Source: an optimization exercise on an open RTL-to-GDS flow (aim: small area). Production flows keep margins and buffers that such runs may drop. In this exercise RTL edits were held to simulation tests only and were not proved equivalent to the original. Some runs may be left out. An edit can pass the tests and still lose a function that they never use. Power figures rest on the tool's default switching activity, not on a simulated workload.

## flow/design.v

```verilog
module CC_FIFO #(
    parameter       FIFO_DEPTH          = 16,
    parameter       DATA_WIDTH          = 32,
    parameter       AFULL_THRESHOLD     = 16,
    parameter       AEMPTY_THRESHOLD    = 0
)
(
    input   wire                        clk,
    input   wire                        rst_n,
    output  wire                        full_o,
    output  wire                        afull_o,
    input   wire                        wren_i,
    input   wire    [DATA_WIDTH-1:0]    wdata_i,
    output  wire                        empty_o,
    output  wire                        aempty_o,
    input   wire                        rden_i,
    output  wire    [DATA_WIDTH-1:0]    rdata_o
);
    localparam  DEPTH_LG2               = $clog2(FIFO_DEPTH);
    reg     [DATA_WIDTH-1:0]            data[FIFO_DEPTH];
    reg     [DEPTH_LG2-1:0]             wrptr;
    reg     [FIFO_DEPTH-1:0]            rdsel;       
    reg     [DEPTH_LG2:0]               counter;
    wire                                full    = (counter == FIFO_DEPTH);
    wire                                empty   = (counter == 0);
    wire                                push    = wren_i & ~full;
    wire                                pop     = rden_i & ~empty;
    always_ff @(posedge clk)
        if (!rst_n) begin
            wrptr                       <= {DEPTH_LG2{1'b0}};
            rdsel                       <= {{(FIFO_DEPTH-1){1'b0}}, 1'b1};
            counter                     <= {(DEPTH_LG2+1){1'b0}};
        end
        else begin
            if (push)
                wrptr                   <= wrptr + 'd1;
            if (pop)
                rdsel                   <= {rdsel[FIFO_DEPTH-2:0], rdsel[FIFO_DEPTH-1]};
            counter                     <= counter + push - pop;
        end
    always_ff @(posedge clk)
        for (int i=0; i<FIFO_DEPTH; i++)
            if (push & (wrptr == i))
                data[i]                 <= wdata_i;
    reg     [DATA_WIDTH-1:0]            rdata;
    always_comb begin
        rdata                           = {DATA_WIDTH{1'b0}};
        for (int i=0; i<FIFO_DEPTH; i++)
            rdata                       = rdata | (data[i] & {DATA_WIDTH{rdsel[i]}});
    end
    assign  full_o                      = full;
    assign  afull_o                     = (counter >= AFULL_THRESHOLD);
    assign  empty_o                     = empty;
    assign  aempty_o                    = (counter <= AEMPTY_THRESHOLD);
    assign  rdata_o                     = rdata;
endmodule
module CC_HIT_DATA_FIFO
(
    input   wire                clk,
    input   wire                rst_n,
    output  wire                full_o,
    output  wire                afull_o,
    input   wire                wren_i,
    input   wire    [517:0]     wdata_i,
    output  wire                empty_o,
    output  wire                aempty_o,
    input   wire                rden_i,
    output  wire    [517:0]     rdata_o
);
    CC_FIFO #(
        .FIFO_DEPTH         (8),
        .DATA_WIDTH         (518),
        .AFULL_THRESHOLD    (6),
        .AEMPTY_THRESHOLD   (0)
    ) u_hit_data_fifo (
        .clk                (clk),
        .rst_n              (rst_n),
        .full_o             (full_o),
        .afull_o            (afull_o),
        .wren_i             (wren_i),
        .wdata_i            (wdata_i),
        .empty_o            (empty_o),
        .aempty_o           (aempty_o),
        .rden_i             (rden_i),
        .rdata_o            (rdata_o)
    );
endmodule
```

## flow/constraint.sdc

```tcl
create_clock -name core_clock -period 5.0 [get_ports {clk}]
set_input_delay 1.0000 -clock core_clock [delete_from_list [all_inputs] [get_ports {clk}]]
set_output_delay 1.0000 -clock core_clock [all_outputs]
set_load 0.01 [all_outputs]
```

## flow/config.mk

```make
export PLATFORM = sky130hd
export DESIGN_NAME = CC_HIT_DATA_FIFO
export DESIGN_NICKNAME = CC_HIT_DATA_FIFO
export VERILOG_FILES = /design/flow/design.v
export SDC_FILE = /design/flow/constraint.sdc
export NUM_CORES = 4
export LEC_CHECK = 0
export CAP_MARGIN = 20
export CORE_MARGIN = 2
export CORE_UTILIZATION = 35
export SLEW_MARGIN = 20
export SYNTH_MEMORY_MAX_BITS = 16384
```

## flow/run.sh

```bash
#!/bin/bash
# synth_recipe.tcl (not shown) runs the flow's synth.tcl, then flattens the netlist and writes it again
# the make line also repeats each setting of config.mk as NAME=value (left out here)
make -C /OpenROAD-flow-scripts/flow DESIGN_CONFIG=/design/flow/config.mk WORK_HOME=/design/flow/orfs CLKGATE_MAP_FILE= SYNTH_SCRIPT=/design/flow/synth_recipe.tcl finish
```

Run 1, clock wires, drivers and flops:
The bar under the picture is 200 µm long.
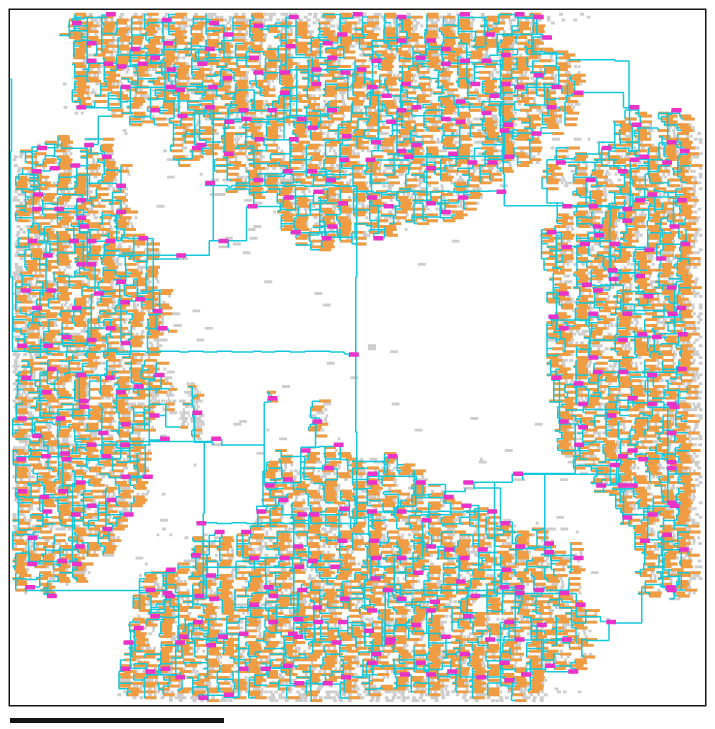
[cyan] clock wires | length: 44.6 mm
[magenta] cells driving clock nets | count: 416
[orange] flip-flops | count: 4159
flops lie: widely spread

Run 1, cells coloured by class:
Fill, decap, tap and diode cells in grey.
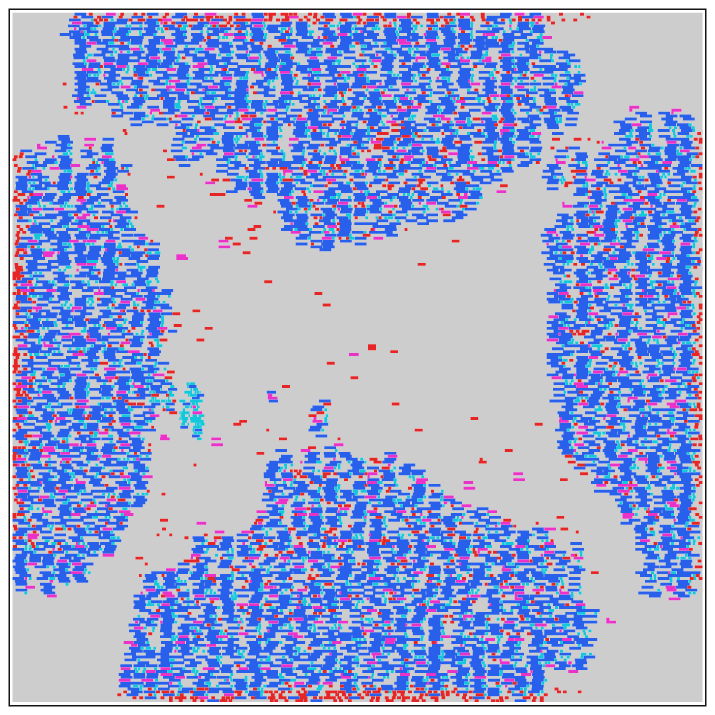
| colour | class | cells | share of their area |
|---|---|---|---|
| cyan | all other logic | 2666 | 11% |
| magenta | clock drivers and dummy loads | 765 | 7.9% |
| blue | flops | 4159 | 72% |
| red | other buffers and delay cells | 1353 | 8.3% |

==> run_results.csv, run 1 <==
group,metric,value,unit
route,detail_route.wl_per_cell,29.96,µm
yosys,synth_xor_area_share,0.005998,%
flow_run,drv_cap,0,
critical_path,path_max_fanout,58,
floorplan,fp-row-count,237,
sta,setup_viol,0,
route,dr_total_vias,81762,
cells_and_area,drive_gt1_share,10.22,%
floorplan,initial_core_util,35.10,%
yosys,synth_top_family_by_area,"compound AO/OA/AOI/OAI gates",
critical_path,reg2reg_from,"u_hit_data_fifo.counter[2]",
yosys,synth_area_leader_cell,"edfxtp_1",
grt,grt-ovfl-total,0,
placed_design,dpl.hpwl,252.3,mm
route,routed_via_density,5.634,
critical_path,r2r-end,"u_hit_data_fifo.data[4][183]",
yosys,ys_ff_latch,4159,
placed_design,portBuffers,1043,
cells_and_area,final_nets,9132,
sta,worstMarginPinSlew,0.9974,ns
sta,slew_viol_final,0,
grt,grt_pass1_vias,79510,
clock_tree,cts_resized,0,
yosys,synth_mux_area_share,0.06854,%
floorplan,io-pin-count,1044,
clock_tree,root_buffer,"clkbuf_16",
yosys,syn_avg_cell_area,20.02,µm²
power,power,86.64,mW
grt,track_usage,19.62,%
grt,grt_pass1_wl,606.4,mm
sta,rsz0062_at_grt,"false",
yosys,syn-num-nets,7829,
yosys,synth_compound_area_share,10.68,%
cells_and_area,fillCellCount,35529,
status,outcome,"complete, no violations",
placed_design,placedCellCount,13675,
power,ir_worst_vdd,0.3902,mV
yosys,netlist_top_cells_area,"edfxtp_1, a22oi_1, nand4_1, clkbuf_1, buf_2",
clock_tree,cts.clk_slew.worst_paths,0.06,ns
placed_design,place.gp.congestion,0.8080,
route,drc,0,
hold_path,min_path_cells,2,
route,drtIter0Drc,9692,
hold_path,holdPathEnd,"u_hit_data_fifo.wrptr[0]",
floorplan,die_h,649.9,µm
sta,hold_violations,0,
cells_and_area,final_util,43.07,%
yosys,synth_cells,7293,
cells_and_area,area_growth,22.72,%
yosys,ys_types,29,
sta,skew,0.05745,ns
grt,antenna_found_initial,125,
critical_path,regToRegSetupSlack,2.06,ns
sta,setup_tns,0,ns
sta,min_period_over_period,92.15,%
route,drt_pass1_iterations,8,
clock_tree,clockBufferDepth,4,
placed_design,place_area,165400,µm²
floorplan,dieArea,422400,µm²
yosys,netlist.area_leader.share,85.21,%
cells_and_area,mostFrequentLayoutCells,"edfxtp_1, a22oi_1, clkdlybuf4s50_1",
clock_tree,clock_sinks,4159,
yosys,yosysSeqAreaShare,85.42,%
hold_path,min_from,"u_hit_data_fifo.wrptr[0]",
sta,fmax,0.2170,GHz
floorplan,core_region_area,416000,µm²
critical_path,critPathLaunchType,"flop",
hold_path,hold_path_class,"reg2reg",
critical_path,rr_worst_depth,6,
Run 1, routing view:
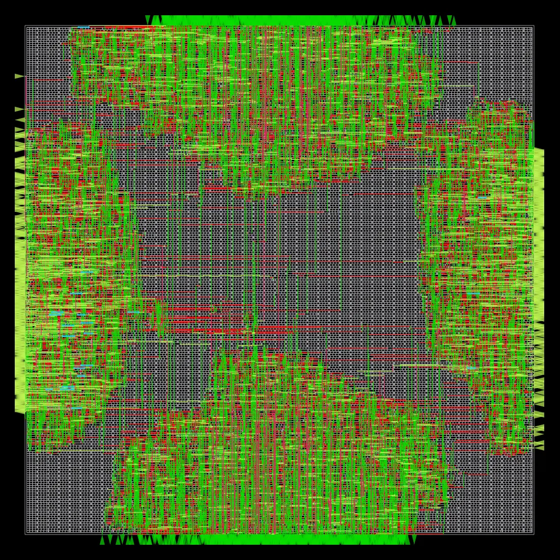
Met2 Wirelength: 209.5 mm
Met3 Wirelength: 33.43 mm
WL met1: 173.5 mm

Run 1, M1 wires:
The bar under the picture is 200 µm long. Supply wires on this layer in grey.
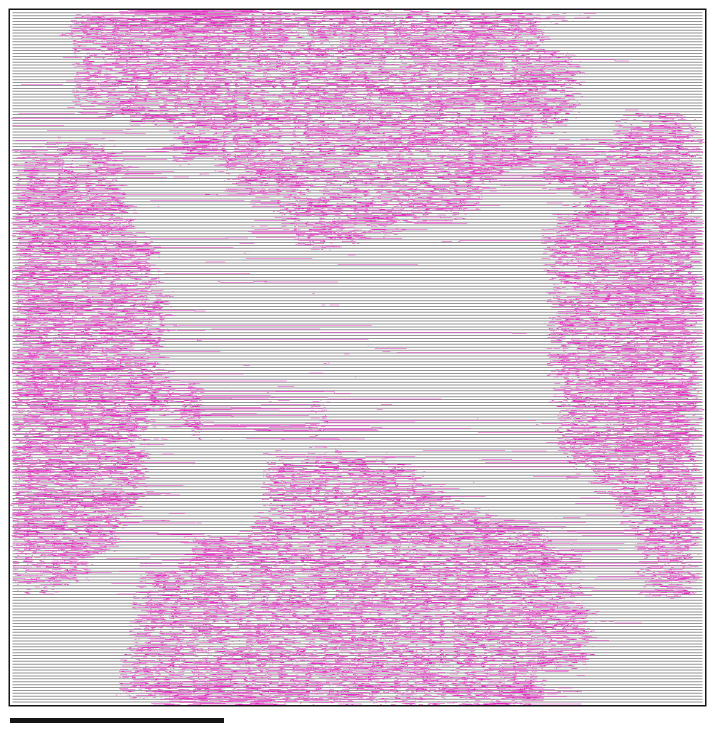
main direction: horizontal
wire length on this layer: 173 mm
share of all routed wire: 40%
nets with wire on the layer: 8643

[run 1: cell type report]
cell class / instances / area [µm²] / area share [%]
Timing Repair Buffer: 1353 / 14340 / 8.004
Antenna cell: 72 / 180.2 / 0.1005
Inverter: 14 / 52.55 / 0.02932
Sequential cell: 4159 / 124800 / 69.62
Multi-Input combinational cell: 2652 / 19330 / 10.79
Clock buffer: 490 / 10730 / 5.988
Clock inverter: 275 / 2920 / 1.630
Tap cell: 5497 / 6878 / 3.838
[run 1: layer usage]
metal  wire (µm)  vias up  track usage [%]
met1      173500    43001            26.16
met5         258        -                0
li1            -    34056                -
met2      209500     3919            31.85
met4       18010       42            7.808
met3       33430      744            3.555
[run 1: cell usage after synthesis, drive strengths merged]
library cell / count
or3b: 1
nor3b: 1
a21o: 1
o211a: 1
nand2b: 2
clkbuf: 274
a21oi: 1
edfxtp: 4144
mux2i: 10
nand2: 15
and3: 8
nor2b: 1
fa: 1
and2: 3
ha: 13
xnor2: 1
o21ai: 1
dfxtp: 15
buf: 194
nand3: 1
o211ai: 1
nand4: 518
a22oi: 2072
inv: 14
[run 1: flip-flops by register name, indices dropped and copies added, names as in the netlist]
register,flops
u_hit_data_fifo.data,4144
u_hit_data_fifo.counter,4
u_hit_data_fifo.rdsel,8
u_hit_data_fifo.wrptr,3
[run 1: where the power goes]
part | switching (mW) | internal (mW)
Clock | 13.2 | 17.9
Sequential | 0.613 | 40.9
Combinational | 8.63 | 5.46
[run 1: worst max path at each step]
stage | depth (start not counted) | start | slack, ns | endpoint
floorplan | 3 | wren_i | -0.37 | u_hit_data_fifo.data[4][0]
global placement | 4 | wren_i | 1.31 | u_hit_data_fifo.data[4][177]
detailed placement | 4 | wren_i | 1.30 | u_hit_data_fifo.data[4][183]
CTS | 4 | u_hit_data_fifo.rdsel[2] | 0.29 | rdata_o[39]
global route | 4 | u_hit_data_fifo.rdsel[2] | 0.23 | rdata_o[39]
finish | 4 | u_hit_data_fifo.rdsel[2] | 0.39 | rdata_o[39]
[run 1: worst max-delay path, stage by stage, from the launching register on]
cell and delay [ns]:
dfxtp_4 0.69, buf_4 0.77, a22oi_1 0.20, nand4_1 0.27
clkdlybuf4s50_1 0.62
[run 1: cells by family after synthesis]
group / after synthesis
flip-flops: 4159
multiplexers: 10
XOR/XNOR: 1
adder cells (fa/ha/maj): 14
AO/OA/AOI/OAI: 2077
buffers and inverters: 482
AND/OR/NAND/NOR: 550
==> run 1 -> run 2 <==
--- a/flow/design.v
+++ b/flow/design.v
@@ -17,8 +17,9 @@
     output  wire    [DATA_WIDTH-1:0]    rdata_o
 );
     localparam  DEPTH_LG2               = $clog2(FIFO_DEPTH);
-    reg     [DATA_WIDTH-1:0]            data[FIFO_DEPTH];
-    reg     [DEPTH_LG2-1:0]             wrptr;
+    reg     [FIFO_DEPTH-1:0][DATA_WIDTH-1:0] data;
+    reg     [FIFO_DEPTH-1:0]            wrsel;       
+    reg     [FIFO_DEPTH-1:0]            wrsel_n;     
     reg     [FIFO_DEPTH-1:0]            rdsel;       
     reg     [DEPTH_LG2:0]               counter;
     wire                                full    = (counter == FIFO_DEPTH);
@@ -27,21 +28,26 @@
     wire                                pop     = rden_i & ~empty;
     always_ff @(posedge clk)
         if (!rst_n) begin
-            wrptr                       <= {DEPTH_LG2{1'b0}};
+            wrsel                       <= {{(FIFO_DEPTH-1){1'b0}}, 1'b1};
+            wrsel_n                     <= {{(FIFO_DEPTH-1){1'b1}}, 1'b0};
             rdsel                       <= {{(FIFO_DEPTH-1){1'b0}}, 1'b1};
             counter                     <= {(DEPTH_LG2+1){1'b0}};
         end
         else begin
-            if (push)
-                wrptr                   <= wrptr + 'd1;
+            if (push) begin
+                wrsel                   <= {wrsel[FIFO_DEPTH-2:0], wrsel[FIFO_DEPTH-1]};
+                wrsel_n                 <= {wrsel_n[FIFO_DEPTH-2:0], wrsel_n[FIFO_DEPTH-1]};
+            end
             if (pop)
                 rdsel                   <= {rdsel[FIFO_DEPTH-2:0], rdsel[FIFO_DEPTH-1]};
             counter                     <= counter + push - pop;
         end
+    wire    [FIFO_DEPTH-1:0]            load    = {FIFO_DEPTH{push}} & wrsel;
+    wire    [FIFO_DEPTH-1:0]            hold    = {FIFO_DEPTH{~push}} | wrsel_n;
     always_ff @(posedge clk)
         for (int i=0; i<FIFO_DEPTH; i++)
-            if (push & (wrptr == i))
-                data[i]                 <= wdata_i;
+            data[i]                     <= (data[i] & {DATA_WIDTH{hold[i]}})
+                                         | (wdata_i & {DATA_WIDTH{load[i]}});
     reg     [DATA_WIDTH-1:0]            rdata;
     always_comb begin
         rdata                           = {DATA_WIDTH{1'b0}};
==> flow/flow/run.sh (new file) <==
#!/bin/bash
# The standard layout, with the port buffers made of the smallest buffer
# (sky130_fd_sc_hd__buf_1) instead of the one buffer_ports picks by default.
set -euo pipefail
bash standard.sh BUFFER_PORTS_ARGS="-buffer_cell sky130_fd_sc_hd__buf_1" finish > standard_flow.log 2>&1
==> flow/standard.sh (new file) <==
#!/bin/bash
# synth_recipe.tcl (not shown) runs the flow's synth.tcl, then flattens the netlist and writes it again
# the make line also repeats each setting of config.mk as NAME=value (left out here)
make -C /OpenROAD-flow-scripts/flow DESIGN_CONFIG=/design/flow/config.mk WORK_HOME=/design/flow/orfs CLKGATE_MAP_FILE= SYNTH_SCRIPT=/design/flow/synth_recipe.tcl "${@:-finish}"
removed: flow/run.sh
Run 2, routing view:
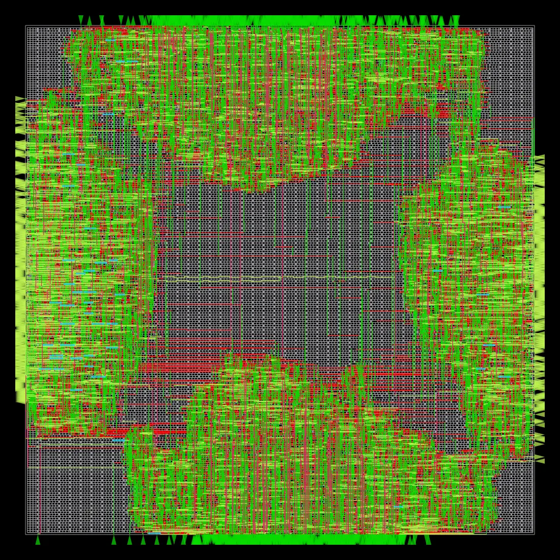
DR top layer: met5
wire per inst: 30.65 µm
final wirelength: 577.6 mm

Run 2, wire density map:
The die is cut into 33 by 33 equal tiles; dark blue is low, red is high, scaled to the fullest tile. Values are wire area over tile area, all layers added.
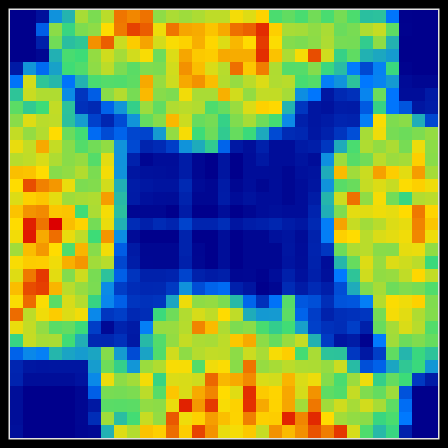
emptiest ninth of the die: centre
mean over tiles: 0.23
nearly empty tiles: 10%
via count: 121551
gr usage total: 25.46%

==> run_results.csv, run 2 <==
group,metric,value,unit
status,outcome,"complete, no violations",
floorplan,fp-row-count,238,
floorplan,die_h,653.0,µm
power,leakagePower,63.11,nW
yosys,async_flop_share,0,%
yosys,synth_warnings,1,
sta,worstMarginPinSlew,1.082,ns
critical_path,cp-end-kind,"output pin",
clock_tree,root_buffer,"clkbuf_16",
grt,grt-ovfl-total,0,
sta,max_slew_margin,27.83,%
hold_path,min_path_cells,4,
power,ir_worst_vdd,0.4718,mV
route,routed_via_density,6.449,
placed_design,dpl.hpwl,312.2,mm
sta,hold_violations,0,
hold_path,hold_path_class,"in2reg",
sta,fmax,0.2275,GHz
cells_and_area,largest_register,"u_hit_data_fifo.data",
flow_run,drv_cap,0,
clock_tree,clock_sinks,4172,
floorplan,initial_core_util,35.11,%
sta,setup_tns,0,ns
yosys,netlist_top_cells_area,"dfxtp_1, a22o_1, a22oi_1, nand4_1, clkbuf_1",
grt,grt_max_degree,122,
cells_and_area,mostFrequentLayoutCells,"dfxtp_1, a22o_1, a22oi_1",
clock_tree,cts_resized,0,
yosys,synth_area_leader_cell,"dfxtp_1",
sta,rsz0062_at_grt,"false",
sta,slew_viol_final,0,
yosys,synth_cells,12933,
yosys,syn_avg_cell_area,11.40,µm²
yosys,netlist.area_leader.share,56.65,%
yosys,syn-num-nets,13463,
clock_tree,clockBufferDepth,4,
route,drtIter0Drc,14646,
power,p_per_area,590.4,nW/µm²
sta,min_period_over_period,87.93,%
clock_tree,htree_levels,5,
yosys,yosysMostFrequentCell,"dfxtp_1",
cells_and_area,final_common_cell,"dfxtp_1",
critical_path,r2r-end,"u_hit_data_fifo.data[702]",
critical_path,slowest_delay,0.92,ns
floorplan,core_region_area,419900,µm²
cells_and_area,fillCellCount,39824,
route,ant_nets,0,
placed_design,portBuffers,1043,
cells_and_area,largest_reg_flops,4144,
hold_path,min_from,"rden_i",
clock_tree,cts.clk_slew.worst_paths,0.06,ns
floorplan,io-pin-count,1044,
sta,finalCriticalPeriod,4.396,ns
clock_tree,cts_tree,"built",
critical_path,reg2reg_from,"u_hit_data_fifo.counter[2]",
critical_path,critPathArrivalTime,3.40,ns
grt,grt_pass1_wl,832.9,mm
critical_path,path_buf_inv,2,
yosys,yosysSeqAreaShare,56.65,%
yosys,ys_types,31,
yosys,synthTopCellsByCount,"dfxtp_1, a22o_1, a22oi_1",
cells_and_area,area_growth,15.61,%
yosys,synth_edf_count,0,
critical_path,rr_worst_depth,7,
critical_path,path_delay_family,"flip-flops",
critical_path,critPathLaunchType,"flop",
critical_path,regToRegSetupSlack,1.57,ns
route,drc,0,
yosys,synth_ff_type,"dfxtp_1",
clock_tree,hold_buffers,0,
placed_design,pre_cts_slack,1.098,ns
critical_path,crit_chain,"buf_12 -> a22oi_1 -> nand4_1 -> buf_1",
grt,antenna_found_initial,178,
floorplan,die_w,653.0,µm
critical_path,crit_path_top_delay_cell,"dfxtp_4",
route,drt_pass1_iterations,6,
clock_tree,cts_setup_buffers,0,
sta,setup_slack,0.6036,ns
sta,setup_viol,0,
yosys,netlist_area,147400,µm²
critical_path,critical_path_class,"reg2out",
cells_and_area,final_nets,13374,
yosys,ys_ff_latch,4172,
cells_and_area,drive_gt1_share,8.324,%
grt,grt_pass1_vias,116402,
placed_design,place.gp.congestion,0.8093,
critical_path,path_max_fanout,86,
floorplan,dieArea,426500,µm²
hold_path,holdPathEnd,"u_hit_data_fifo.rdsel[0]",
Run 2, clock wires, drivers and flops:
The bar under the picture is 200 µm long.
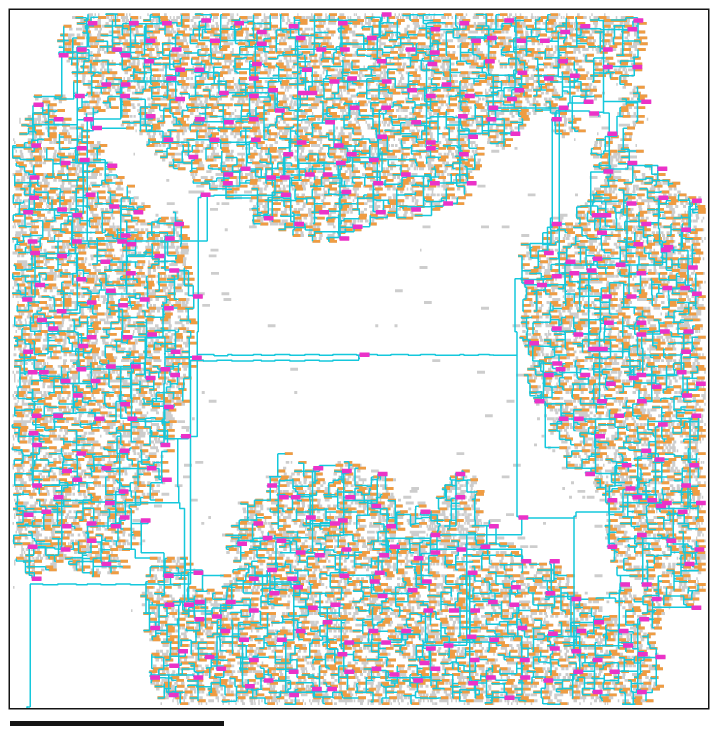
[cyan] clock wires | length: 50.1 mm
[orange] flip-flops | count: 4172
[magenta] cells driving clock nets | count: 427
routed clock nets: 428
flops lie: widely spread
clock skew: 0.05214 ns
clk pwr: 34.1 mW
Clk Latency, worst-skew pair: 0.99 ns
clock power share: 33.9%

Run 2, M1 wires:
The bar under the picture is 200 µm long. Supply wires on this layer in grey.
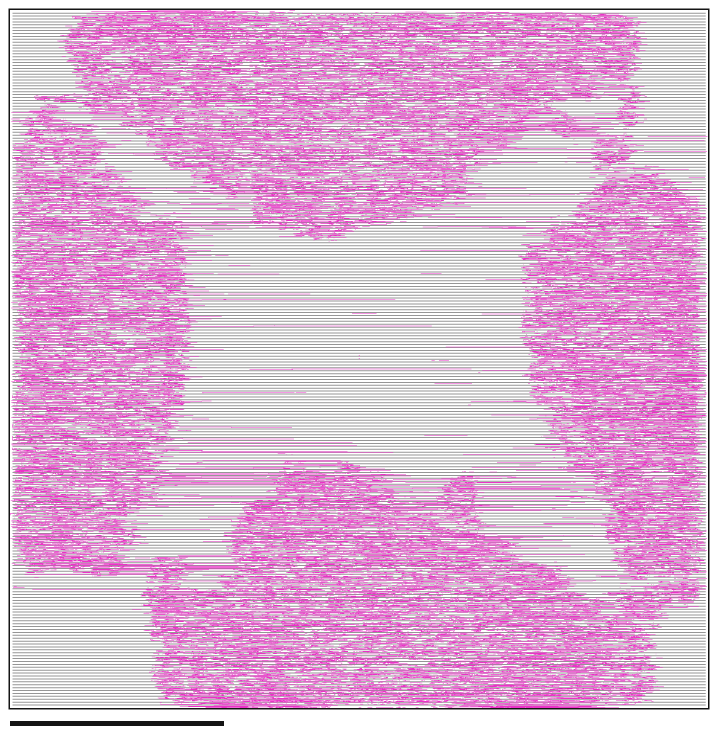
longest straight run: 200 µm
main direction: horizontal
nets with wire on the layer: 12856
met1 usage: 33.97%

## run 2: per-layer routing
metal  wire length (µm)  part of all wire [%]  track usage (%)
met4              27740                   4.8            12.41
met2             254100                    44            38.77
met3              51640                   8.9            5.661
met1             243500                    42            33.97
met5                566                 0.098                0
## run 2: cell families after synthesis
| logic type | Yosys count | synth area share [%] |
|---|---|---|
| mux | 9 | 0.06110 |
| buf+inv | 1932 | 5.558 |
| simple gates | 576 | 2.400 |
| flops | 4172 | 56.65 |
| compound gates | 6235 | 35.25 |
| fa+ha+maj | 8 | 0.07298 |
| xor+xnor | 1 | 0.005941 |
## run 2: worst reg2reg max path, cell delays in order (launching register included)
cell and delay, ns:
dfxtp_1 0.31, inv_1 0.10, ha_1 0.16, or3b_1 0.63, inv_2 0.32, or3_4 0.81, buf_4 0.73, a22o_1 0.28
## run 2: worst max path at each step
stage,slack [ns],startpoint,to,cells after the start
5_1_grt,0.51,u_hit_data_fifo.rdsel[1],rdata_o[436],4
2_1_floorplan,2.34,wren_i,u_hit_data_fifo.counter[2],8
3_3_place_gp,1.15,wren_i,u_hit_data_fifo.counter[2],8
4_1_cts,0.52,u_hit_data_fifo.rdsel[1],rdata_o[481],4
6_report,0.60,u_hit_data_fifo.rdsel[1],rdata_o[514],4
3_5_place_dp,1.10,wren_i,u_hit_data_fifo.data[1252],6
## run 2: power by group
group          internal [mW]  switching, mW
Sequential              40.5           4.05
Clock                   19.9           14.2
Combinational           8.88           13.1
## run 2: through the flow
stage / utilization, % / area, µm² / total power, mW / instances / hold slack [ns]
6_report: 40.60 / 170500 / 100.6 / 18847 / 0.3813
5_1_grt: 40.57 / 170300 / 104.0 / 18797 / 0.3682
4_1_cts: 40.52 / 170100 / 100.4 / 18723 / 0.2687
3_5_place_dp: 36.92 / 155000 / 66.47 / 17935 / 0.4540
3_3_place_gp: 36.92 / 155000 / 66.20 / 17935 / 0.4479
2_1_floorplan: - / 147400 / 57.37 / 12933 / 0.4374
## run 2: final cells by class
type	count	area (µm²)	share of cell area [%]
Timing Repair Buffer	1401	8705	5.107
Sequential cell	4172	83550	49.02
Clock inverter	178	2623	1.539
Multi-Input combinational cell	6829	55810	32.74
Antenna cell	124	310.3	0.1820
Inverter	13	48.80	0.02863
Clock buffer	610	12500	7.332
Tap cell	5520	6907	4.052
==> run 2 -> run 3 <==
==> flow/flow/run.sh (replaced) <==
#!/bin/bash
# The standard layout, with
# - the read multiplexer of the standard synthesis remapped to a222oi cells
#   (flow/patch_mux.py; registers and everything else untouched);
# - the port buffers made of the smallest buffer (sky130_fd_sc_hd__buf_1)
#   instead of the one buffer_ports picks by default;
# - clock tree synthesis without dummy loads, with clkbuf_8 sink clusters.
set -euo pipefail
R=orfs/results/sky130hd/CC_HIT_DATA_FIFO/base
CTS="-sink_clustering_enable -repair_clock_nets -dont_use_dummy_load"
CTS="$CTS -sink_clustering_size 16 -sink_clustering_max_diameter 60"
CTS="$CTS -buf_list {sky130_fd_sc_hd__clkbuf_8}"
KNOBS=(BUFFER_PORTS_ARGS="-buffer_cell sky130_fd_sc_hd__buf_1" CTS_ARGS="$CTS")

bash standard.sh "${KNOBS[@]}" synth > flow_synth.log 2>&1
cp $R/1_2_yosys.v $R/1_2_yosys_standard.v
python3 flow/patch_mux.py $R/1_2_yosys_standard.v $R/1_2_yosys.v > flow_patch.log 2>&1
rm -f $R/1_synth.odb $R/1_synth.sdc
bash standard.sh "${KNOBS[@]}" finish > flow_finish.log 2>&1
==> flow/flow/patch_mux.py (new file) <==
#!/usr/bin/env python3
"""Remap the read multiplexer of the synthesized netlist.

ABC maps each 8-input AND-OR of the read side to four a22oi_1 and a nand4_1
(36.3 um2). Its mapper never uses the 6-input a222oi_1, so this script
rewrites every such group as two a222oi_1, one a22oi_1 and a nand3_1
(32.5 um2), the same function. Usage: patch_mux.py IN.v OUT.v
"""
import re
import sys
from collections import defaultdict

src = open(sys.argv[1]).read()

inst_re = re.compile(r"^  (sky130_fd_sc_hd__\w+) (\S+) \((.*?)\n  \);\n", re.S | re.M)
pin_re = re.compile(r"\.(\w+)\(([^()]*)\)")

insts = []
for m in inst_re.finditer(src):
    pins = dict((p, n) for p, n in pin_re.findall(m.group(3)))
    insts.append((m.start(), m.end(), m.group(1), m.group(2), pins))

OUT = {"Y", "X", "Q", "Q_N", "HI", "LO", "COUT", "SUM"}
driver = {}
loads = defaultdict(int)
for i, (_, _, cell, name, pins) in enumerate(insts):
    for p, n in pins.items():
        if p in OUT:
            driver[n.strip()] = i
        else:
            loads[n.strip()] += 1
# nets used by assign statements or ports count as loads too
for n in re.findall(r"assign\s+[^=]+=\s*([^;]+);", src):
    loads[n.strip()] += 1

replace = {}  # index -> new text ('' to drop)
dead_nets = set()
count = 0
for i, (_, _, cell, name, pins) in enumerate(insts):
    if cell != "sky130_fd_sc_hd__nand4_1":
        continue
    ins = [pins[p] for p in "ABCD"]
    srcs = [driver.get(n.strip()) for n in ins]
    if any(s is None for s in srcs) or len(set(srcs)) != 4:
        continue
    if any(insts[s][2] != "sky130_fd_sc_hd__a22oi_1" for s in srcs):
        continue
    if any(loads[n.strip()] != 1 for n in ins) or any(s in replace for s in srcs):
        continue
    pairs = []
    for s in srcs:
        p = insts[s][4]
        pairs += [(p["A1"], p["A2"]), (p["B1"], p["B2"])]
    n1, n2, n3, n4 = ins
    t = "  sky130_fd_sc_hd__a222oi_1 %s (\n" % insts[srcs[0]][3]
    t += "    .A1(%s),\n    .A2(%s),\n    .B1(%s),\n    .B2(%s),\n    .C1(%s),\n    .C2(%s),\n    .Y(%s)\n  );\n" % (
        pairs[0] + pairs[1] + pairs[2] + (n1,))
    replace[srcs[0]] = t
    t = "  sky130_fd_sc_hd__a222oi_1 %s (\n" % insts[srcs[1]][3]
    t += "    .A1(%s),\n    .A2(%s),\n    .B1(%s),\n    .B2(%s),\n    .C1(%s),\n    .C2(%s),\n    .Y(%s)\n  );\n" % (
        pairs[3] + pairs[4] + pairs[5] + (n2,))
    replace[srcs[1]] = t
    t = "  sky130_fd_sc_hd__a22oi_1 %s (\n" % insts[srcs[2]][3]
    t += "    .A1(%s),\n    .A2(%s),\n    .B1(%s),\n    .B2(%s),\n    .Y(%s)\n  );\n" % (pairs[6] + pairs[7] + (n3,))
    replace[srcs[2]] = t
    replace[srcs[3]] = ""
    t = "  sky130_fd_sc_hd__nand3_1 %s (\n" % name
    t += "    .A(%s),\n    .B(%s),\n    .C(%s),\n    .Y(%s)\n  );\n" % (n1, n2, n3, pins["Y"])
    replace[i] = t
    dead_nets.add(n4.strip())
    count += 1

out = []
pos = 0
for i, (s, e, _, _, _) in enumerate(insts):
    if i in replace:
        out.append(src[pos:s])
        out.append(replace[i])
        pos = e
out.append(src[pos:])
text = "".join(out)
for n in dead_nets:
    text = re.sub(r"^  wire %s;\n" % re.escape(n), "", text, count=1, flags=re.M)
open(sys.argv[2], "w").write(text)
print("patch_mux: remapped %d read multiplexer groups" % count)
--- a/flow/config.mk
+++ b/flow/config.mk
@@ -5,8 +5,12 @@
 export SDC_FILE = /design/flow/constraint.sdc
 export NUM_CORES = 4
 export LEC_CHECK = 0
-export CAP_MARGIN = 20
+export CAP_MARGIN = 10
 export CORE_MARGIN = 2
-export CORE_UTILIZATION = 35
-export SLEW_MARGIN = 20
+export CORE_UTILIZATION = 70
+export CTS_BUF_LIST = sky130_fd_sc_hd__clkbuf_8
+export CTS_CLUSTER_DIAMETER = 60
+export CTS_CLUSTER_SIZE = 16
+export PLACE_DENSITY = 0.8
+export SLEW_MARGIN = 10
 export SYNTH_MEMORY_MAX_BITS = 16384
Run 3, clock wires, drivers and flops:
The bar under the picture is 100 µm long.
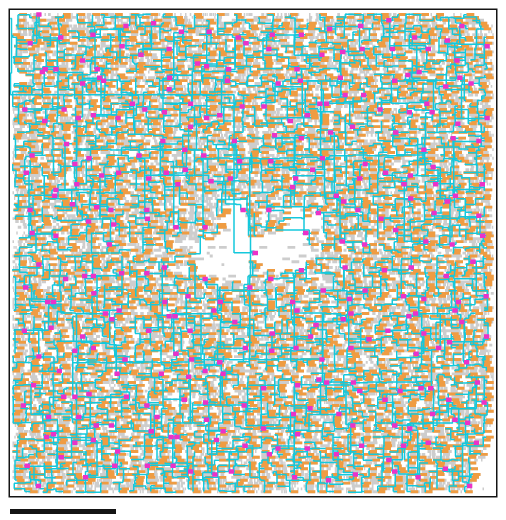
[orange] flip-flops | count: 4172
[cyan] clock wires | length: 40.1 mm
[magenta] cells driving clock nets | count: 312
routed clock nets: 313
flops lie: widely spread
clk pwr: 16.1 mW
clock power share: 19.5%

Run 3, wire density map:
The die is cut into 23 by 23 equal tiles; dark blue is low, red is high, scaled to the fullest tile. Values are wire area over tile area, all layers added.
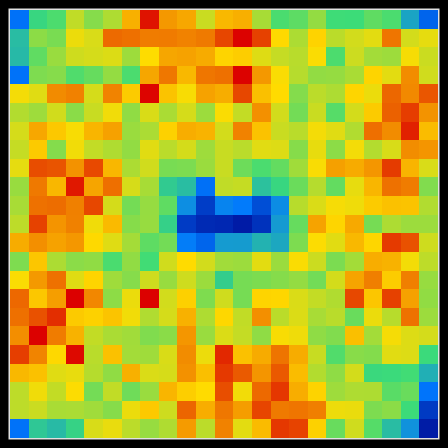
fullest tile: 0.65
tiles over half the peak: 91%
emptiest ninth of the die: centre
mean over tiles: 0.45

==> run_results.csv, run 3 <==
group,metric,value,unit
sta,setup_tns,0,ns
power,leakagePower,57.52,nW
cells_and_area,drive_gt1_share,4.867,%
cells_and_area,mostFrequentLayoutCells,"dfxtp_1, a22o_1, buf_1",
clock_tree,cts_setup_buffers,0,
cells_and_area,fillCellCount,14144,
placed_design,place_area,148300,µm²
grt,grt_pass1_vias,119222,
critical_path,critPathArrivalTime,3.78,ns
critical_path,critPathLaunchType,"flop",
yosys,syn_avg_cell_area,11.72,µm²
sta,max_slew_margin,7.882,%
clock_tree,cts_tree,"built",
critical_path,path_max_fanout,65,
route,ant_nets,0,
route,drt_pass1_iterations,10,
sta,fmax,0.2092,GHz
yosys,netlist_area,145500,µm²
clock_tree,cts_resized,0,
cells_and_area,final_nets,12633,
sta,min_period_over_period,95.59,%
cells_and_area,multi_input_area,53870,µm²
yosys,synth_cells,12415,
floorplan,fp-row-count,167,
power,switching_power,27.46,mW
power,power.share.sequential,54.3,%
clock_tree,root_buffer,"clkbuf_8",
grt,grt_max_degree,140,
sta,hold_violations,0,
grt,antenna_found_initial,223,
cells_and_area,largest_reg_flops,4144,
route,drtIter0Drc,24495,
placed_design,portBuffers,1043,
clock_tree,htree_levels,5,
cells_and_area,largest_register,"u_hit_data_fifo.data",
floorplan,io-pin-count,1044,
floorplan,die_w,459.9,µm
clock_tree,clockBufferDepth,4,
sta,finalCriticalPeriod,4.780,ns
cells_and_area,finalNonFillerCells,14973,
power,switching_share,33.37,%
sta,skew,0.07257,ns
placed_design,place.gp.congestion,0.8852,
sta,worstMarginPinSlew,1.382,ns
power,p_per_area,537.7,nW/µm²
yosys,synth_warnings,1,
grt,grt-ovfl-total,0,
power,p_comb_share,26.2,%
hold_path,hold_path_class,"in2reg",
clock_tree,hold_buffers,0,
clock_tree,clk_latency,1.13,ns
sta,rsz0062_at_grt,"false",
clock_tree,numCtsBuffers,312,
floorplan,initial_core_util,70.33,%
sta,slew_viol_final,0,
floorplan,die_h,459.9,µm
sta,setup_viol,0,
cells_and_area,area_growth,5.181,%
floorplan,core_region_area,206900,µm²
route,detail_route.wl_per_cell,34.29,µm
power,power,82.29,mW
critical_path,cp-end-kind,"output pin",
grt,grt_pass1_wl,756.7,mm
flow_run,drv_cap,0,
cells_and_area,final_common_cell,"dfxtp_1",
route,drc,0,
cells_and_area,area.sequential,83550,µm²
floorplan,dieArea,211500,µm²
status,outcome,"complete, no violations",
placed_design,placedCellCount,14493,
placed_design,dpl.hpwl,274.6,mm
clock_tree,clock_sinks,4172,
route,routed_via_density,8.189,
clock_tree,cts.clk_slew.worst_paths,0.10,ns
critical_path,critical_path_class,"reg2out",
cells_and_area,final_cell_area,153000,µm²
power,p_int,54.83,mW
critical_path,required,4.00,ns
yosys,syn-num-nets,12945,
power,ir_worst_vdd,0.3366,mV
Run 3, routing view:
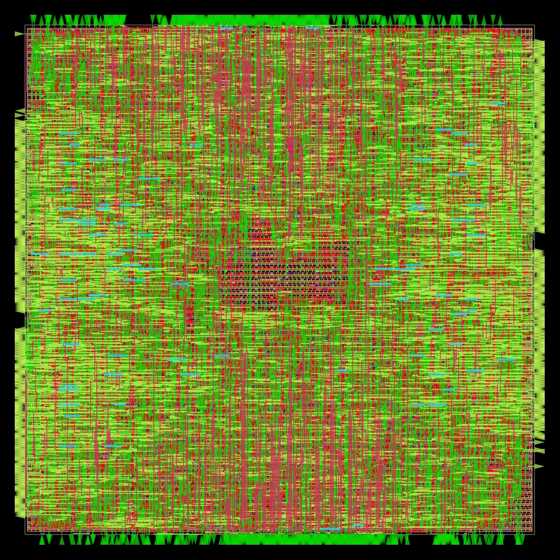
gr usage total: 45.91%
final wirelength: 513.4 mm
Met3 Wirelength: 75.97 mm
via count: 122620
WL met1: 183.0 mm

Run 3, M1 wires:
The bar under the picture is 100 µm long. Supply wires on this layer in grey.
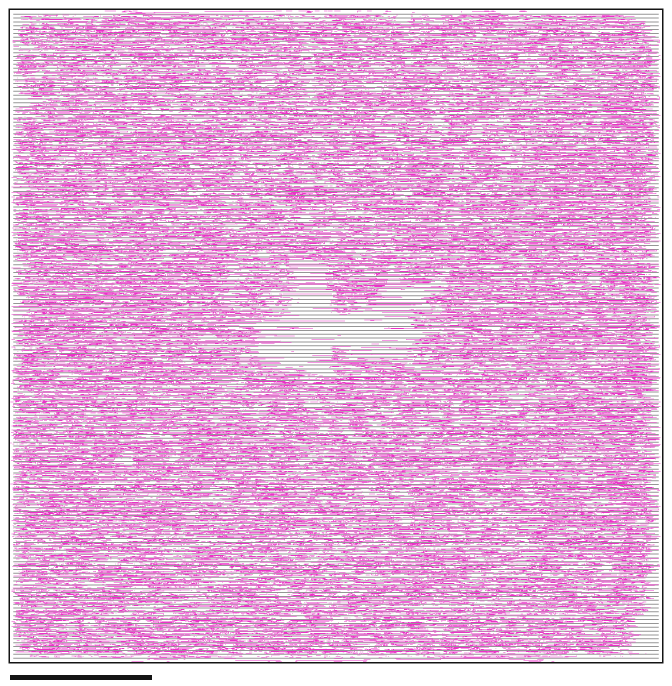
share of all routed wire: 36%
wire length on this layer: 183 mm
longest straight run: 75.9 µm
main direction: horizontal
nets with wire on the layer: 12186
met1 usage: 57.46%

run 3: changes by cell type in the layout (fill, tap and decap cells not counted), moves of 14 or more:
cell	before	now
clkbuf_8	106	312
diode_2	124	168
clkbuf_16	430	0
nand3_1	13	531
nand4_1	518	0
buf_4	190	116
clkinv_2	82	0
buf_12	168	134
a22oi_1	2072	518
bufinv_16	47	0
clkinvlp_4	15	0
clkinv_16	14	0
clkbuf_1	74	0
a222oi_1	0	1036
run 3: per-layer routing:
layer	wire (µm)	vias to the layer above	track usage [%]
met3	75970	1910	16.05
met1	183000	60936	57.46
li1	-	49230	-
met2	218500	10380	67.29
met5	1012	-	0.3444
met4	34870	164	29.66
run 3: final cells by class:
cell class	count	share of cell area, %
diodes	168	0.2747
clock buffers	312	2.806
inverters	13	0.03189
multi-input cells	6311	35.20
flip-flops and latches	4172	54.60
well taps	2704	2.211
repair buffers	1293	4.880
run 3: final timing paths:
path                                                 start                         end  slack, ns  depth (start not counted)
worst max-delay path              u_hit_data_fifo.rdsel[5]                rdata_o[236]       0.22                          4
worst min register to register    u_hit_data_fifo.wrsel[7]    u_hit_data_fifo.wrsel[7]       0.47                          2
worst min-delay path                                rden_i    u_hit_data_fifo.rdsel[0]       0.25                          4
worst max register to register  u_hit_data_fifo.counter[2]  u_hit_data_fifo.data[3511]       1.19                          7
run 3: critical path, cell delays in order, from the launching register on:
cell,delay [ns]
dfxtp_4,1.22
buf_4,0.50
a22oi_1,0.17
nand3_1,0.13
buf_1,0.67
run 3: power groups by stage:
stage / registers (mW) / logic (mW) / clock network, mW
floorplan: 43.8 / 13.6 / 0
global placement: 44.6 / 20.1 / 0
detailed placement: 45.0 / 20.6 / 0
CTS: 44.4 / 20.7 / 15.9
global route: 45.2 / 22.3 / 17.1
finish: 44.7 / 21.5 / 16.1
run 3: through the flow:
stage / hold slack (ns) / worst slack [ns] / util, %
floorplan: 0.4374 / 2.336 / -
global placement: 0.4483 / 1.334 / 71.70
detailed placement: 0.4627 / 1.322 / 71.70
CTS: 0.1968 / 0.3946 / 73.77
global route: 0.2774 / 0.2460 / 73.90
finish: 0.2471 / 0.2203 / 73.98
==> run 3 -> run 4 <==
--- a/flow/config.mk
+++ b/flow/config.mk
@@ -5,12 +5,12 @@
 export SDC_FILE = /design/flow/constraint.sdc
 export NUM_CORES = 4
 export LEC_CHECK = 0
-export CAP_MARGIN = 10
+export CAP_MARGIN = 20
 export CORE_MARGIN = 2
 export CORE_UTILIZATION = 70
 export CTS_BUF_LIST = sky130_fd_sc_hd__clkbuf_8
 export CTS_CLUSTER_DIAMETER = 60
 export CTS_CLUSTER_SIZE = 16
 export PLACE_DENSITY = 0.8
-export SLEW_MARGIN = 10
+export SLEW_MARGIN = 20
 export SYNTH_MEMORY_MAX_BITS = 16384
Run 4, clock wires, drivers and flops:
The bar under the picture is 100 µm long.
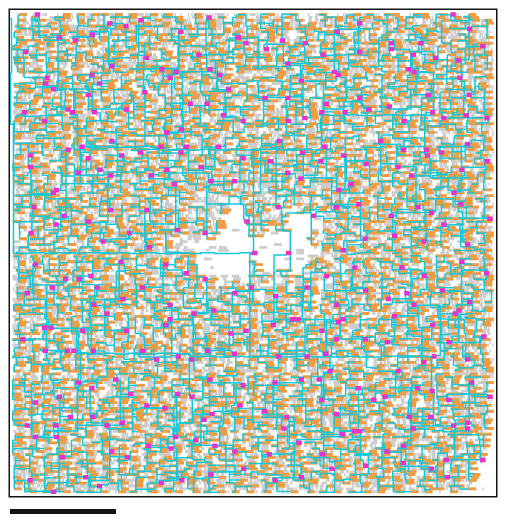
[cyan] clock wires | length: 40.2 mm
[magenta] cells driving clock nets | count: 312
[orange] flip-flops | count: 4172
flops lie: widely spread
clk pwr: 16.0 mW
clock skew: 0.06720 ns
Clk Latency, worst-skew pair: 1.13 ns

Run 4, wire density map:
The die is cut into 23 by 23 equal tiles; dark blue is low, red is high, scaled to the fullest tile. Values are wire area over tile area, all layers added.
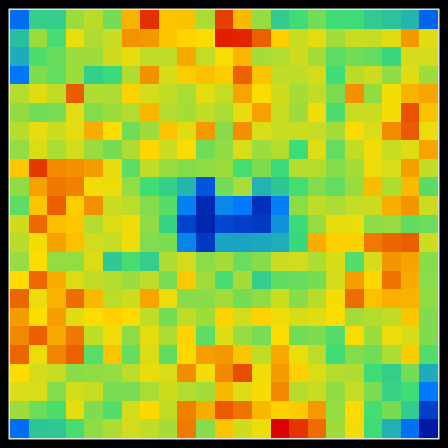
mean over tiles: 0.45
tiles over half the peak: 89%
emptiest ninth of the die: centre

==> run_results.csv, run 4 <==
group,metric,value,unit
clock_tree,clock_sinks,4172,
cells_and_area,drive_gt1_share,4.883,%
placed_design,place.gp.congestion,0.8852,
clock_tree,cts_resized,0,
clock_tree,numCtsBuffers,312,
status,outcome,"complete, no violations",
critical_path,slowest_delay,0.91,ns
clock_tree,clockBufferDepth,4,
yosys,netlist_area,145500,µm²
critical_path,reg2reg_from,"u_hit_data_fifo.counter[2]",
hold_path,hold_path_class,"in2reg",
route,drtIter0Drc,25439,
sta,setup_viol,0,
clock_tree,cts_tree,"built",
placed_design,dpl.hpwl,275.1,mm
power,switching_power,27.44,mW
sta,fmax,0.2165,GHz
critical_path,path_max_fanout,92,
route,drc,0,
route,drt_pass1_iterations,13,
critical_path,critPathLaunchType,"flop",
yosys,synth_cells,12415,
cells_and_area,final_nets,12635,
critical_path,r2r-end,"u_hit_data_fifo.data[1294]",
critical_path,required,4.00,ns
floorplan,dieArea,211500,µm²
floorplan,fp-row-count,167,
critical_path,crit_path_top_delay_cell,"dfxtp_4",
floorplan,io-pin-count,1044,
cells_and_area,final_common_cell,"dfxtp_1",
critical_path,critPathArrivalTime,3.62,ns
hold_path,min_from,"rden_i",
clock_tree,cts_setup_buffers,0,
power,p_comb_share,26.3,%
power,leakagePower,57.55,nW
critical_path,regToRegSetupSlack,1.24,ns
critical_path,crit_chain,"buf_12 -> a222oi_1 -> nand3_1 -> buf_1",
cells_and_area,area_growth,5.191,%
yosys,syn_avg_cell_area,11.72,µm²
grt,grt_max_degree,140,
power,ir_worst_vdd,0.3735,mV
critical_path,rr_worst_depth,7,
grt,antenna_found_initial,223,
grt,grt_pass1_wl,757.9,mm
power,p_per_area,537.6,nW/µm²
route,dr_total_vias,122489,
yosys,synth_warnings,1,
grt,grt-ovfl-total,0,
power,p_int,54.84,mW
sta,hold_violations,0,
yosys,syn-num-nets,12945,
clock_tree,hold_buffers,0,
placed_design,pre_cts_slack,1.322,ns
critical_path,critical_path_class,"reg2out",
cells_and_area,largest_register,"u_hit_data_fifo.data",
clock_tree,cts.clk_slew.worst_paths,0.10,ns
power,p_clk_share,19.5,%
cells_and_area,largest_reg_flops,4144,
sta,setup_slack,0.3801,ns
sta,min_period_over_period,92.40,%
floorplan,initial_core_util,70.33,%
clock_tree,htree_levels,5,
sta,setup_tns,0,ns
power,power.share.sequential,54.2,%
sta,worstMarginPinSlew,1.226,ns
power,switching_share,33.35,%
sta,rsz0062_at_grt,"false",
flow_run,drv_cap,0,
floorplan,die_h,459.9,µm
clock_tree,root_buffer,"clkbuf_8",
sta,finalCriticalPeriod,4.620,ns
critical_path,cp-end-kind,"output pin",
sta,slew_viol_final,0,
grt,grt_pass1_vias,118797,
hold_path,holdPathEnd,"u_hit_data_fifo.rdsel[0]",
floorplan,die_w,459.9,µm
placed_design,portBuffers,1043,
route,routed_via_density,8.188,
hold_path,min_path_cells,4,
sta,max_slew_margin,18.29,%
grt,track_usage,46.01,%
route,ant_nets,0,
cells_and_area,mostFrequentLayoutCells,"dfxtp_1, a22o_1, buf_1",
Run 4, routing view:
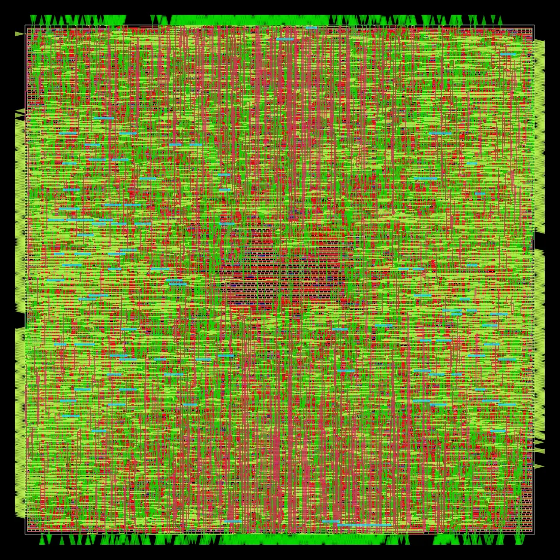
Met2 Wirelength: 218.3 mm
final wirelength: 514.9 mm
WL met1: 182.4 mm
wire per inst: 34.42 µm
Met3 Wirelength: 78.39 mm

Run 4, cells coloured by class:
Fill, decap, tap and diode cells in grey.
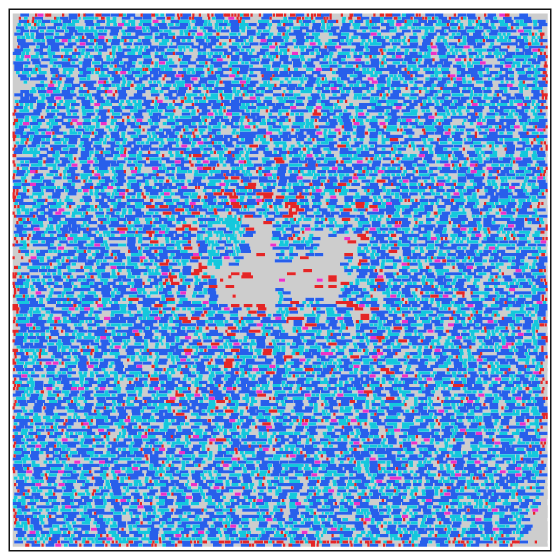
| colour | class | cells | share of their area |
|---|---|---|---|
| cyan | all other logic | 6324 | 36% |
| red | other buffers and delay cells | 1295 | 5.0% |
| magenta | cells driving clock nets | 312 | 2.9% |
| blue | flops | 4172 | 56% |
Core Area: 206900 µm²
Seq area share: 54.59%

-- run 4: layout make-up --
class	count	area, µm²
Tap cell	2704	3383
Sequential cell	4172	83550
Antenna cell	152	380.4
Clock buffer	312	4294
Inverter	13	48.80
Fill cell	14181	53810
Multi-Input combinational cell	6311	53870
Timing Repair Buffer	1295	7523
-- run 4: routing by layer --
layer  wire length, µm  part of all wire, %  GRT usage, %  up-vias
li1                  -                    -             -    49168
met1            182400                   35         57.34    60874
met2            218300                   42         67.22    10373
met3             78390                   15         16.90     1894
met4             34640                  6.7         29.58      180
met5              1143                 0.22             0        -
-- run 4: metrics by stage --
step / power [mW] / area [µm²] / cells / util (%) / hold WS [ns]
2_1_floorplan: 57.38 / 145500 / 12415 / - / 0.4374
3_3_place_gp: 64.66 / 148300 / 14493 / 71.70 / 0.4483
3_5_place_dp: 65.60 / 148300 / 14494 / 71.71 / 0.4590
4_1_cts: 80.93 / 152600 / 14806 / 73.79 / 0.2002
5_1_grt: 84.63 / 152900 / 14905 / 73.92 / 0.2839
6_report: 82.27 / 153000 / 14959 / 73.99 / 0.2579
-- run 4: worst max-delay path: cells and delay by family, from the launching register on --
| kind | cells | cell delay, ns |
|---|---|---|
| buf+inv | 2 | 0.77 |
| simple gates | 1 | 0.67 |
| flops | 1 | 0.91 |
| compound gates | 1 | 0.19 |
-- run 4: power by group through the flow --
stage	Clock, mW	Sequential, mW	Combinational (mW)
2_1_floorplan	0	43.8	13.6
3_5_place_dp	0	45.0	20.6
4_1_cts	15.9	44.4	20.7
3_3_place_gp	0	44.6	20.1
6_report	16.0	44.6	21.6
5_1_grt	17.1	45.2	22.4
-- run 4: worst max-delay path by stage --
stage                                 endpoint  cells past startpoint                     start
floorplan           u_hit_data_fifo.counter[2]                      8                    wren_i
global placement    u_hit_data_fifo.data[1361]                      6                    wren_i
CTS                               rdata_o[241]                      4  u_hit_data_fifo.rdsel[1]
detailed placement  u_hit_data_fifo.data[1316]                      6                    wren_i
finish                            rdata_o[495]                      4  u_hit_data_fifo.rdsel[2]
global route                      rdata_o[495]                      4  u_hit_data_fifo.rdsel[2]
==> run 4 -> run 5 <==
==> flow/config.mk (replaced) <==
export PLATFORM = sky130hd
export DESIGN_NAME = CC_HIT_DATA_FIFO
export DESIGN_NICKNAME = CC_HIT_DATA_FIFO
export VERILOG_FILES = /design/flow/design.v
export SDC_FILE = /design/flow/constraint.sdc
export NUM_CORES = 4
export LEC_CHECK = 0
export CAP_MARGIN = 10
export CORE_MARGIN = 2
export CORE_UTILIZATION = 76
export CTS_BUF_LIST = sky130_fd_sc_hd__clkbuf_8
export CTS_CLUSTER_DIAMETER = 60
export CTS_CLUSTER_SIZE = 16
export PLACE_DENSITY = 0.86
export SLEW_MARGIN = 10
export SYNTH_MEMORY_MAX_BITS = 16384
Run 5, wire density map:
The die is cut into 22 by 22 equal tiles; dark blue is low, red is high, scaled to the fullest tile. Values are wire area over tile area, all layers added.
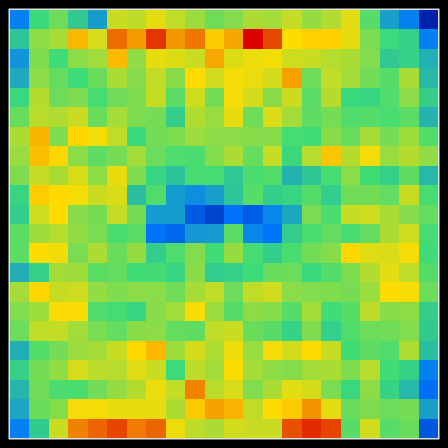
fullest tile: 0.83
emptiest ninth of the die: centre
tiles over half the peak: 82%

Run 5, M1 wires:
The bar under the picture is 100 µm long. Supply wires on this layer in grey.
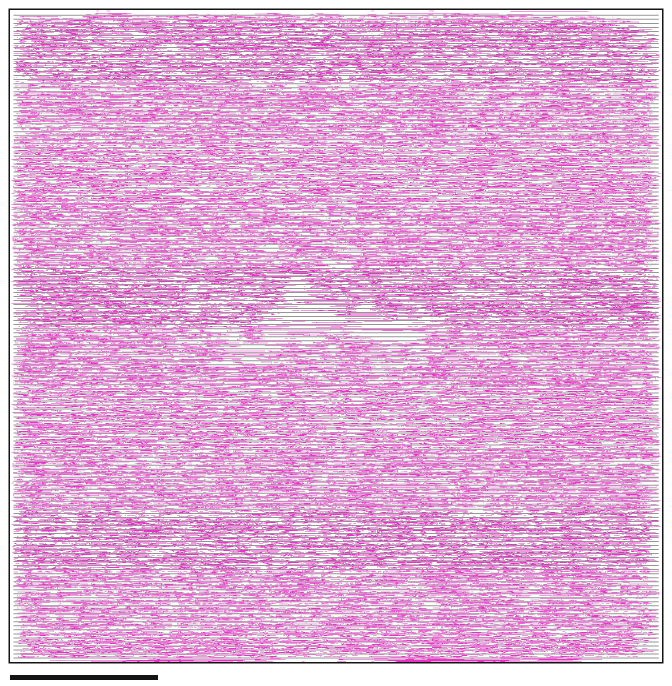
wire length on this layer: 173 mm
longest straight run: 121 µm
nets with wire on the layer: 12107
main direction: horizontal
final wirelength: 508.9 mm
via count: 123562

==> run_results.csv, run 5 <==
group,metric,value,unit
status,outcome,"complete, no violations",
critical_path,critical_path_class,"reg2out",
power,p_comb_share,26.3,%
clock_tree,cts_tree,"built",
floorplan,fp-row-count,160,
critical_path,r2r-end,"u_hit_data_fifo.data[2801]",
grt,grt_pass1_wl,753.4,mm
clock_tree,htree_levels,5,
sta,setup_tns,0,ns
critical_path,critPathArrivalTime,3.84,ns
route,drt_pass1_iterations,13,
placed_design,dpl.hpwl,265.7,mm
yosys,synth_warnings,1,
grt,grt_max_degree,161,
hold_path,hold_path_class,"in2reg",
power,p_int,54.76,mW
power,p_per_area,540.2,nW/µm²
sta,fmax,0.2067,GHz
flow_run,drv_cap,0,
floorplan,dieArea,195000,µm²
sta,rsz0062_at_grt,"false",
critical_path,cp-end-kind,"output pin",
cells_and_area,drive_gt1_share,4.607,%
cells_and_area,final_nets,12600,
route,ant_nets,0,
cells_and_area,final_util,80.12,%
grt,grt_util_met2,72.03,%
critical_path,regToRegSetupSlack,1.27,ns
route,detail_route.wl_per_cell,34.47,µm
sta,min_period_over_period,96.76,%
power,switching_share,33.47,%
cells_and_area,fillCellCount,11639,
cells_and_area,largest_reg_flops,4144,
critical_path,required,4.00,ns
grt,antenna_found_initial,215,
yosys,syn_avg_cell_area,11.72,µm²
route,drc,0,
sta,hold_violations,0,
yosys,syn-num-nets,12945,
route,routed_via_density,8.367,
clock_tree,numCtsBuffers,311,
yosys,netlist_area,145500,µm²
floorplan,die_w,441.5,µm
cells_and_area,mostFrequentLayoutCells,"dfxtp_1, a22o_1, buf_1",
grt,grt-busiest-layer,"met2",
clock_tree,root_buffer,"clkbuf_8",
clock_tree,hold_buffers,0,
critical_path,critPathLaunchType,"flop",
clock_tree,cts.clk_slew.worst_paths,0.10,ns
grt,grtUsageMet3,17.41,%
sta,slew_viol_final,0,
placed_design,portBuffers,1043,
clock_tree,clockBufferDepth,4,
critical_path,rr_worst_depth,7,
floorplan,die_h,441.5,µm
sta,worstMarginPinSlew,1.260,ns
power,switching_power,27.55,mW
floorplan,initial_core_util,76.50,%
floorplan,core_region_area,190200,µm²
sta,max_slew_margin,16.03,%
placed_design,place.gp.congestion,0.8952,
critical_path,path_max_fanout,52,
sta,holdWs,0.2815,ns
hold_path,min_from,"wdata_i[502]",
power,power.share.sequential,54.3,%
grt,grt_pass1_vias,120666,
hold_path,holdPathEnd,"u_hit_data_fifo.data[502]",
cells_and_area,final_common_cell,"dfxtp_1",
floorplan,io-pin-count,1044,
cells_and_area,area_growth,4.728,%
cells_and_area,largest_register,"u_hit_data_fifo.data",
grt,grt-ovfl-total,0,
power,ir_worst_vdd,0.3716,mV
sta,finalCriticalPeriod,4.838,ns
sta,setup_viol,0,
grt,grtUsageMet1,60.29,%
yosys,synth_cells,12415,
route,drtIter0Drc,27409,
power,leakagePower,57.31,nW
critical_path,reg2reg_from,"u_hit_data_fifo.counter[2]",
hold_path,min_path_cells,2,
clock_tree,clock_sinks,4172,
Run 5, clock wires, drivers and flops:
The bar under the picture is 100 µm long.
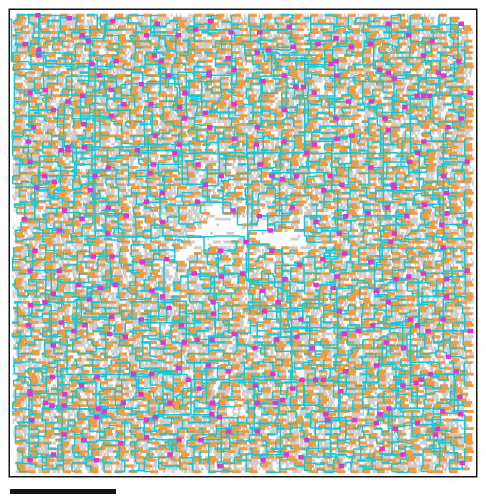
[cyan] clock wires | length: 39.0 mm
[magenta] cells driving clock nets | count: 311
[orange] flip-flops | count: 4172
flops lie: widely spread
clock power share: 19.4%
clock skew: 0.06356 ns
Clk Latency, worst-skew pair: 1.15 ns

Run 5, routing view:
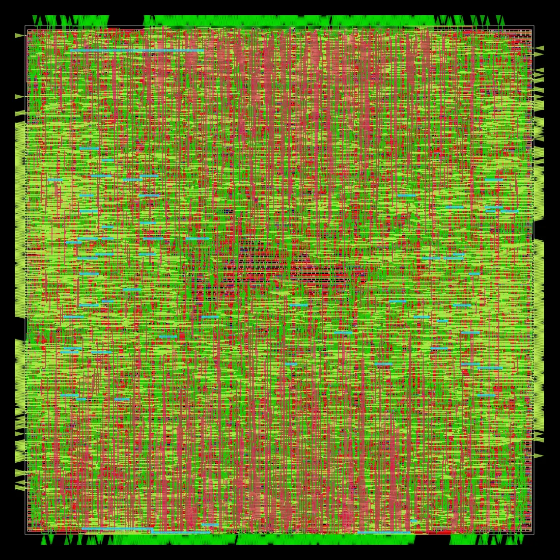
gr usage total: 49.69%
WL met1: 173.4 mm

run 5: worst max-delay path by stage:
stage / startpoint / to / slack (ns) / depth (start not counted)
after floorplan: wren_i / u_hit_data_fifo.counter[2] / 2.34 / 8
after global placement: wren_i / u_hit_data_fifo.data[976] / 1.36 / 5
after detailed placement: wren_i / u_hit_data_fifo.data[552] / 1.34 / 5
after CTS: u_hit_data_fifo.rdsel[6] / rdata_o[231] / 0.24 / 4
after global routing: u_hit_data_fifo.rdsel[5] / rdata_o[515] / 0.21 / 4
final: u_hit_data_fifo.rdsel[6] / rdata_o[201] / 0.16 / 4
run 5: repair_timing:
action                                  4_1_cts  5_1_grt
setup buffers                                 0        1
endpoints found under the hold margin         0        0
resized for setup                             0        0
endpoints found under the setup margin        0        1
run 5: area by class of cell:
| cell class | instances | area [µm²] | share of cell area (%) |
|---|---|---|---|
| Sequential cell | 4172 | 83550 | 54.83 |
| Multi-Input combinational cell | 6311 | 53870 | 35.35 |
| Antenna cell | 188 | 470.5 | 0.3087 |
| Tap cell | 2511 | 3142 | 2.062 |
| Inverter | 13 | 48.80 | 0.03202 |
| Clock buffer | 311 | 4280 | 2.809 |
| Timing Repair Buffer | 1261 | 7015 | 4.604 |
run 5: metal layers:
| metal | part of all wire [%] | up-vias | routed length, µm |
|---|---|---|---|
| met3 | 15 | 2352 | 76400 |
| met4 | 8.7 | 120 | 44440 |
| met1 | 34 | 60624 | 173400 |
| met5 | 0.20 | - | 997 |
| met2 | 42 | 11309 | 213700 |
| li1 | - | 49157 | - |
run 5: power by group through the flow:
stage               sequential (mW)  clock [mW]  combinational (mW)
finish                         44.7        16.0                21.6
global route                   45.2        16.9                22.4
CTS                            44.4        15.8                20.5
detailed placement             45.0           0                20.4
global placement               44.5           0                19.8
floorplan                      43.8           0                13.6
run 5: critical path, cell delays in order (launching register included):
cell and delay (ns):
dfxtp_4 0.88, buf_4 0.80, a222oi_1 0.27, nand3_1 0.14, buf_1 0.60
run 5: metrics by stage:
stage	worst slack, ns	cell area (µm²)	total power, mW	instances
after floorplan	2.336	145500	57.38	12415
after global placement	1.364	147600	64.30	14267
after detailed placement	1.338	147600	65.43	14267
after CTS	0.2370	151900	80.61	14578
after global routing	0.2058	152200	84.55	14705
final	0.1621	152400	82.32	14767
==> run 5 -> run 6 <==
--- a/flow/config.mk
+++ b/flow/config.mk
@@ -7,10 +7,10 @@
 export LEC_CHECK = 0
 export CAP_MARGIN = 10
 export CORE_MARGIN = 2
-export CORE_UTILIZATION = 76
+export CORE_UTILIZATION = 82
 export CTS_BUF_LIST = sky130_fd_sc_hd__clkbuf_8
 export CTS_CLUSTER_DIAMETER = 60
 export CTS_CLUSTER_SIZE = 16
-export PLACE_DENSITY = 0.86
+export PLACE_DENSITY = 0.9
 export SLEW_MARGIN = 10
 export SYNTH_MEMORY_MAX_BITS = 16384
Run 6, cells coloured by class:
Fill, decap, tap and diode cells in grey.
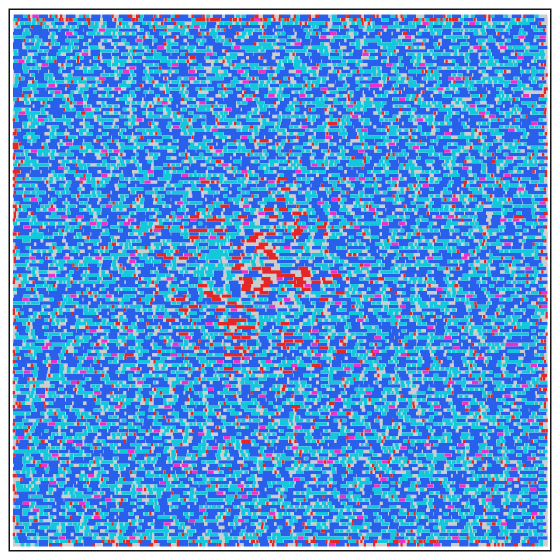
| colour | class | cells | share of their area |
|---|---|---|---|
| magenta | cells driving clock nets | 310 | 2.9% |
| cyan | all other logic | 6324 | 36% |
| red | other buffers and delay cells | 1224 | 4.4% |
| blue | flops | 4172 | 56% |
cell row count: 154
Seq area share: 55.05%
final core utilization: 86.08%
final design area excluding fillers: 151800 µm²
Core Area: 176300 µm²

Run 6, wire density map:
The die is cut into 21 by 21 equal tiles; dark blue is low, red is high, scaled to the fullest tile. Values are wire area over tile area, all layers added.
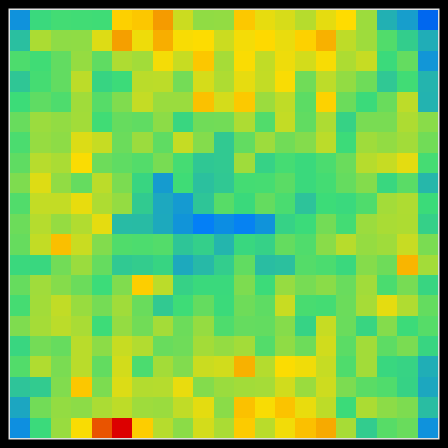
emptiest ninth of the die: centre
tiles over half the peak: 78%
mean over tiles: 0.54
wire per inst: 35.08 µm
gr usage total: 53.92%
final wirelength: 511.3 mm
via count: 125981

==> run_results.csv, run 6 <==
group,metric,value,unit
route,ant_nets,0,
flow_run,drv_cap,0,
critical_path,slowest_delay,0.80,ns
sta,min_period_over_period,94.74,%
yosys,synth_warnings,1,
yosys,synth_cells,12415,
status,outcome,"complete, no violations",
critical_path,critPathArrivalTime,3.74,ns
sta,rsz0062_at_grt,"false",
cells_and_area,area_growth,4.315,%
sta,setup_viol,0,
power,ir_worst_vdd,0.5791,mV
critical_path,path_max_fanout,41,
sta,skew,0.04026,ns
critical_path,critPathLaunchType,"flop",
clock_tree,cts_setup_buffers,0,
critical_path,critical_path_class,"reg2out",
placed_design,place_area,147000,µm²
cells_and_area,drive_gt1_share,4.306,%
clock_tree,cts.clk_slew.worst_paths,0.11,ns
critical_path,path_buf_inv,2,
clock_tree,htree_levels,5,
critical_path,path_delay_family,"buffers and inverters",
sta,finalCriticalPeriod,4.737,ns
floorplan,initial_core_util,82.52,%
cells_and_area,final_common_cell,"dfxtp_1",
route,drc,0,
power,leakagePower,57.09,nW
floorplan,die_w,425.2,µm
floorplan,dieArea,180800,µm²
critical_path,crit_chain,"buf_4 -> a222oi_1 -> nand3_1 -> buf_1",
cells_and_area,mostFrequentLayoutCells,"dfxtp_1, a22o_1, buf_1",
critical_path,required,4.00,ns
clock_tree,root_buffer,"clkbuf_8",
placed_design,portBuffers,1043,
sta,max_slew_margin,19.20,%
cells_and_area,largest_reg_flops,4144,
power,p_per_area,543.3,nW/µm²
clock_tree,cts_resized,0,
floorplan,io-pin-count,1044,
clock_tree,clockBufferDepth,4,
yosys,syn-num-nets,12945,
cells_and_area,finalNonFillerCells,14575,
sta,fmax,0.2111,GHz
clock_tree,hold_buffers,0,
grt,grt_pass1_wl,763.5,mm
grt,grt_max_degree,160,
critical_path,cp-end-kind,"output pin",
grt,grt-ovfl-total,0,
placed_design,placedCellCount,14060,
yosys,netlist_area,145500,µm²
route,routed_via_density,8.644,
grt,grt_pass1_vias,122906,
clock_tree,numCtsBuffers,310,
grt,antenna_found_initial,234,
cells_and_area,final_nets,12562,
sta,setup_tns,0,ns
critical_path,crit_path_top_delay_cell,"dfxtp_4",
route,drtIter0Drc,32345,
hold_path,hold_path_class,"in2reg",
clock_tree,cts_tree,"built",
route,drt_pass1_iterations,14,
placed_design,place.gp.congestion,0.8922,
clock_tree,clock_sinks,4172,
floorplan,die_h,425.2,µm
yosys,syn_avg_cell_area,11.72,µm²
placed_design,dpl.hpwl,263.2,mm
sta,hold_violations,0,
sta,worstMarginPinSlew,1.212,ns
sta,slew_viol_final,0,
cells_and_area,largest_register,"u_hit_data_fifo.data",
Run 6, clock wires, drivers and flops:
The bar under the picture is 100 µm long.
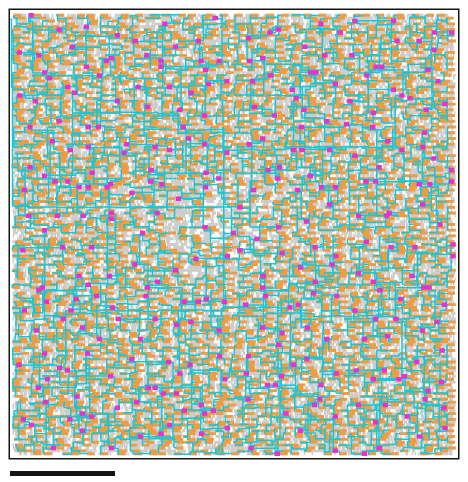
[cyan] clock wires | length: 38.0 mm
[magenta] cells driving clock nets | count: 310
[orange] flip-flops | count: 4172
flops lie: widely spread
routed clock nets: 311
clk pwr: 15.9 mW
Clk Latency, worst-skew pair: 1.14 ns

Run 6, routing view:
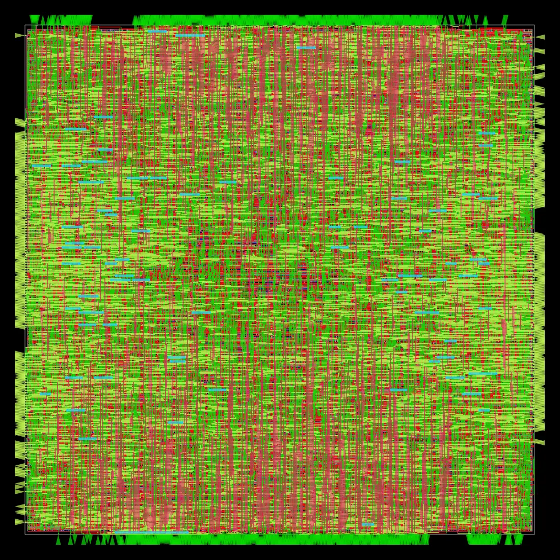
WL met1: 169.5 mm
Met2 Wirelength: 211.8 mm
Met3 Wirelength: 82.59 mm

==> run 6: metal layers <==
| metal | share of wire, % | track usage (%) | routed length, µm | up-vias |
|---|---|---|---|---|
| li1 | - | - | - | 49115 |
| met1 | 33 | 65.28 | 169500 | 60821 |
| met2 | 41 | 76.93 | 211800 | 13057 |
| met3 | 16 | 20.49 | 82590 | 2838 |
| met4 | 9.1 | 42.72 | 46300 | 150 |
| met5 | 0.19 | 1.058 | 995 | - |
==> run 6: cell type report <==
type / count / area, µm²
repair buffers: 1224 / 6600
fillers: 9206 / 24530
well taps: 2340 / 2928
clock buffers: 310 / 4267
diodes: 205 / 513.0
inverters: 13 / 48.80
flip-flops and latches: 4172 / 83550
multi-input cells: 6311 / 53870
==> run 6: power by group <==
part / switching (mW) / total [mW] / internal, mW
clock network: 10.3 / 15.9 / 5.60
registers: 4.38 / 44.8 / 40.4
logic: 13.1 / 21.8 / 8.65
total: 27.8 / 82.5 / 54.7
==> run 6: metrics by stage <==
stage / hold slack (ns) / setup slack (ns) / total power, mW
final: 0.2837 / 0.2628 / 82.46
after global routing: 0.2751 / 0.3692 / 84.56
after CTS: 0.2403 / 0.6207 / 80.38
after detailed placement: 0.4557 / 1.299 / 65.28
after global placement: 0.4489 / 1.362 / 64.06
after floorplan: 0.4374 / 2.336 / 57.38
==> run 6: final timing paths <==
kind	startpoint	to	slack, ns	depth (start not counted)
worst max-delay path	u_hit_data_fifo.rdsel[7]	rdata_o[36]	0.26	4
worst min-delay path	wdata_i[443]	u_hit_data_fifo.data[961]	0.28	2
worst max register to register	u_hit_data_fifo.counter[2]	u_hit_data_fifo.data[3046]	1.23	7
worst min register to register	u_hit_data_fifo.wrsel[5]	u_hit_data_fifo.wrsel[5]	0.47	2
==> run 6 -> run 7 <==
--- a/flow/flow/run.sh
+++ b/flow/flow/run.sh
@@ -8,7 +8,7 @@
 set -euo pipefail
 R=orfs/results/sky130hd/CC_HIT_DATA_FIFO/base
 CTS="-sink_clustering_enable -repair_clock_nets -dont_use_dummy_load"
-CTS="$CTS -sink_clustering_size 16 -sink_clustering_max_diameter 60"
+CTS="$CTS -sink_clustering_size 18 -sink_clustering_max_diameter 60"
 CTS="$CTS -buf_list {sky130_fd_sc_hd__clkbuf_8}"
 KNOBS=(BUFFER_PORTS_ARGS="-buffer_cell sky130_fd_sc_hd__buf_1" CTS_ARGS="$CTS")
 
--- a/flow/config.mk
+++ b/flow/config.mk
@@ -7,10 +7,10 @@
 export LEC_CHECK = 0
 export CAP_MARGIN = 10
 export CORE_MARGIN = 2
-export CORE_UTILIZATION = 82
+export CORE_UTILIZATION = 70
 export CTS_BUF_LIST = sky130_fd_sc_hd__clkbuf_8
 export CTS_CLUSTER_DIAMETER = 60
-export CTS_CLUSTER_SIZE = 16
-export PLACE_DENSITY = 0.9
+export CTS_CLUSTER_SIZE = 18
+export PLACE_DENSITY = 0.8
 export SLEW_MARGIN = 10
 export SYNTH_MEMORY_MAX_BITS = 16384
Run 7, cells coloured by class:
Fill, decap, tap and diode cells in grey.
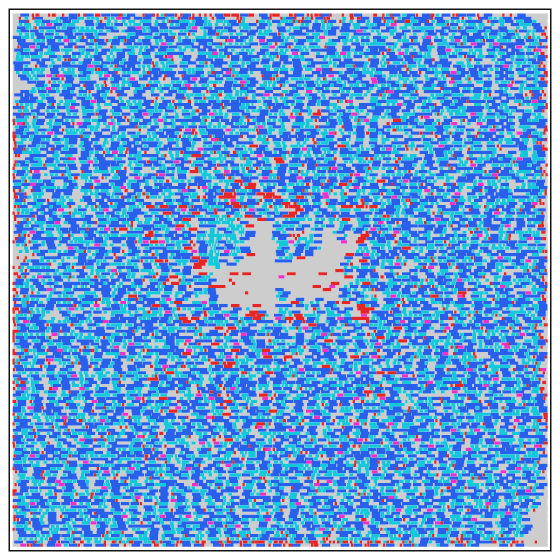
| colour | class | cells | share of their area |
|---|---|---|---|
| red | other buffers and delay cells | 1293 | 5.0% |
| blue | flops | 4172 | 56% |
| cyan | all other logic | 6324 | 36% |
| magenta | cells driving clock nets | 285 | 2.6% |

Run 7, wire density map:
The die is cut into 23 by 23 equal tiles; dark blue is low, red is high, scaled to the fullest tile. Values are wire area over tile area, all layers added.
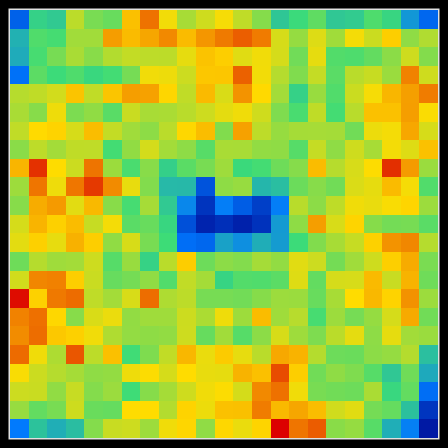
emptiest ninth of the die: centre
tiles over half the peak: 89%
mean over tiles: 0.45
fullest tile: 0.70
wire per inst: 34.37 µm
final wirelength: 513.6 mm
via count: 122652
gr usage total: 45.95%

==> run_results.csv, run 7 <==
group,metric,value,unit
status,outcome,"complete, no violations",
route,routed_via_density,8.207,
power,p_int,54.36,mW
grt,grt_pass1_vias,118821,
cells_and_area,final_nets,12606,
power,switching_power,27.34,mW
sta,worstMarginPinSlew,1.399,ns
hold_path,hold_path_class,"in2reg",
yosys,syn-num-nets,12945,
sta,rsz0062_at_grt,"false",
floorplan,fp-row-count,167,
clock_tree,cts_setup_buffers,0,
critical_path,critPathArrivalTime,3.87,ns
sta,hold_violations,0,
hold_path,min_path_cells,4,
grt,grt_pass1_wl,757.4,mm
sta,setup_slack,0.1335,ns
yosys,synth_cells,12415,
flow_run,drv_cap,0,
grt,grt-ovfl-total,0,
power,ir_worst_vdd,0.3818,mV
cells_and_area,largest_register,"u_hit_data_fifo.data",
clock_tree,clk_latency,1.14,ns
sta,setup_viol,0,
route,drc,0,
power,switching_share,33.46,%
clock_tree,clock_sinks,4172,
route,drt_pass1_iterations,14,
yosys,syn_avg_cell_area,11.72,µm²
route,drtIter0Drc,25872,
floorplan,io-pin-count,1044,
critical_path,crit_chain,"buf_4 -> a222oi_1 -> nand3_1 -> buf_1",
critical_path,required,4.00,ns
clock_tree,clockBufferDepth,4,
floorplan,initial_core_util,70.33,%
floorplan,die_h,459.9,µm
clock_tree,root_buffer,"clkbuf_8",
cells_and_area,area_growth,4.924,%
sta,fmax,0.2055,GHz
cells_and_area,final_util,73.80,%
cells_and_area,drive_gt1_share,4.655,%
placed_design,dpl.hpwl,274.6,mm
sta,max_slew_margin,6.702,%
critical_path,slowest_delay,1.24,ns
hold_path,min_from,"rden_i",
yosys,synth_warnings,1,
critical_path,rr_worst_depth,7,
critical_path,critical_path_class,"reg2out",
cells_and_area,mostFrequentLayoutCells,"dfxtp_1, a22o_1, buf_1",
critical_path,crit_path_top_delay_cell,"dfxtp_4",
clock_tree,numCtsBuffers,285,
placed_design,portBuffers,1043,
clock_tree,cts_resized,0,
floorplan,core_region_area,206900,µm²
sta,slew_viol_final,0,
power,power.share.sequential,54.7,%
clock_tree,cts.clk_slew.worst_paths,0.11,ns
power,leakagePower,57.33,nW
yosys,netlist_area,145500,µm²
clock_tree,hold_buffers,0,
grt,antenna_found_initial,224,
sta,finalCriticalPeriod,4.867,ns
critical_path,path_max_fanout,65,
cells_and_area,final_common_cell,"dfxtp_1",
clock_tree,htree_levels,5,
placed_design,pre_cts_slack,1.322,ns
cells_and_area,largest_reg_flops,4144,
clock_tree,cts_tree,"built",
critical_path,cp-startpoint,"u_hit_data_fifo.rdsel[5]",
critical_path,cp-end-kind,"output pin",
power,p_comb_share,26.4,%
floorplan,die_w,459.9,µm
floorplan,dieArea,211500,µm²
placed_design,place.gp.congestion,0.8852,
power,p_per_area,535.2,nW/µm²
critical_path,reg2reg_from,"u_hit_data_fifo.counter[2]",
sta,setup_tns,0,ns
route,ant_nets,0,
cells_and_area,fillCellCount,14145,
critical_path,critPathLaunchType,"flop",
grt,grt_max_degree,140,
sta,min_period_over_period,97.33,%
Run 7, clock wires, drivers and flops:
The bar under the picture is 100 µm long.
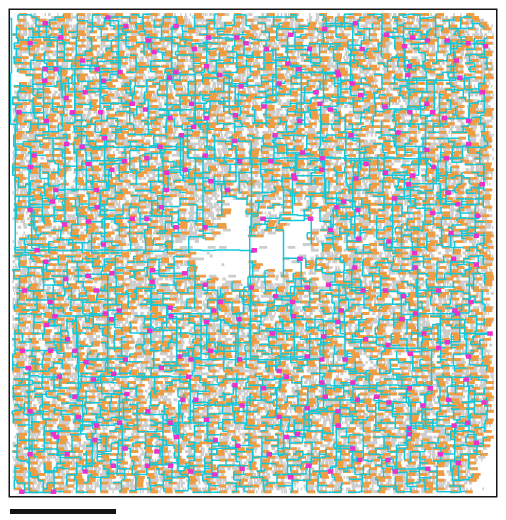
[magenta] cells driving clock nets | count: 285
[orange] flip-flops | count: 4172
[cyan] clock wires | length: 39.4 mm
flops lie: widely spread
routed clock nets: 286
clock power share: 18.9%
clk pwr: 15.4 mW
clock skew: 0.07490 ns

Run 7, M1 wires:
The bar under the picture is 100 µm long. Supply wires on this layer in grey.
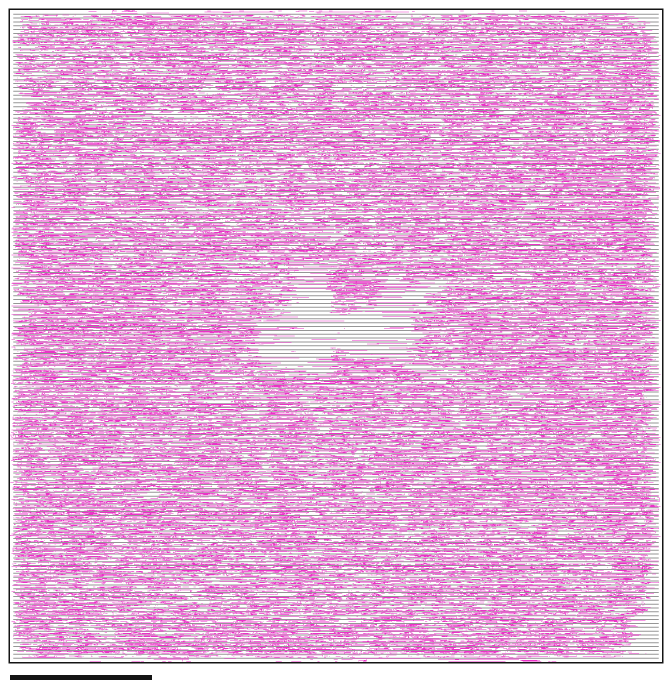
main direction: horizontal
nets with wire on the layer: 12141

## run 7: final cells by class
type / instances / area, µm² / share of cell area (%)
sequential: 4172 / 83550 / 54.73
multi-input combinational: 6311 / 53870 / 35.29
timing repair buffer: 1293 / 7468 / 4.892
clock buffer: 285 / 3923 / 2.569
tap: 2704 / 3383 / 2.216
antenna: 167 / 417.9 / 0.2737
inverter: 13 / 48.80 / 0.03196
## run 7: per-stage QoR
stage	total power [mW]	cell area, µm²	hold WS, ns	cells
3_3_place_gp	64.66	148300	0.4483	14493
5_1_grt	84.05	152500	0.2857	14883
3_5_place_dp	65.61	148300	0.4627	14493
2_1_floorplan	57.38	145500	0.4374	12415
4_1_cts	80.31	152200	0.2110	14778
6_report	81.70	152700	0.2561	14945
## run 7: worst paths after layout
path / end / slack [ns]
hold / removal: u_hit_data_fifo.rdsel[0] / 0.26
setup / recovery: rdata_o[221] / 0.13
setup reg to reg: u_hit_data_fifo.data[3491] / 1.17
hold reg to reg: u_hit_data_fifo.wrsel[7] / 0.48
## run 7: power groups by stage
stage | Sequential, mW | Clock (mW) | Combinational [mW]
4_1_cts | 44.4 | 15.3 | 20.7
3_3_place_gp | 44.6 | 0 | 20.1
3_5_place_dp | 45.0 | 0 | 20.6
2_1_floorplan | 43.8 | 0 | 13.6
5_1_grt | 45.2 | 16.4 | 22.4
6_report | 44.7 | 15.4 | 21.6
## run 7: layer usage
layer  vias up  part of all wire (%)  global-route usage, %
met2     10299                    43                  67.82
met5         -                  0.22                 0.3444
met3      1916                    15                  15.93
met1     61105                    36                  57.74
li1      49156                     -                      -
met4       176                   6.6                  28.28
## run 7: worst max-delay path: cells and delay by family (launching register included)
family	cells	cell delay, ns
DFF	1	1.24
buffers and inverters	2	1.19
AOI/OAI and AO/OA	1	0.18
and+or+nand+nor	1	0.16
==> run 7 -> run 8 <==
--- a/flow/config.mk
+++ b/flow/config.mk
@@ -7,10 +7,10 @@
 export LEC_CHECK = 0
 export CAP_MARGIN = 10
 export CORE_MARGIN = 2
-export CORE_UTILIZATION = 70
+export CORE_UTILIZATION = 76
 export CTS_BUF_LIST = sky130_fd_sc_hd__clkbuf_8
 export CTS_CLUSTER_DIAMETER = 60
 export CTS_CLUSTER_SIZE = 18
-export PLACE_DENSITY = 0.8
+export PLACE_DENSITY = 0.86
 export SLEW_MARGIN = 10
 export SYNTH_MEMORY_MAX_BITS = 16384
Run 8, clock wires, drivers and flops:
The bar under the picture is 100 µm long.
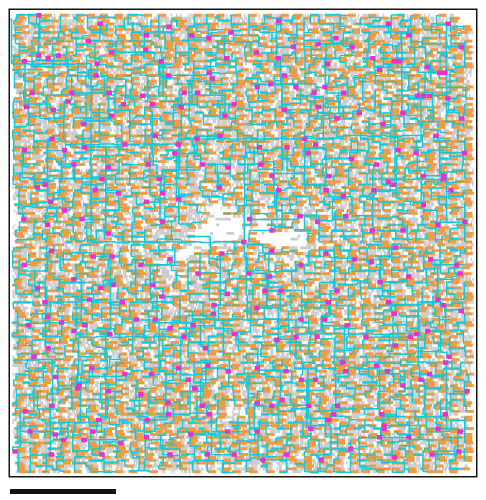
[cyan] clock wires | length: 38.1 mm
[magenta] cells driving clock nets | count: 284
[orange] flip-flops | count: 4172
routed clock nets: 285

Run 8, M1 wires:
The bar under the picture is 100 µm long. Supply wires on this layer in grey.
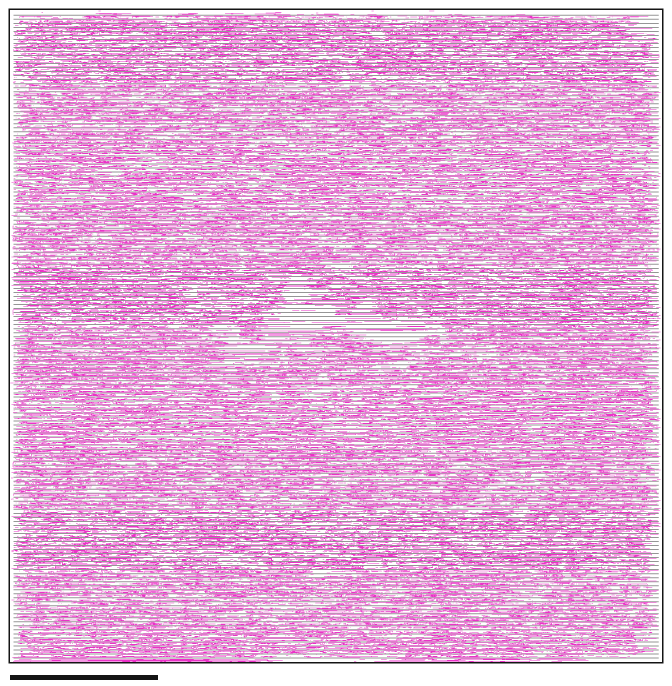
longest straight run: 156 µm
wire length on this layer: 173 mm
nets with wire on the layer: 12126

==> run_results.csv, run 8 <==
group,metric,value,unit
sta,slew_viol_final,0,
cells_and_area,final_nets,12573,
cells_and_area,final_common_cell,"dfxtp_1",
critical_path,crit_path_top_delay_cell,"dfxtp_4",
grt,grt_pass1_wl,752.2,mm
critical_path,cp-end-kind,"output pin",
sta,fmax,0.2026,GHz
floorplan,die_w,441.5,µm
power,p_per_area,538.2,nW/µm²
power,p_int,54.30,mW
clock_tree,clockBufferDepth,4,
grt,grt_pass1_vias,120054,
clock_tree,clk_latency,1.14,ns
power,p_comb_share,26.6,%
clock_tree,hold_buffers,0,
hold_path,hold_path_class,"in2reg",
cells_and_area,largest_reg_flops,4144,
route,drt_pass1_iterations,14,
critical_path,required,4.00,ns
floorplan,core_region_area,190200,µm²
cells_and_area,drive_gt1_share,4.402,%
sta,finalCriticalPeriod,4.937,ns
grt,antenna_found_initial,231,
sta,setup_viol,0,
placed_design,dpl.hpwl,265.7,mm
sta,worstMarginPinSlew,1.250,ns
status,outcome,"complete, no violations",
sta,skew,0.06250,ns
route,drtIter0Drc,27614,
cells_and_area,final_util,79.92,%
clock_tree,clock_sinks,4172,
floorplan,die_h,441.5,µm
yosys,syn_avg_cell_area,11.72,µm²
cells_and_area,largest_register,"u_hit_data_fifo.data",
floorplan,fp-row-count,160,
power,leakagePower,57.12,nW
clock_tree,htree_levels,5,
sta,rsz0062_at_grt,"false",
power,switching_share,33.61,%
yosys,netlist_area,145500,µm²
cells_and_area,multi_input_area,53870,µm²
critical_path,critical_path_class,"reg2out",
cells_and_area,mostFrequentLayoutCells,"dfxtp_1, a22o_1, buf_1",
placed_design,place_area,147600,µm²
yosys,syn-num-nets,12945,
clock_tree,root_buffer,"clkbuf_8",
route,routed_via_density,8.348,
critical_path,crit_chain,"buf_4 -> a222oi_1 -> nand3_1 -> buf_1",
placed_design,portBuffers,1043,
sta,min_period_over_period,98.73,%
floorplan,io-pin-count,1044,
floorplan,dieArea,195000,µm²
route,drc,0,
cells_and_area,area.sequential,83550,µm²
floorplan,initial_core_util,76.50,%
critical_path,critPathLaunchType,"flop",
critical_path,slowest_delay,1.02,ns
yosys,synth_warnings,1,
clock_tree,cts_tree,"built",
placed_design,place.gp.congestion,0.8952,
power,switching_power,27.49,mW
sta,setup_tns,0,ns
route,ant_nets,0,
critical_path,critPathArrivalTime,3.94,ns
clock_tree,numCtsBuffers,284,
sta,max_slew_margin,16.68,%
cells_and_area,area_growth,4.461,%
power,p_clk_share,18.7,%
power,ir_worst_vdd,0.4246,mV
cells_and_area,fillCellCount,11731,
yosys,synth_cells,12415,
power,power.share.sequential,54.7,%
clock_tree,cts.clk_slew.worst_paths,0.11,ns
grt,grt_max_degree,161,
cells_and_area,final_cell_area,152000,µm²
flow_run,drv_cap,0,
sta,hold_violations,0,
critical_path,path_max_fanout,47,
grt,grt-ovfl-total,0,
Run 8, routing view:
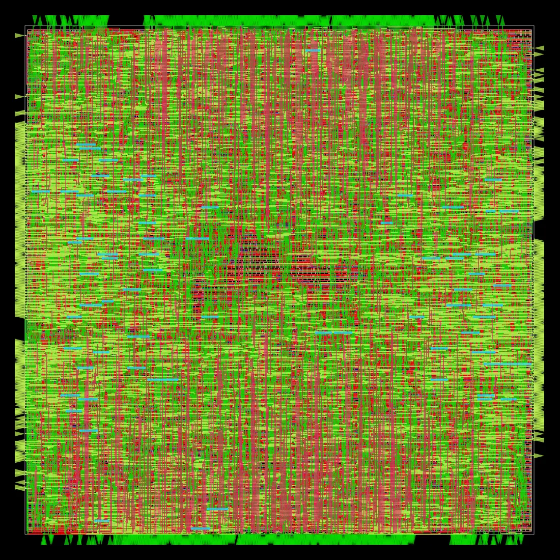
gr usage total: 49.71%
final wirelength: 509.0 mm

Run 8, wire density map:
The die is cut into 22 by 22 equal tiles; dark blue is low, red is high, scaled to the fullest tile. Values are wire area over tile area, all layers added.
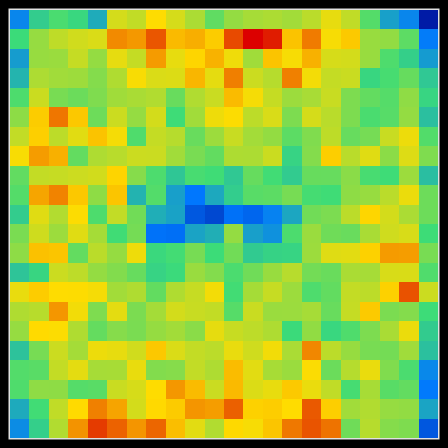
fullest tile: 0.78
emptiest ninth of the die: centre
mean over tiles: 0.49
wire per inst: 34.55 µm
via count: 122977

## run 8: cell count changes in the layout (fill, tap and decap cells not counted), sizes merged
| cell | delta |
|---|---|
| buf | -32 |
| clkbuf | -1 |
| diode | +12 |
## run 8: area by class of cell
class	count	area share [%]
Timing Repair Buffer	1261	4.616
Clock buffer	284	2.572
Multi-Input combinational cell	6311	35.45
Inverter	13	0.03211
Sequential cell	4172	54.97
Antenna cell	179	0.2947
Tap cell	2511	2.067
## run 8: per-stage QoR
stage	hold WS, ns	setup slack, ns	cells	power (mW)
after global placement	0.4490	1.364	14267	64.30
after global routing	0.2644	0.1275	14687	84.07
after floorplan	0.4374	2.336	12415	57.38
final	0.2895	0.06349	14731	81.80
after detailed placement	0.4619	1.338	14267	65.43
after CTS	0.2287	0.2294	14551	79.97
## run 8: critical path: cells and delay by family (launching register included)
| kind | cells | cell delay [ns] |
|---|---|---|
| buffers and inverters | 2 | 1.36 |
| flip-flops | 1 | 1.02 |
| AO/OA/AOI/OAI | 1 | 0.19 |
| AND/OR/NAND/NOR | 1 | 0.10 |
## run 8: per-layer routing
| metal | routed length, µm | GRT usage [%] |
|---|---|---|
| met1 | 173400 | 60.55 |
| met2 | 214500 | 72.06 |
| met3 | 76560 | 17.43 |
| met4 | 43500 | 38.25 |
| met5 | 979 | 0.6598 |
## run 8: final timing paths
| check | start | endpoint | slack [ns] | depth (start not counted) |
|---|---|---|---|---|
| max reg2reg | u_hit_data_fifo.counter[2] | u_hit_data_fifo.data[2962] | 1.29 | 7 |
| max | u_hit_data_fifo.rdsel[4] | rdata_o[470] | 0.06 | 4 |
| min | wdata_i[200] | u_hit_data_fifo.data[1236] | 0.29 | 2 |
| min reg2reg | u_hit_data_fifo.wrsel[5] | u_hit_data_fifo.wrsel[5] | 0.47 | 2 |
## run 8: power by group through the flow
stage	Combinational (mW)	Clock [mW]	Sequential, mW
after floorplan	13.6	0	43.8
after global placement	19.8	0	44.5
after detailed placement	20.4	0	45.0
after CTS	20.5	15.1	44.4
after global routing	22.6	16.3	45.2
final	21.8	15.3	44.7
## run 8: timing repair
| action | 4_1_cts | 5_1_grt |
|---|---|---|
| gates resized for setup | 0 | 1 |
| hold endpoints to repair | 0 | 0 |
| buffers inserted | 0 | 1 |
| setup endpoints to repair | 0 | 4 |
==> run 8 -> run 9 <==
--- a/flow/config.mk
+++ b/flow/config.mk
@@ -7,10 +7,10 @@
 export LEC_CHECK = 0
 export CAP_MARGIN = 10
 export CORE_MARGIN = 2
-export CORE_UTILIZATION = 76
+export CORE_UTILIZATION = 79
 export CTS_BUF_LIST = sky130_fd_sc_hd__clkbuf_8
 export CTS_CLUSTER_DIAMETER = 60
 export CTS_CLUSTER_SIZE = 18
-export PLACE_DENSITY = 0.86
+export PLACE_DENSITY = 0.88
 export SLEW_MARGIN = 10
 export SYNTH_MEMORY_MAX_BITS = 16384
Run 9, cells coloured by class:
Fill, decap, tap and diode cells in grey.
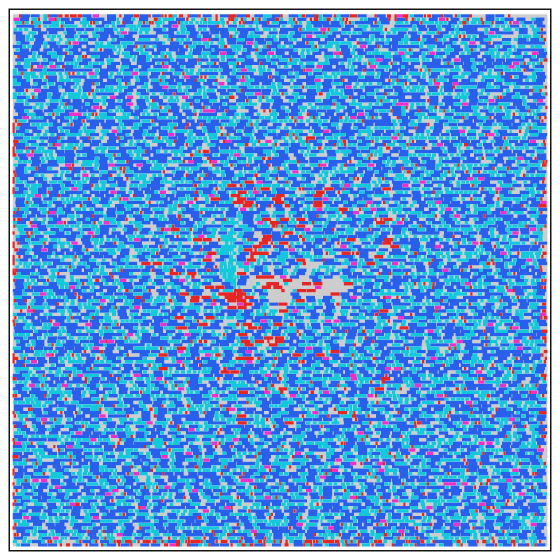
| colour | class | cells | share of their area |
|---|---|---|---|
| blue | flops | 4172 | 56% |
| cyan | all other logic | 6324 | 36% |
| magenta | cells driving clock nets | 283 | 2.6% |
| red | other buffers and delay cells | 1226 | 4.6% |
Core Area: 183100 µm²
Seq area share: 55.04%

Run 9, routing view:
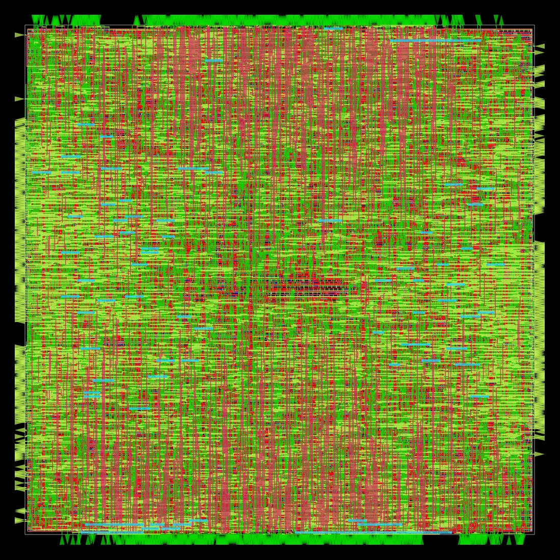
Met2 Wirelength: 210.6 mm
via count: 123723

==> run_results.csv, run 9 <==
group,metric,value,unit
status,outcome,"complete, no violations",
placed_design,placedCellCount,14186,
grt,grt_pass1_vias,120914,
critical_path,critPathLaunchType,"flop",
sta,rsz0062_at_grt,"false",
sta,max_slew_margin,9.324,%
sta,fmax,0.2075,GHz
placed_design,dpl.hpwl,260.1,mm
clock_tree,clock_sinks,4172,
cells_and_area,final_common_cell,"dfxtp_1",
route,drt_pass1_iterations,13,
sta,setup_viol,0,
sta,setup_tns,0,ns
floorplan,dieArea,187600,µm²
clock_tree,cts.clk_slew.worst_paths,0.11,ns
power,ir_worst_vdd,0.4371,mV
floorplan,die_w,433.2,µm
clock_tree,clockBufferDepth,4,
critical_path,required,4.00,ns
grt,antenna_found_initial,232,
placed_design,place.gp.congestion,0.8953,
power,power,81.66,mW
sta,skew,0.1093,ns
sta,finalCriticalPeriod,4.819,ns
route,drtIter0Drc,28955,
route,detail_route.wl_per_cell,34.52,µm
clock_tree,cts_setup_buffers,0,
clock_tree,hold_buffers,0,
cells_and_area,largest_reg_flops,4144,
grt,grt_max_degree,169,
route,ant_nets,0,
power,power.share.sequential,54.8,%
clock_tree,clk_latency,1.15,ns
power,p_per_area,538.0,nW/µm²
grt,grt-ovfl-total,0,
floorplan,io-pin-count,1044,
power,p_clk_share,18.8,%
cells_and_area,finalNonFillerCells,14671,
sta,min_period_over_period,96.38,%
cells_and_area,drive_gt1_share,4.115,%
yosys,synth_cells,12415,
hold_path,hold_path_class,"in2reg",
floorplan,fp-row-count,157,
flow_run,drv_cap,0,
critical_path,critical_path_class,"reg2out",
clock_tree,numCtsBuffers,283,
sta,hold_violations,0,
floorplan,initial_core_util,79.47,%
grt,grt_pass1_wl,752.4,mm
power,leakagePower,56.96,nW
route,drc,0,
power,switching_power,27.45,mW
power,switching_share,33.61,%
cells_and_area,final_nets,12537,
sta,slew_viol_final,0,
cells_and_area,largest_register,"u_hit_data_fifo.data",
critical_path,cp-end-kind,"output pin",
power,p_comb_share,26.4,%
yosys,syn_avg_cell_area,11.72,µm²
sta,worstMarginPinSlew,1.360,ns
yosys,netlist_area,145500,µm²
clock_tree,cts_resized,0,
critical_path,path_max_fanout,52,
cells_and_area,mostFrequentLayoutCells,"dfxtp_1, a22o_1, buf_1",
yosys,synth_warnings,1,
yosys,syn-num-nets,12945,
grt,track_usage,51.45,%
power,p_int,54.21,mW
sta,holdWs,0.2755,ns
placed_design,portBuffers,1043,
clock_tree,cts_tree,"built",
cells_and_area,area_growth,4.330,%
clock_tree,htree_levels,5,
critical_path,critPathArrivalTime,3.82,ns
floorplan,die_h,433.2,µm
clock_tree,root_buffer,"clkbuf_8",
route,routed_via_density,8.433,
Run 9, M1 wires:
The bar under the picture is 100 µm long. Supply wires on this layer in grey.
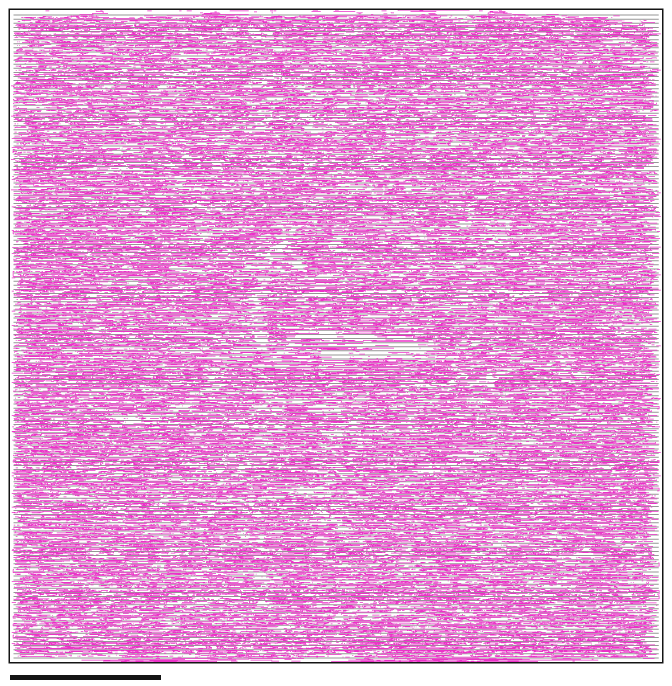
wire length on this layer: 171 mm
nets with wire on the layer: 12087
final wirelength: 506.4 mm
met1 usage: 62.03%

Run 9, wire density map:
The die is cut into 22 by 22 equal tiles; dark blue is low, red is high, scaled to the fullest tile. Values are wire area over tile area, all layers added.
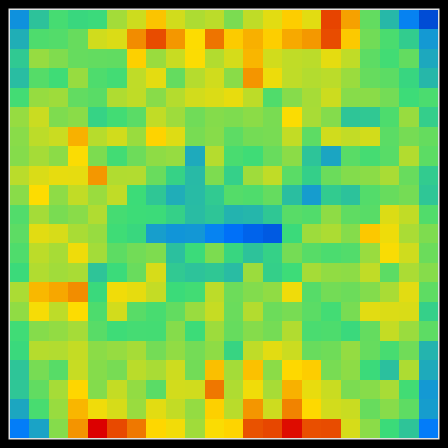
mean over tiles: 0.51
fullest tile: 0.86
emptiest ninth of the die: centre
tiles over half the peak: 82%

run 9: final cells by class:
class | count | area [µm²]
well taps | 2464 | 3083
flip-flops and latches | 4172 | 83550
diodes | 202 | 505.5
inverters | 13 | 48.80
multi-input cells | 6311 | 53870
clock buffers | 283 | 3895
fillers | 10517 | 31290
repair buffers | 1226 | 6840
run 9: final timing paths:
path	from	end	slack (ns)	depth (start not counted)
worst max-delay path	u_hit_data_fifo.rdsel[1]	rdata_o[510]	0.18	4
worst min-delay path	wdata_i[49]	u_hit_data_fifo.data[1085]	0.28	2
worst max register to register	u_hit_data_fifo.counter[2]	u_hit_data_fifo.data[1454]	1.13	7
worst min register to register	u_hit_data_fifo.wrsel[3]	u_hit_data_fifo.wrsel[3]	0.47	2
run 9: power groups by stage:
stage / logic [mW] / clock network [mW] / registers [mW]
2_1_floorplan: 13.6 / 0 / 43.8
3_3_place_gp: 19.6 / 0 / 44.5
3_5_place_dp: 20.2 / 0 / 45.1
4_1_cts: 20.3 / 15.1 / 44.4
5_1_grt: 22.3 / 16.3 / 45.2
6_report: 21.6 / 15.3 / 44.8
run 9: worst max-delay path, stage by stage, from the launching register on:
cell      delay (ns)
dfxtp_4         0.76
buf_4           0.74
a222oi_1        0.24
nand3_1         0.74
buf_1           0.23
run 9: metrics by stage:
stage          worst slack [ns]  util [%]  area [µm²]
2_1_floorplan             2.336         -      145500
3_3_place_gp              1.394     80.50      147400
3_5_place_dp              1.299     80.51      147400
4_1_cts                  0.5377     82.64      151300
5_1_grt                  0.2377     82.83      151600
6_report                 0.1811     82.91      151800
run 9: routing by layer:
layer / track usage (%) / vias to the layer above / wire, µm
li1: - / 49050 / -
met1: 62.03 / 60599 / 171000
met2: 73.39 / 11550 / 210600
met3: 19.16 / 2380 / 78450
met4: 41.67 / 144 / 45150
met5: 1.639 / - / 1207
==> run 9 -> run 10 <==
--- a/flow/config.mk
+++ b/flow/config.mk
@@ -7,10 +7,10 @@
 export LEC_CHECK = 0
 export CAP_MARGIN = 10
 export CORE_MARGIN = 2
-export CORE_UTILIZATION = 79
+export CORE_UTILIZATION = 82
 export CTS_BUF_LIST = sky130_fd_sc_hd__clkbuf_8
 export CTS_CLUSTER_DIAMETER = 60
 export CTS_CLUSTER_SIZE = 18
-export PLACE_DENSITY = 0.88
+export PLACE_DENSITY = 0.9
 export SLEW_MARGIN = 10
 export SYNTH_MEMORY_MAX_BITS = 16384
Run 10, routing view:
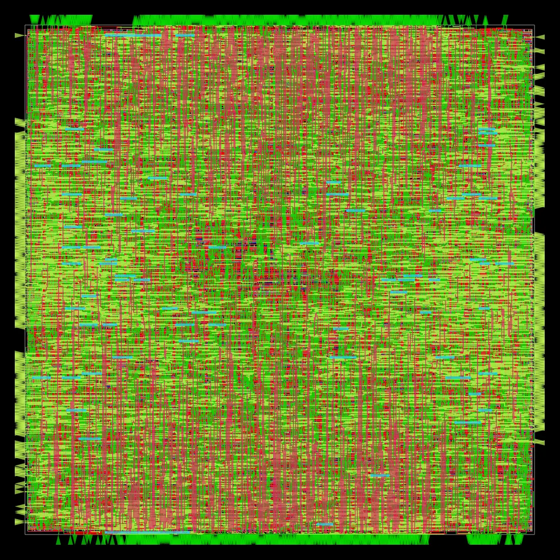
final wirelength: 510.4 mm
wire per inst: 35.11 µm

Run 10, cells coloured by class:
Fill, decap, tap and diode cells in grey.
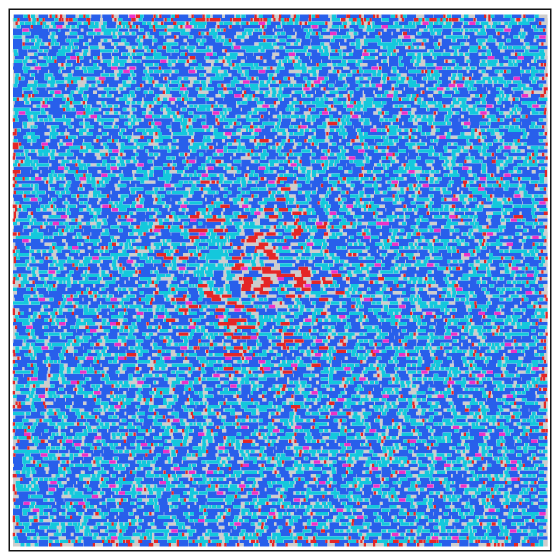
| colour | class | cells | share of their area |
|---|---|---|---|
| cyan | all other logic | 6324 | 36% |
| red | other buffers and delay cells | 1224 | 4.5% |
| blue | flops | 4172 | 56% |
| magenta | cells driving clock nets | 282 | 2.6% |

==> run_results.csv, run 10 <==
group,metric,value,unit
critical_path,required,4.00,ns
route,routed_via_density,8.638,
cells_and_area,area_growth,4.035,%
yosys,syn_avg_cell_area,11.72,µm²
critical_path,path_max_fanout,41,
clock_tree,hold_buffers,0,
critical_path,rr_worst_depth,7,
status,outcome,"complete, no violations",
sta,min_period_over_period,94.09,%
grt,grt_pass1_wl,757.9,mm
critical_path,cp-end-kind,"output pin",
floorplan,die_w,425.2,µm
sta,setup_tns,0,ns
floorplan,core_region_area,176300,µm²
sta,hold_violations,0,
clock_tree,clk_latency,1.14,ns
clock_tree,cts_setup_buffers,0,
route,drc,0,
clock_tree,numCtsBuffers,282,
grt,track_usage,53.60,%
hold_path,hold_path_class,"in2reg",
hold_path,min_from,"wdata_i[276]",
cells_and_area,drive_gt1_share,4.083,%
cells_and_area,mostFrequentLayoutCells,"dfxtp_1, a22o_1, buf_1",
grt,grt_pass1_vias,122239,
grt,antenna_found_initial,239,
flow_run,drv_cap,0,
sta,fmax,0.2126,GHz
power,leakagePower,56.88,nW
sta,slew_viol_final,0,
clock_tree,cts_tree,"built",
route,dr_total_vias,125581,
hold_path,min_path_cells,2,
floorplan,die_h,425.2,µm
critical_path,critPathArrivalTime,3.70,ns
sta,worstMarginPinSlew,1.221,ns
clock_tree,clock_sinks,4172,
clock_tree,cts_resized,0,
route,drtIter0Drc,32405,
cells_and_area,largest_reg_flops,4144,
yosys,syn-num-nets,12945,
yosys,synth_cells,12415,
hold_path,holdPathEnd,"u_hit_data_fifo.data[276]",
placed_design,portBuffers,1043,
clock_tree,cts.clk_slew.worst_paths,0.12,ns
clock_tree,htree_levels,5,
floorplan,initial_core_util,82.52,%
yosys,synth_warnings,1,
yosys,netlist_area,145500,µm²
floorplan,fp-row-count,154,
critical_path,critPathLaunchType,"flop",
sta,skew,0.04402,ns
sta,finalCriticalPeriod,4.704,ns
route,drt_pass1_iterations,13,
critical_path,critical_path_class,"reg2out",
sta,setup_viol,0,
placed_design,place.gp.congestion,0.8922,
critical_path,reg2reg_from,"u_hit_data_fifo.counter[2]",
cells_and_area,final_util,85.85,%
floorplan,io-pin-count,1044,
cells_and_area,final_common_cell,"dfxtp_1",
grt,grt-ovfl-total,0,
critical_path,regToRegSetupSlack,1.30,ns
placed_design,dpl.hpwl,263.2,mm
clock_tree,clockBufferDepth,4,
critical_path,r2r-end,"u_hit_data_fifo.data[3049]",
cells_and_area,largest_register,"u_hit_data_fifo.data",
sta,max_slew_margin,18.60,%
floorplan,dieArea,180800,µm²
route,ant_nets,0,
power,ir_worst_vdd,0.5665,mV
grt,grt_max_degree,160,
sta,rsz0062_at_grt,"false",
cells_and_area,final_nets,12534,
clock_tree,root_buffer,"clkbuf_8",
power,p_per_area,540.9,nW/µm²
Run 10, wire density map:
The die is cut into 21 by 21 equal tiles; dark blue is low, red is high, scaled to the fullest tile. Values are wire area over tile area, all layers added.
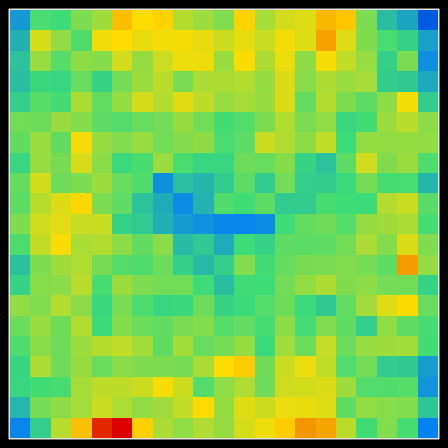
emptiest ninth of the die: centre
tiles over half the peak: 81%
fullest tile: 0.93
mean over tiles: 0.54

Run 10, M1 wires:
The bar under the picture is 100 µm long. Supply wires on this layer in grey.
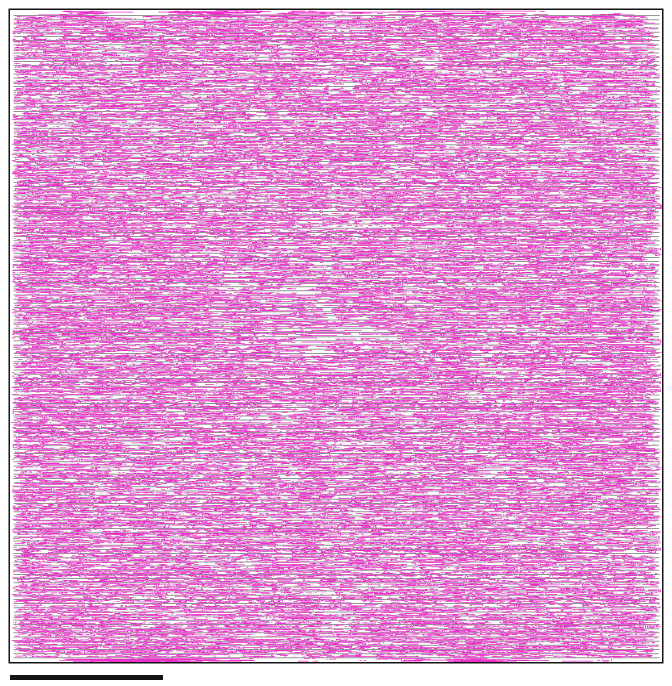
nets with wire on the layer: 12088
wire length on this layer: 168 mm
share of all routed wire: 33%
longest straight run: 104 µm
main direction: horizontal

## run 10: worst max path at each step
stage / from / end / slack [ns] / cells past startpoint
final: u_hit_data_fifo.rdsel[7] / rdata_o[42] / 0.30 / 4
after global routing: u_hit_data_fifo.rdsel[5] / rdata_o[294] / 0.38 / 4
after CTS: u_hit_data_fifo.rdsel[6] / rdata_o[342] / 0.64 / 5
after detailed placement: wren_i / u_hit_data_fifo.data[3046] / 1.30 / 5
after global placement: wren_i / u_hit_data_fifo.data[2640] / 1.36 / 5
after floorplan: wren_i / u_hit_data_fifo.counter[2] / 2.34 / 8
## run 10: critical path, stage by stage, from the launching register on
cell and delay, ns:
dfxtp_4 0.81, buf_4 0.65, a222oi_1 0.24, nand3_1 0.13, buf_1 0.73
## run 10: cell type report
class                      instances  area, µm²
antenna                          196      490.5
inverter                          13      48.80
sequential                      4172      83550
fill                            9302      24940
multi-input combinational       6311      53870
tap                             2340       2928
clock buffer                     282       3881
timing repair buffer            1224       6600
## run 10: layer usage
metal  up-vias  GRT usage, %  part of all wire [%]
li1      49044             -                     -
met1     60747         64.76                    33
met2     12856         76.25                    41
met3      2792         20.42                    16
met4       142         43.32                   9.3
met5         -        0.4497                  0.20
## run 10: per-stage QoR
stage	instance area, µm²	worst slack [ns]	hold slack (ns)	std cells	total power, mW
final	151400	0.2957	0.2837	14538	81.87
after global routing	151200	0.3831	0.2943	14486	83.84
after CTS	150900	0.6356	0.2399	14342	79.73
after detailed placement	147000	1.299	0.4557	14060	65.28
after global placement	147000	1.362	0.4489	14060	64.06
after floorplan	145500	2.336	0.4374	12415	57.38
## run 10: power by group
group          internal (mW)  switching [mW]  leakage (nW)
registers               40.4            4.37          34.1
logic                   8.65            13.1          20.8
clock network           5.12            10.2          2.03
total                   54.2            27.7          56.9

-- static timing again, ports no longer ideal --
How much do the figures lean on ideal ports? The routed layouts below were timed once more, with nothing changed but the port constraints. Step 1: set_driving_cell puts a clkbuf_16 on clk and a buf_2 on each other input, an assumption about the parent block. Step 2 times the ports against the registers' clock, not the clock port: input delays grow and output delays shrink by t, the midpoint of the rising clock arrivals with the driver on. Slacks: no drivers / after step 1 / after step 2; pairs: no drivers / after step 1.
| run | t (ns) | setup slack, ns | worst setup path after step 2 | cell pins on the clock port's net |
|---|---|---|---|---|
| run 1 | 1.059 | 0.393 / 0.282 / 1.190 | input to register | 1 |
| run 2 | 1.055 | 0.604 / 0.497 / 1.021 | input to register | 1 |
| run 3 | 1.185 | 0.220 / 0.123 / 0.974 | input to register | 1 |
| run 4 | 1.185 | 0.380 / 0.285 / 1.011 | input to register | 1 |
| run 5 | 1.210 | 0.162 / 0.067 / 0.801 | input to register | 1 |
| run 6 | 1.214 | 0.263 / 0.164 / 0.834 | input to register | 1 |
| run 7 | 1.190 | 0.133 / 0.038 / 0.888 | input to register | 1 |
| run 8 | 1.207 | 0.063 / -0.036 / 0.569 | input to register | 1 |
| run 9 | 1.195 | 0.181 / 0.084 / 0.602 | input to register | 1 |
| run 10 | 1.210 | 0.296 / 0.197 / 0.937 | input to register | 1 |
After both steps setup and hold are still met in every run listed.
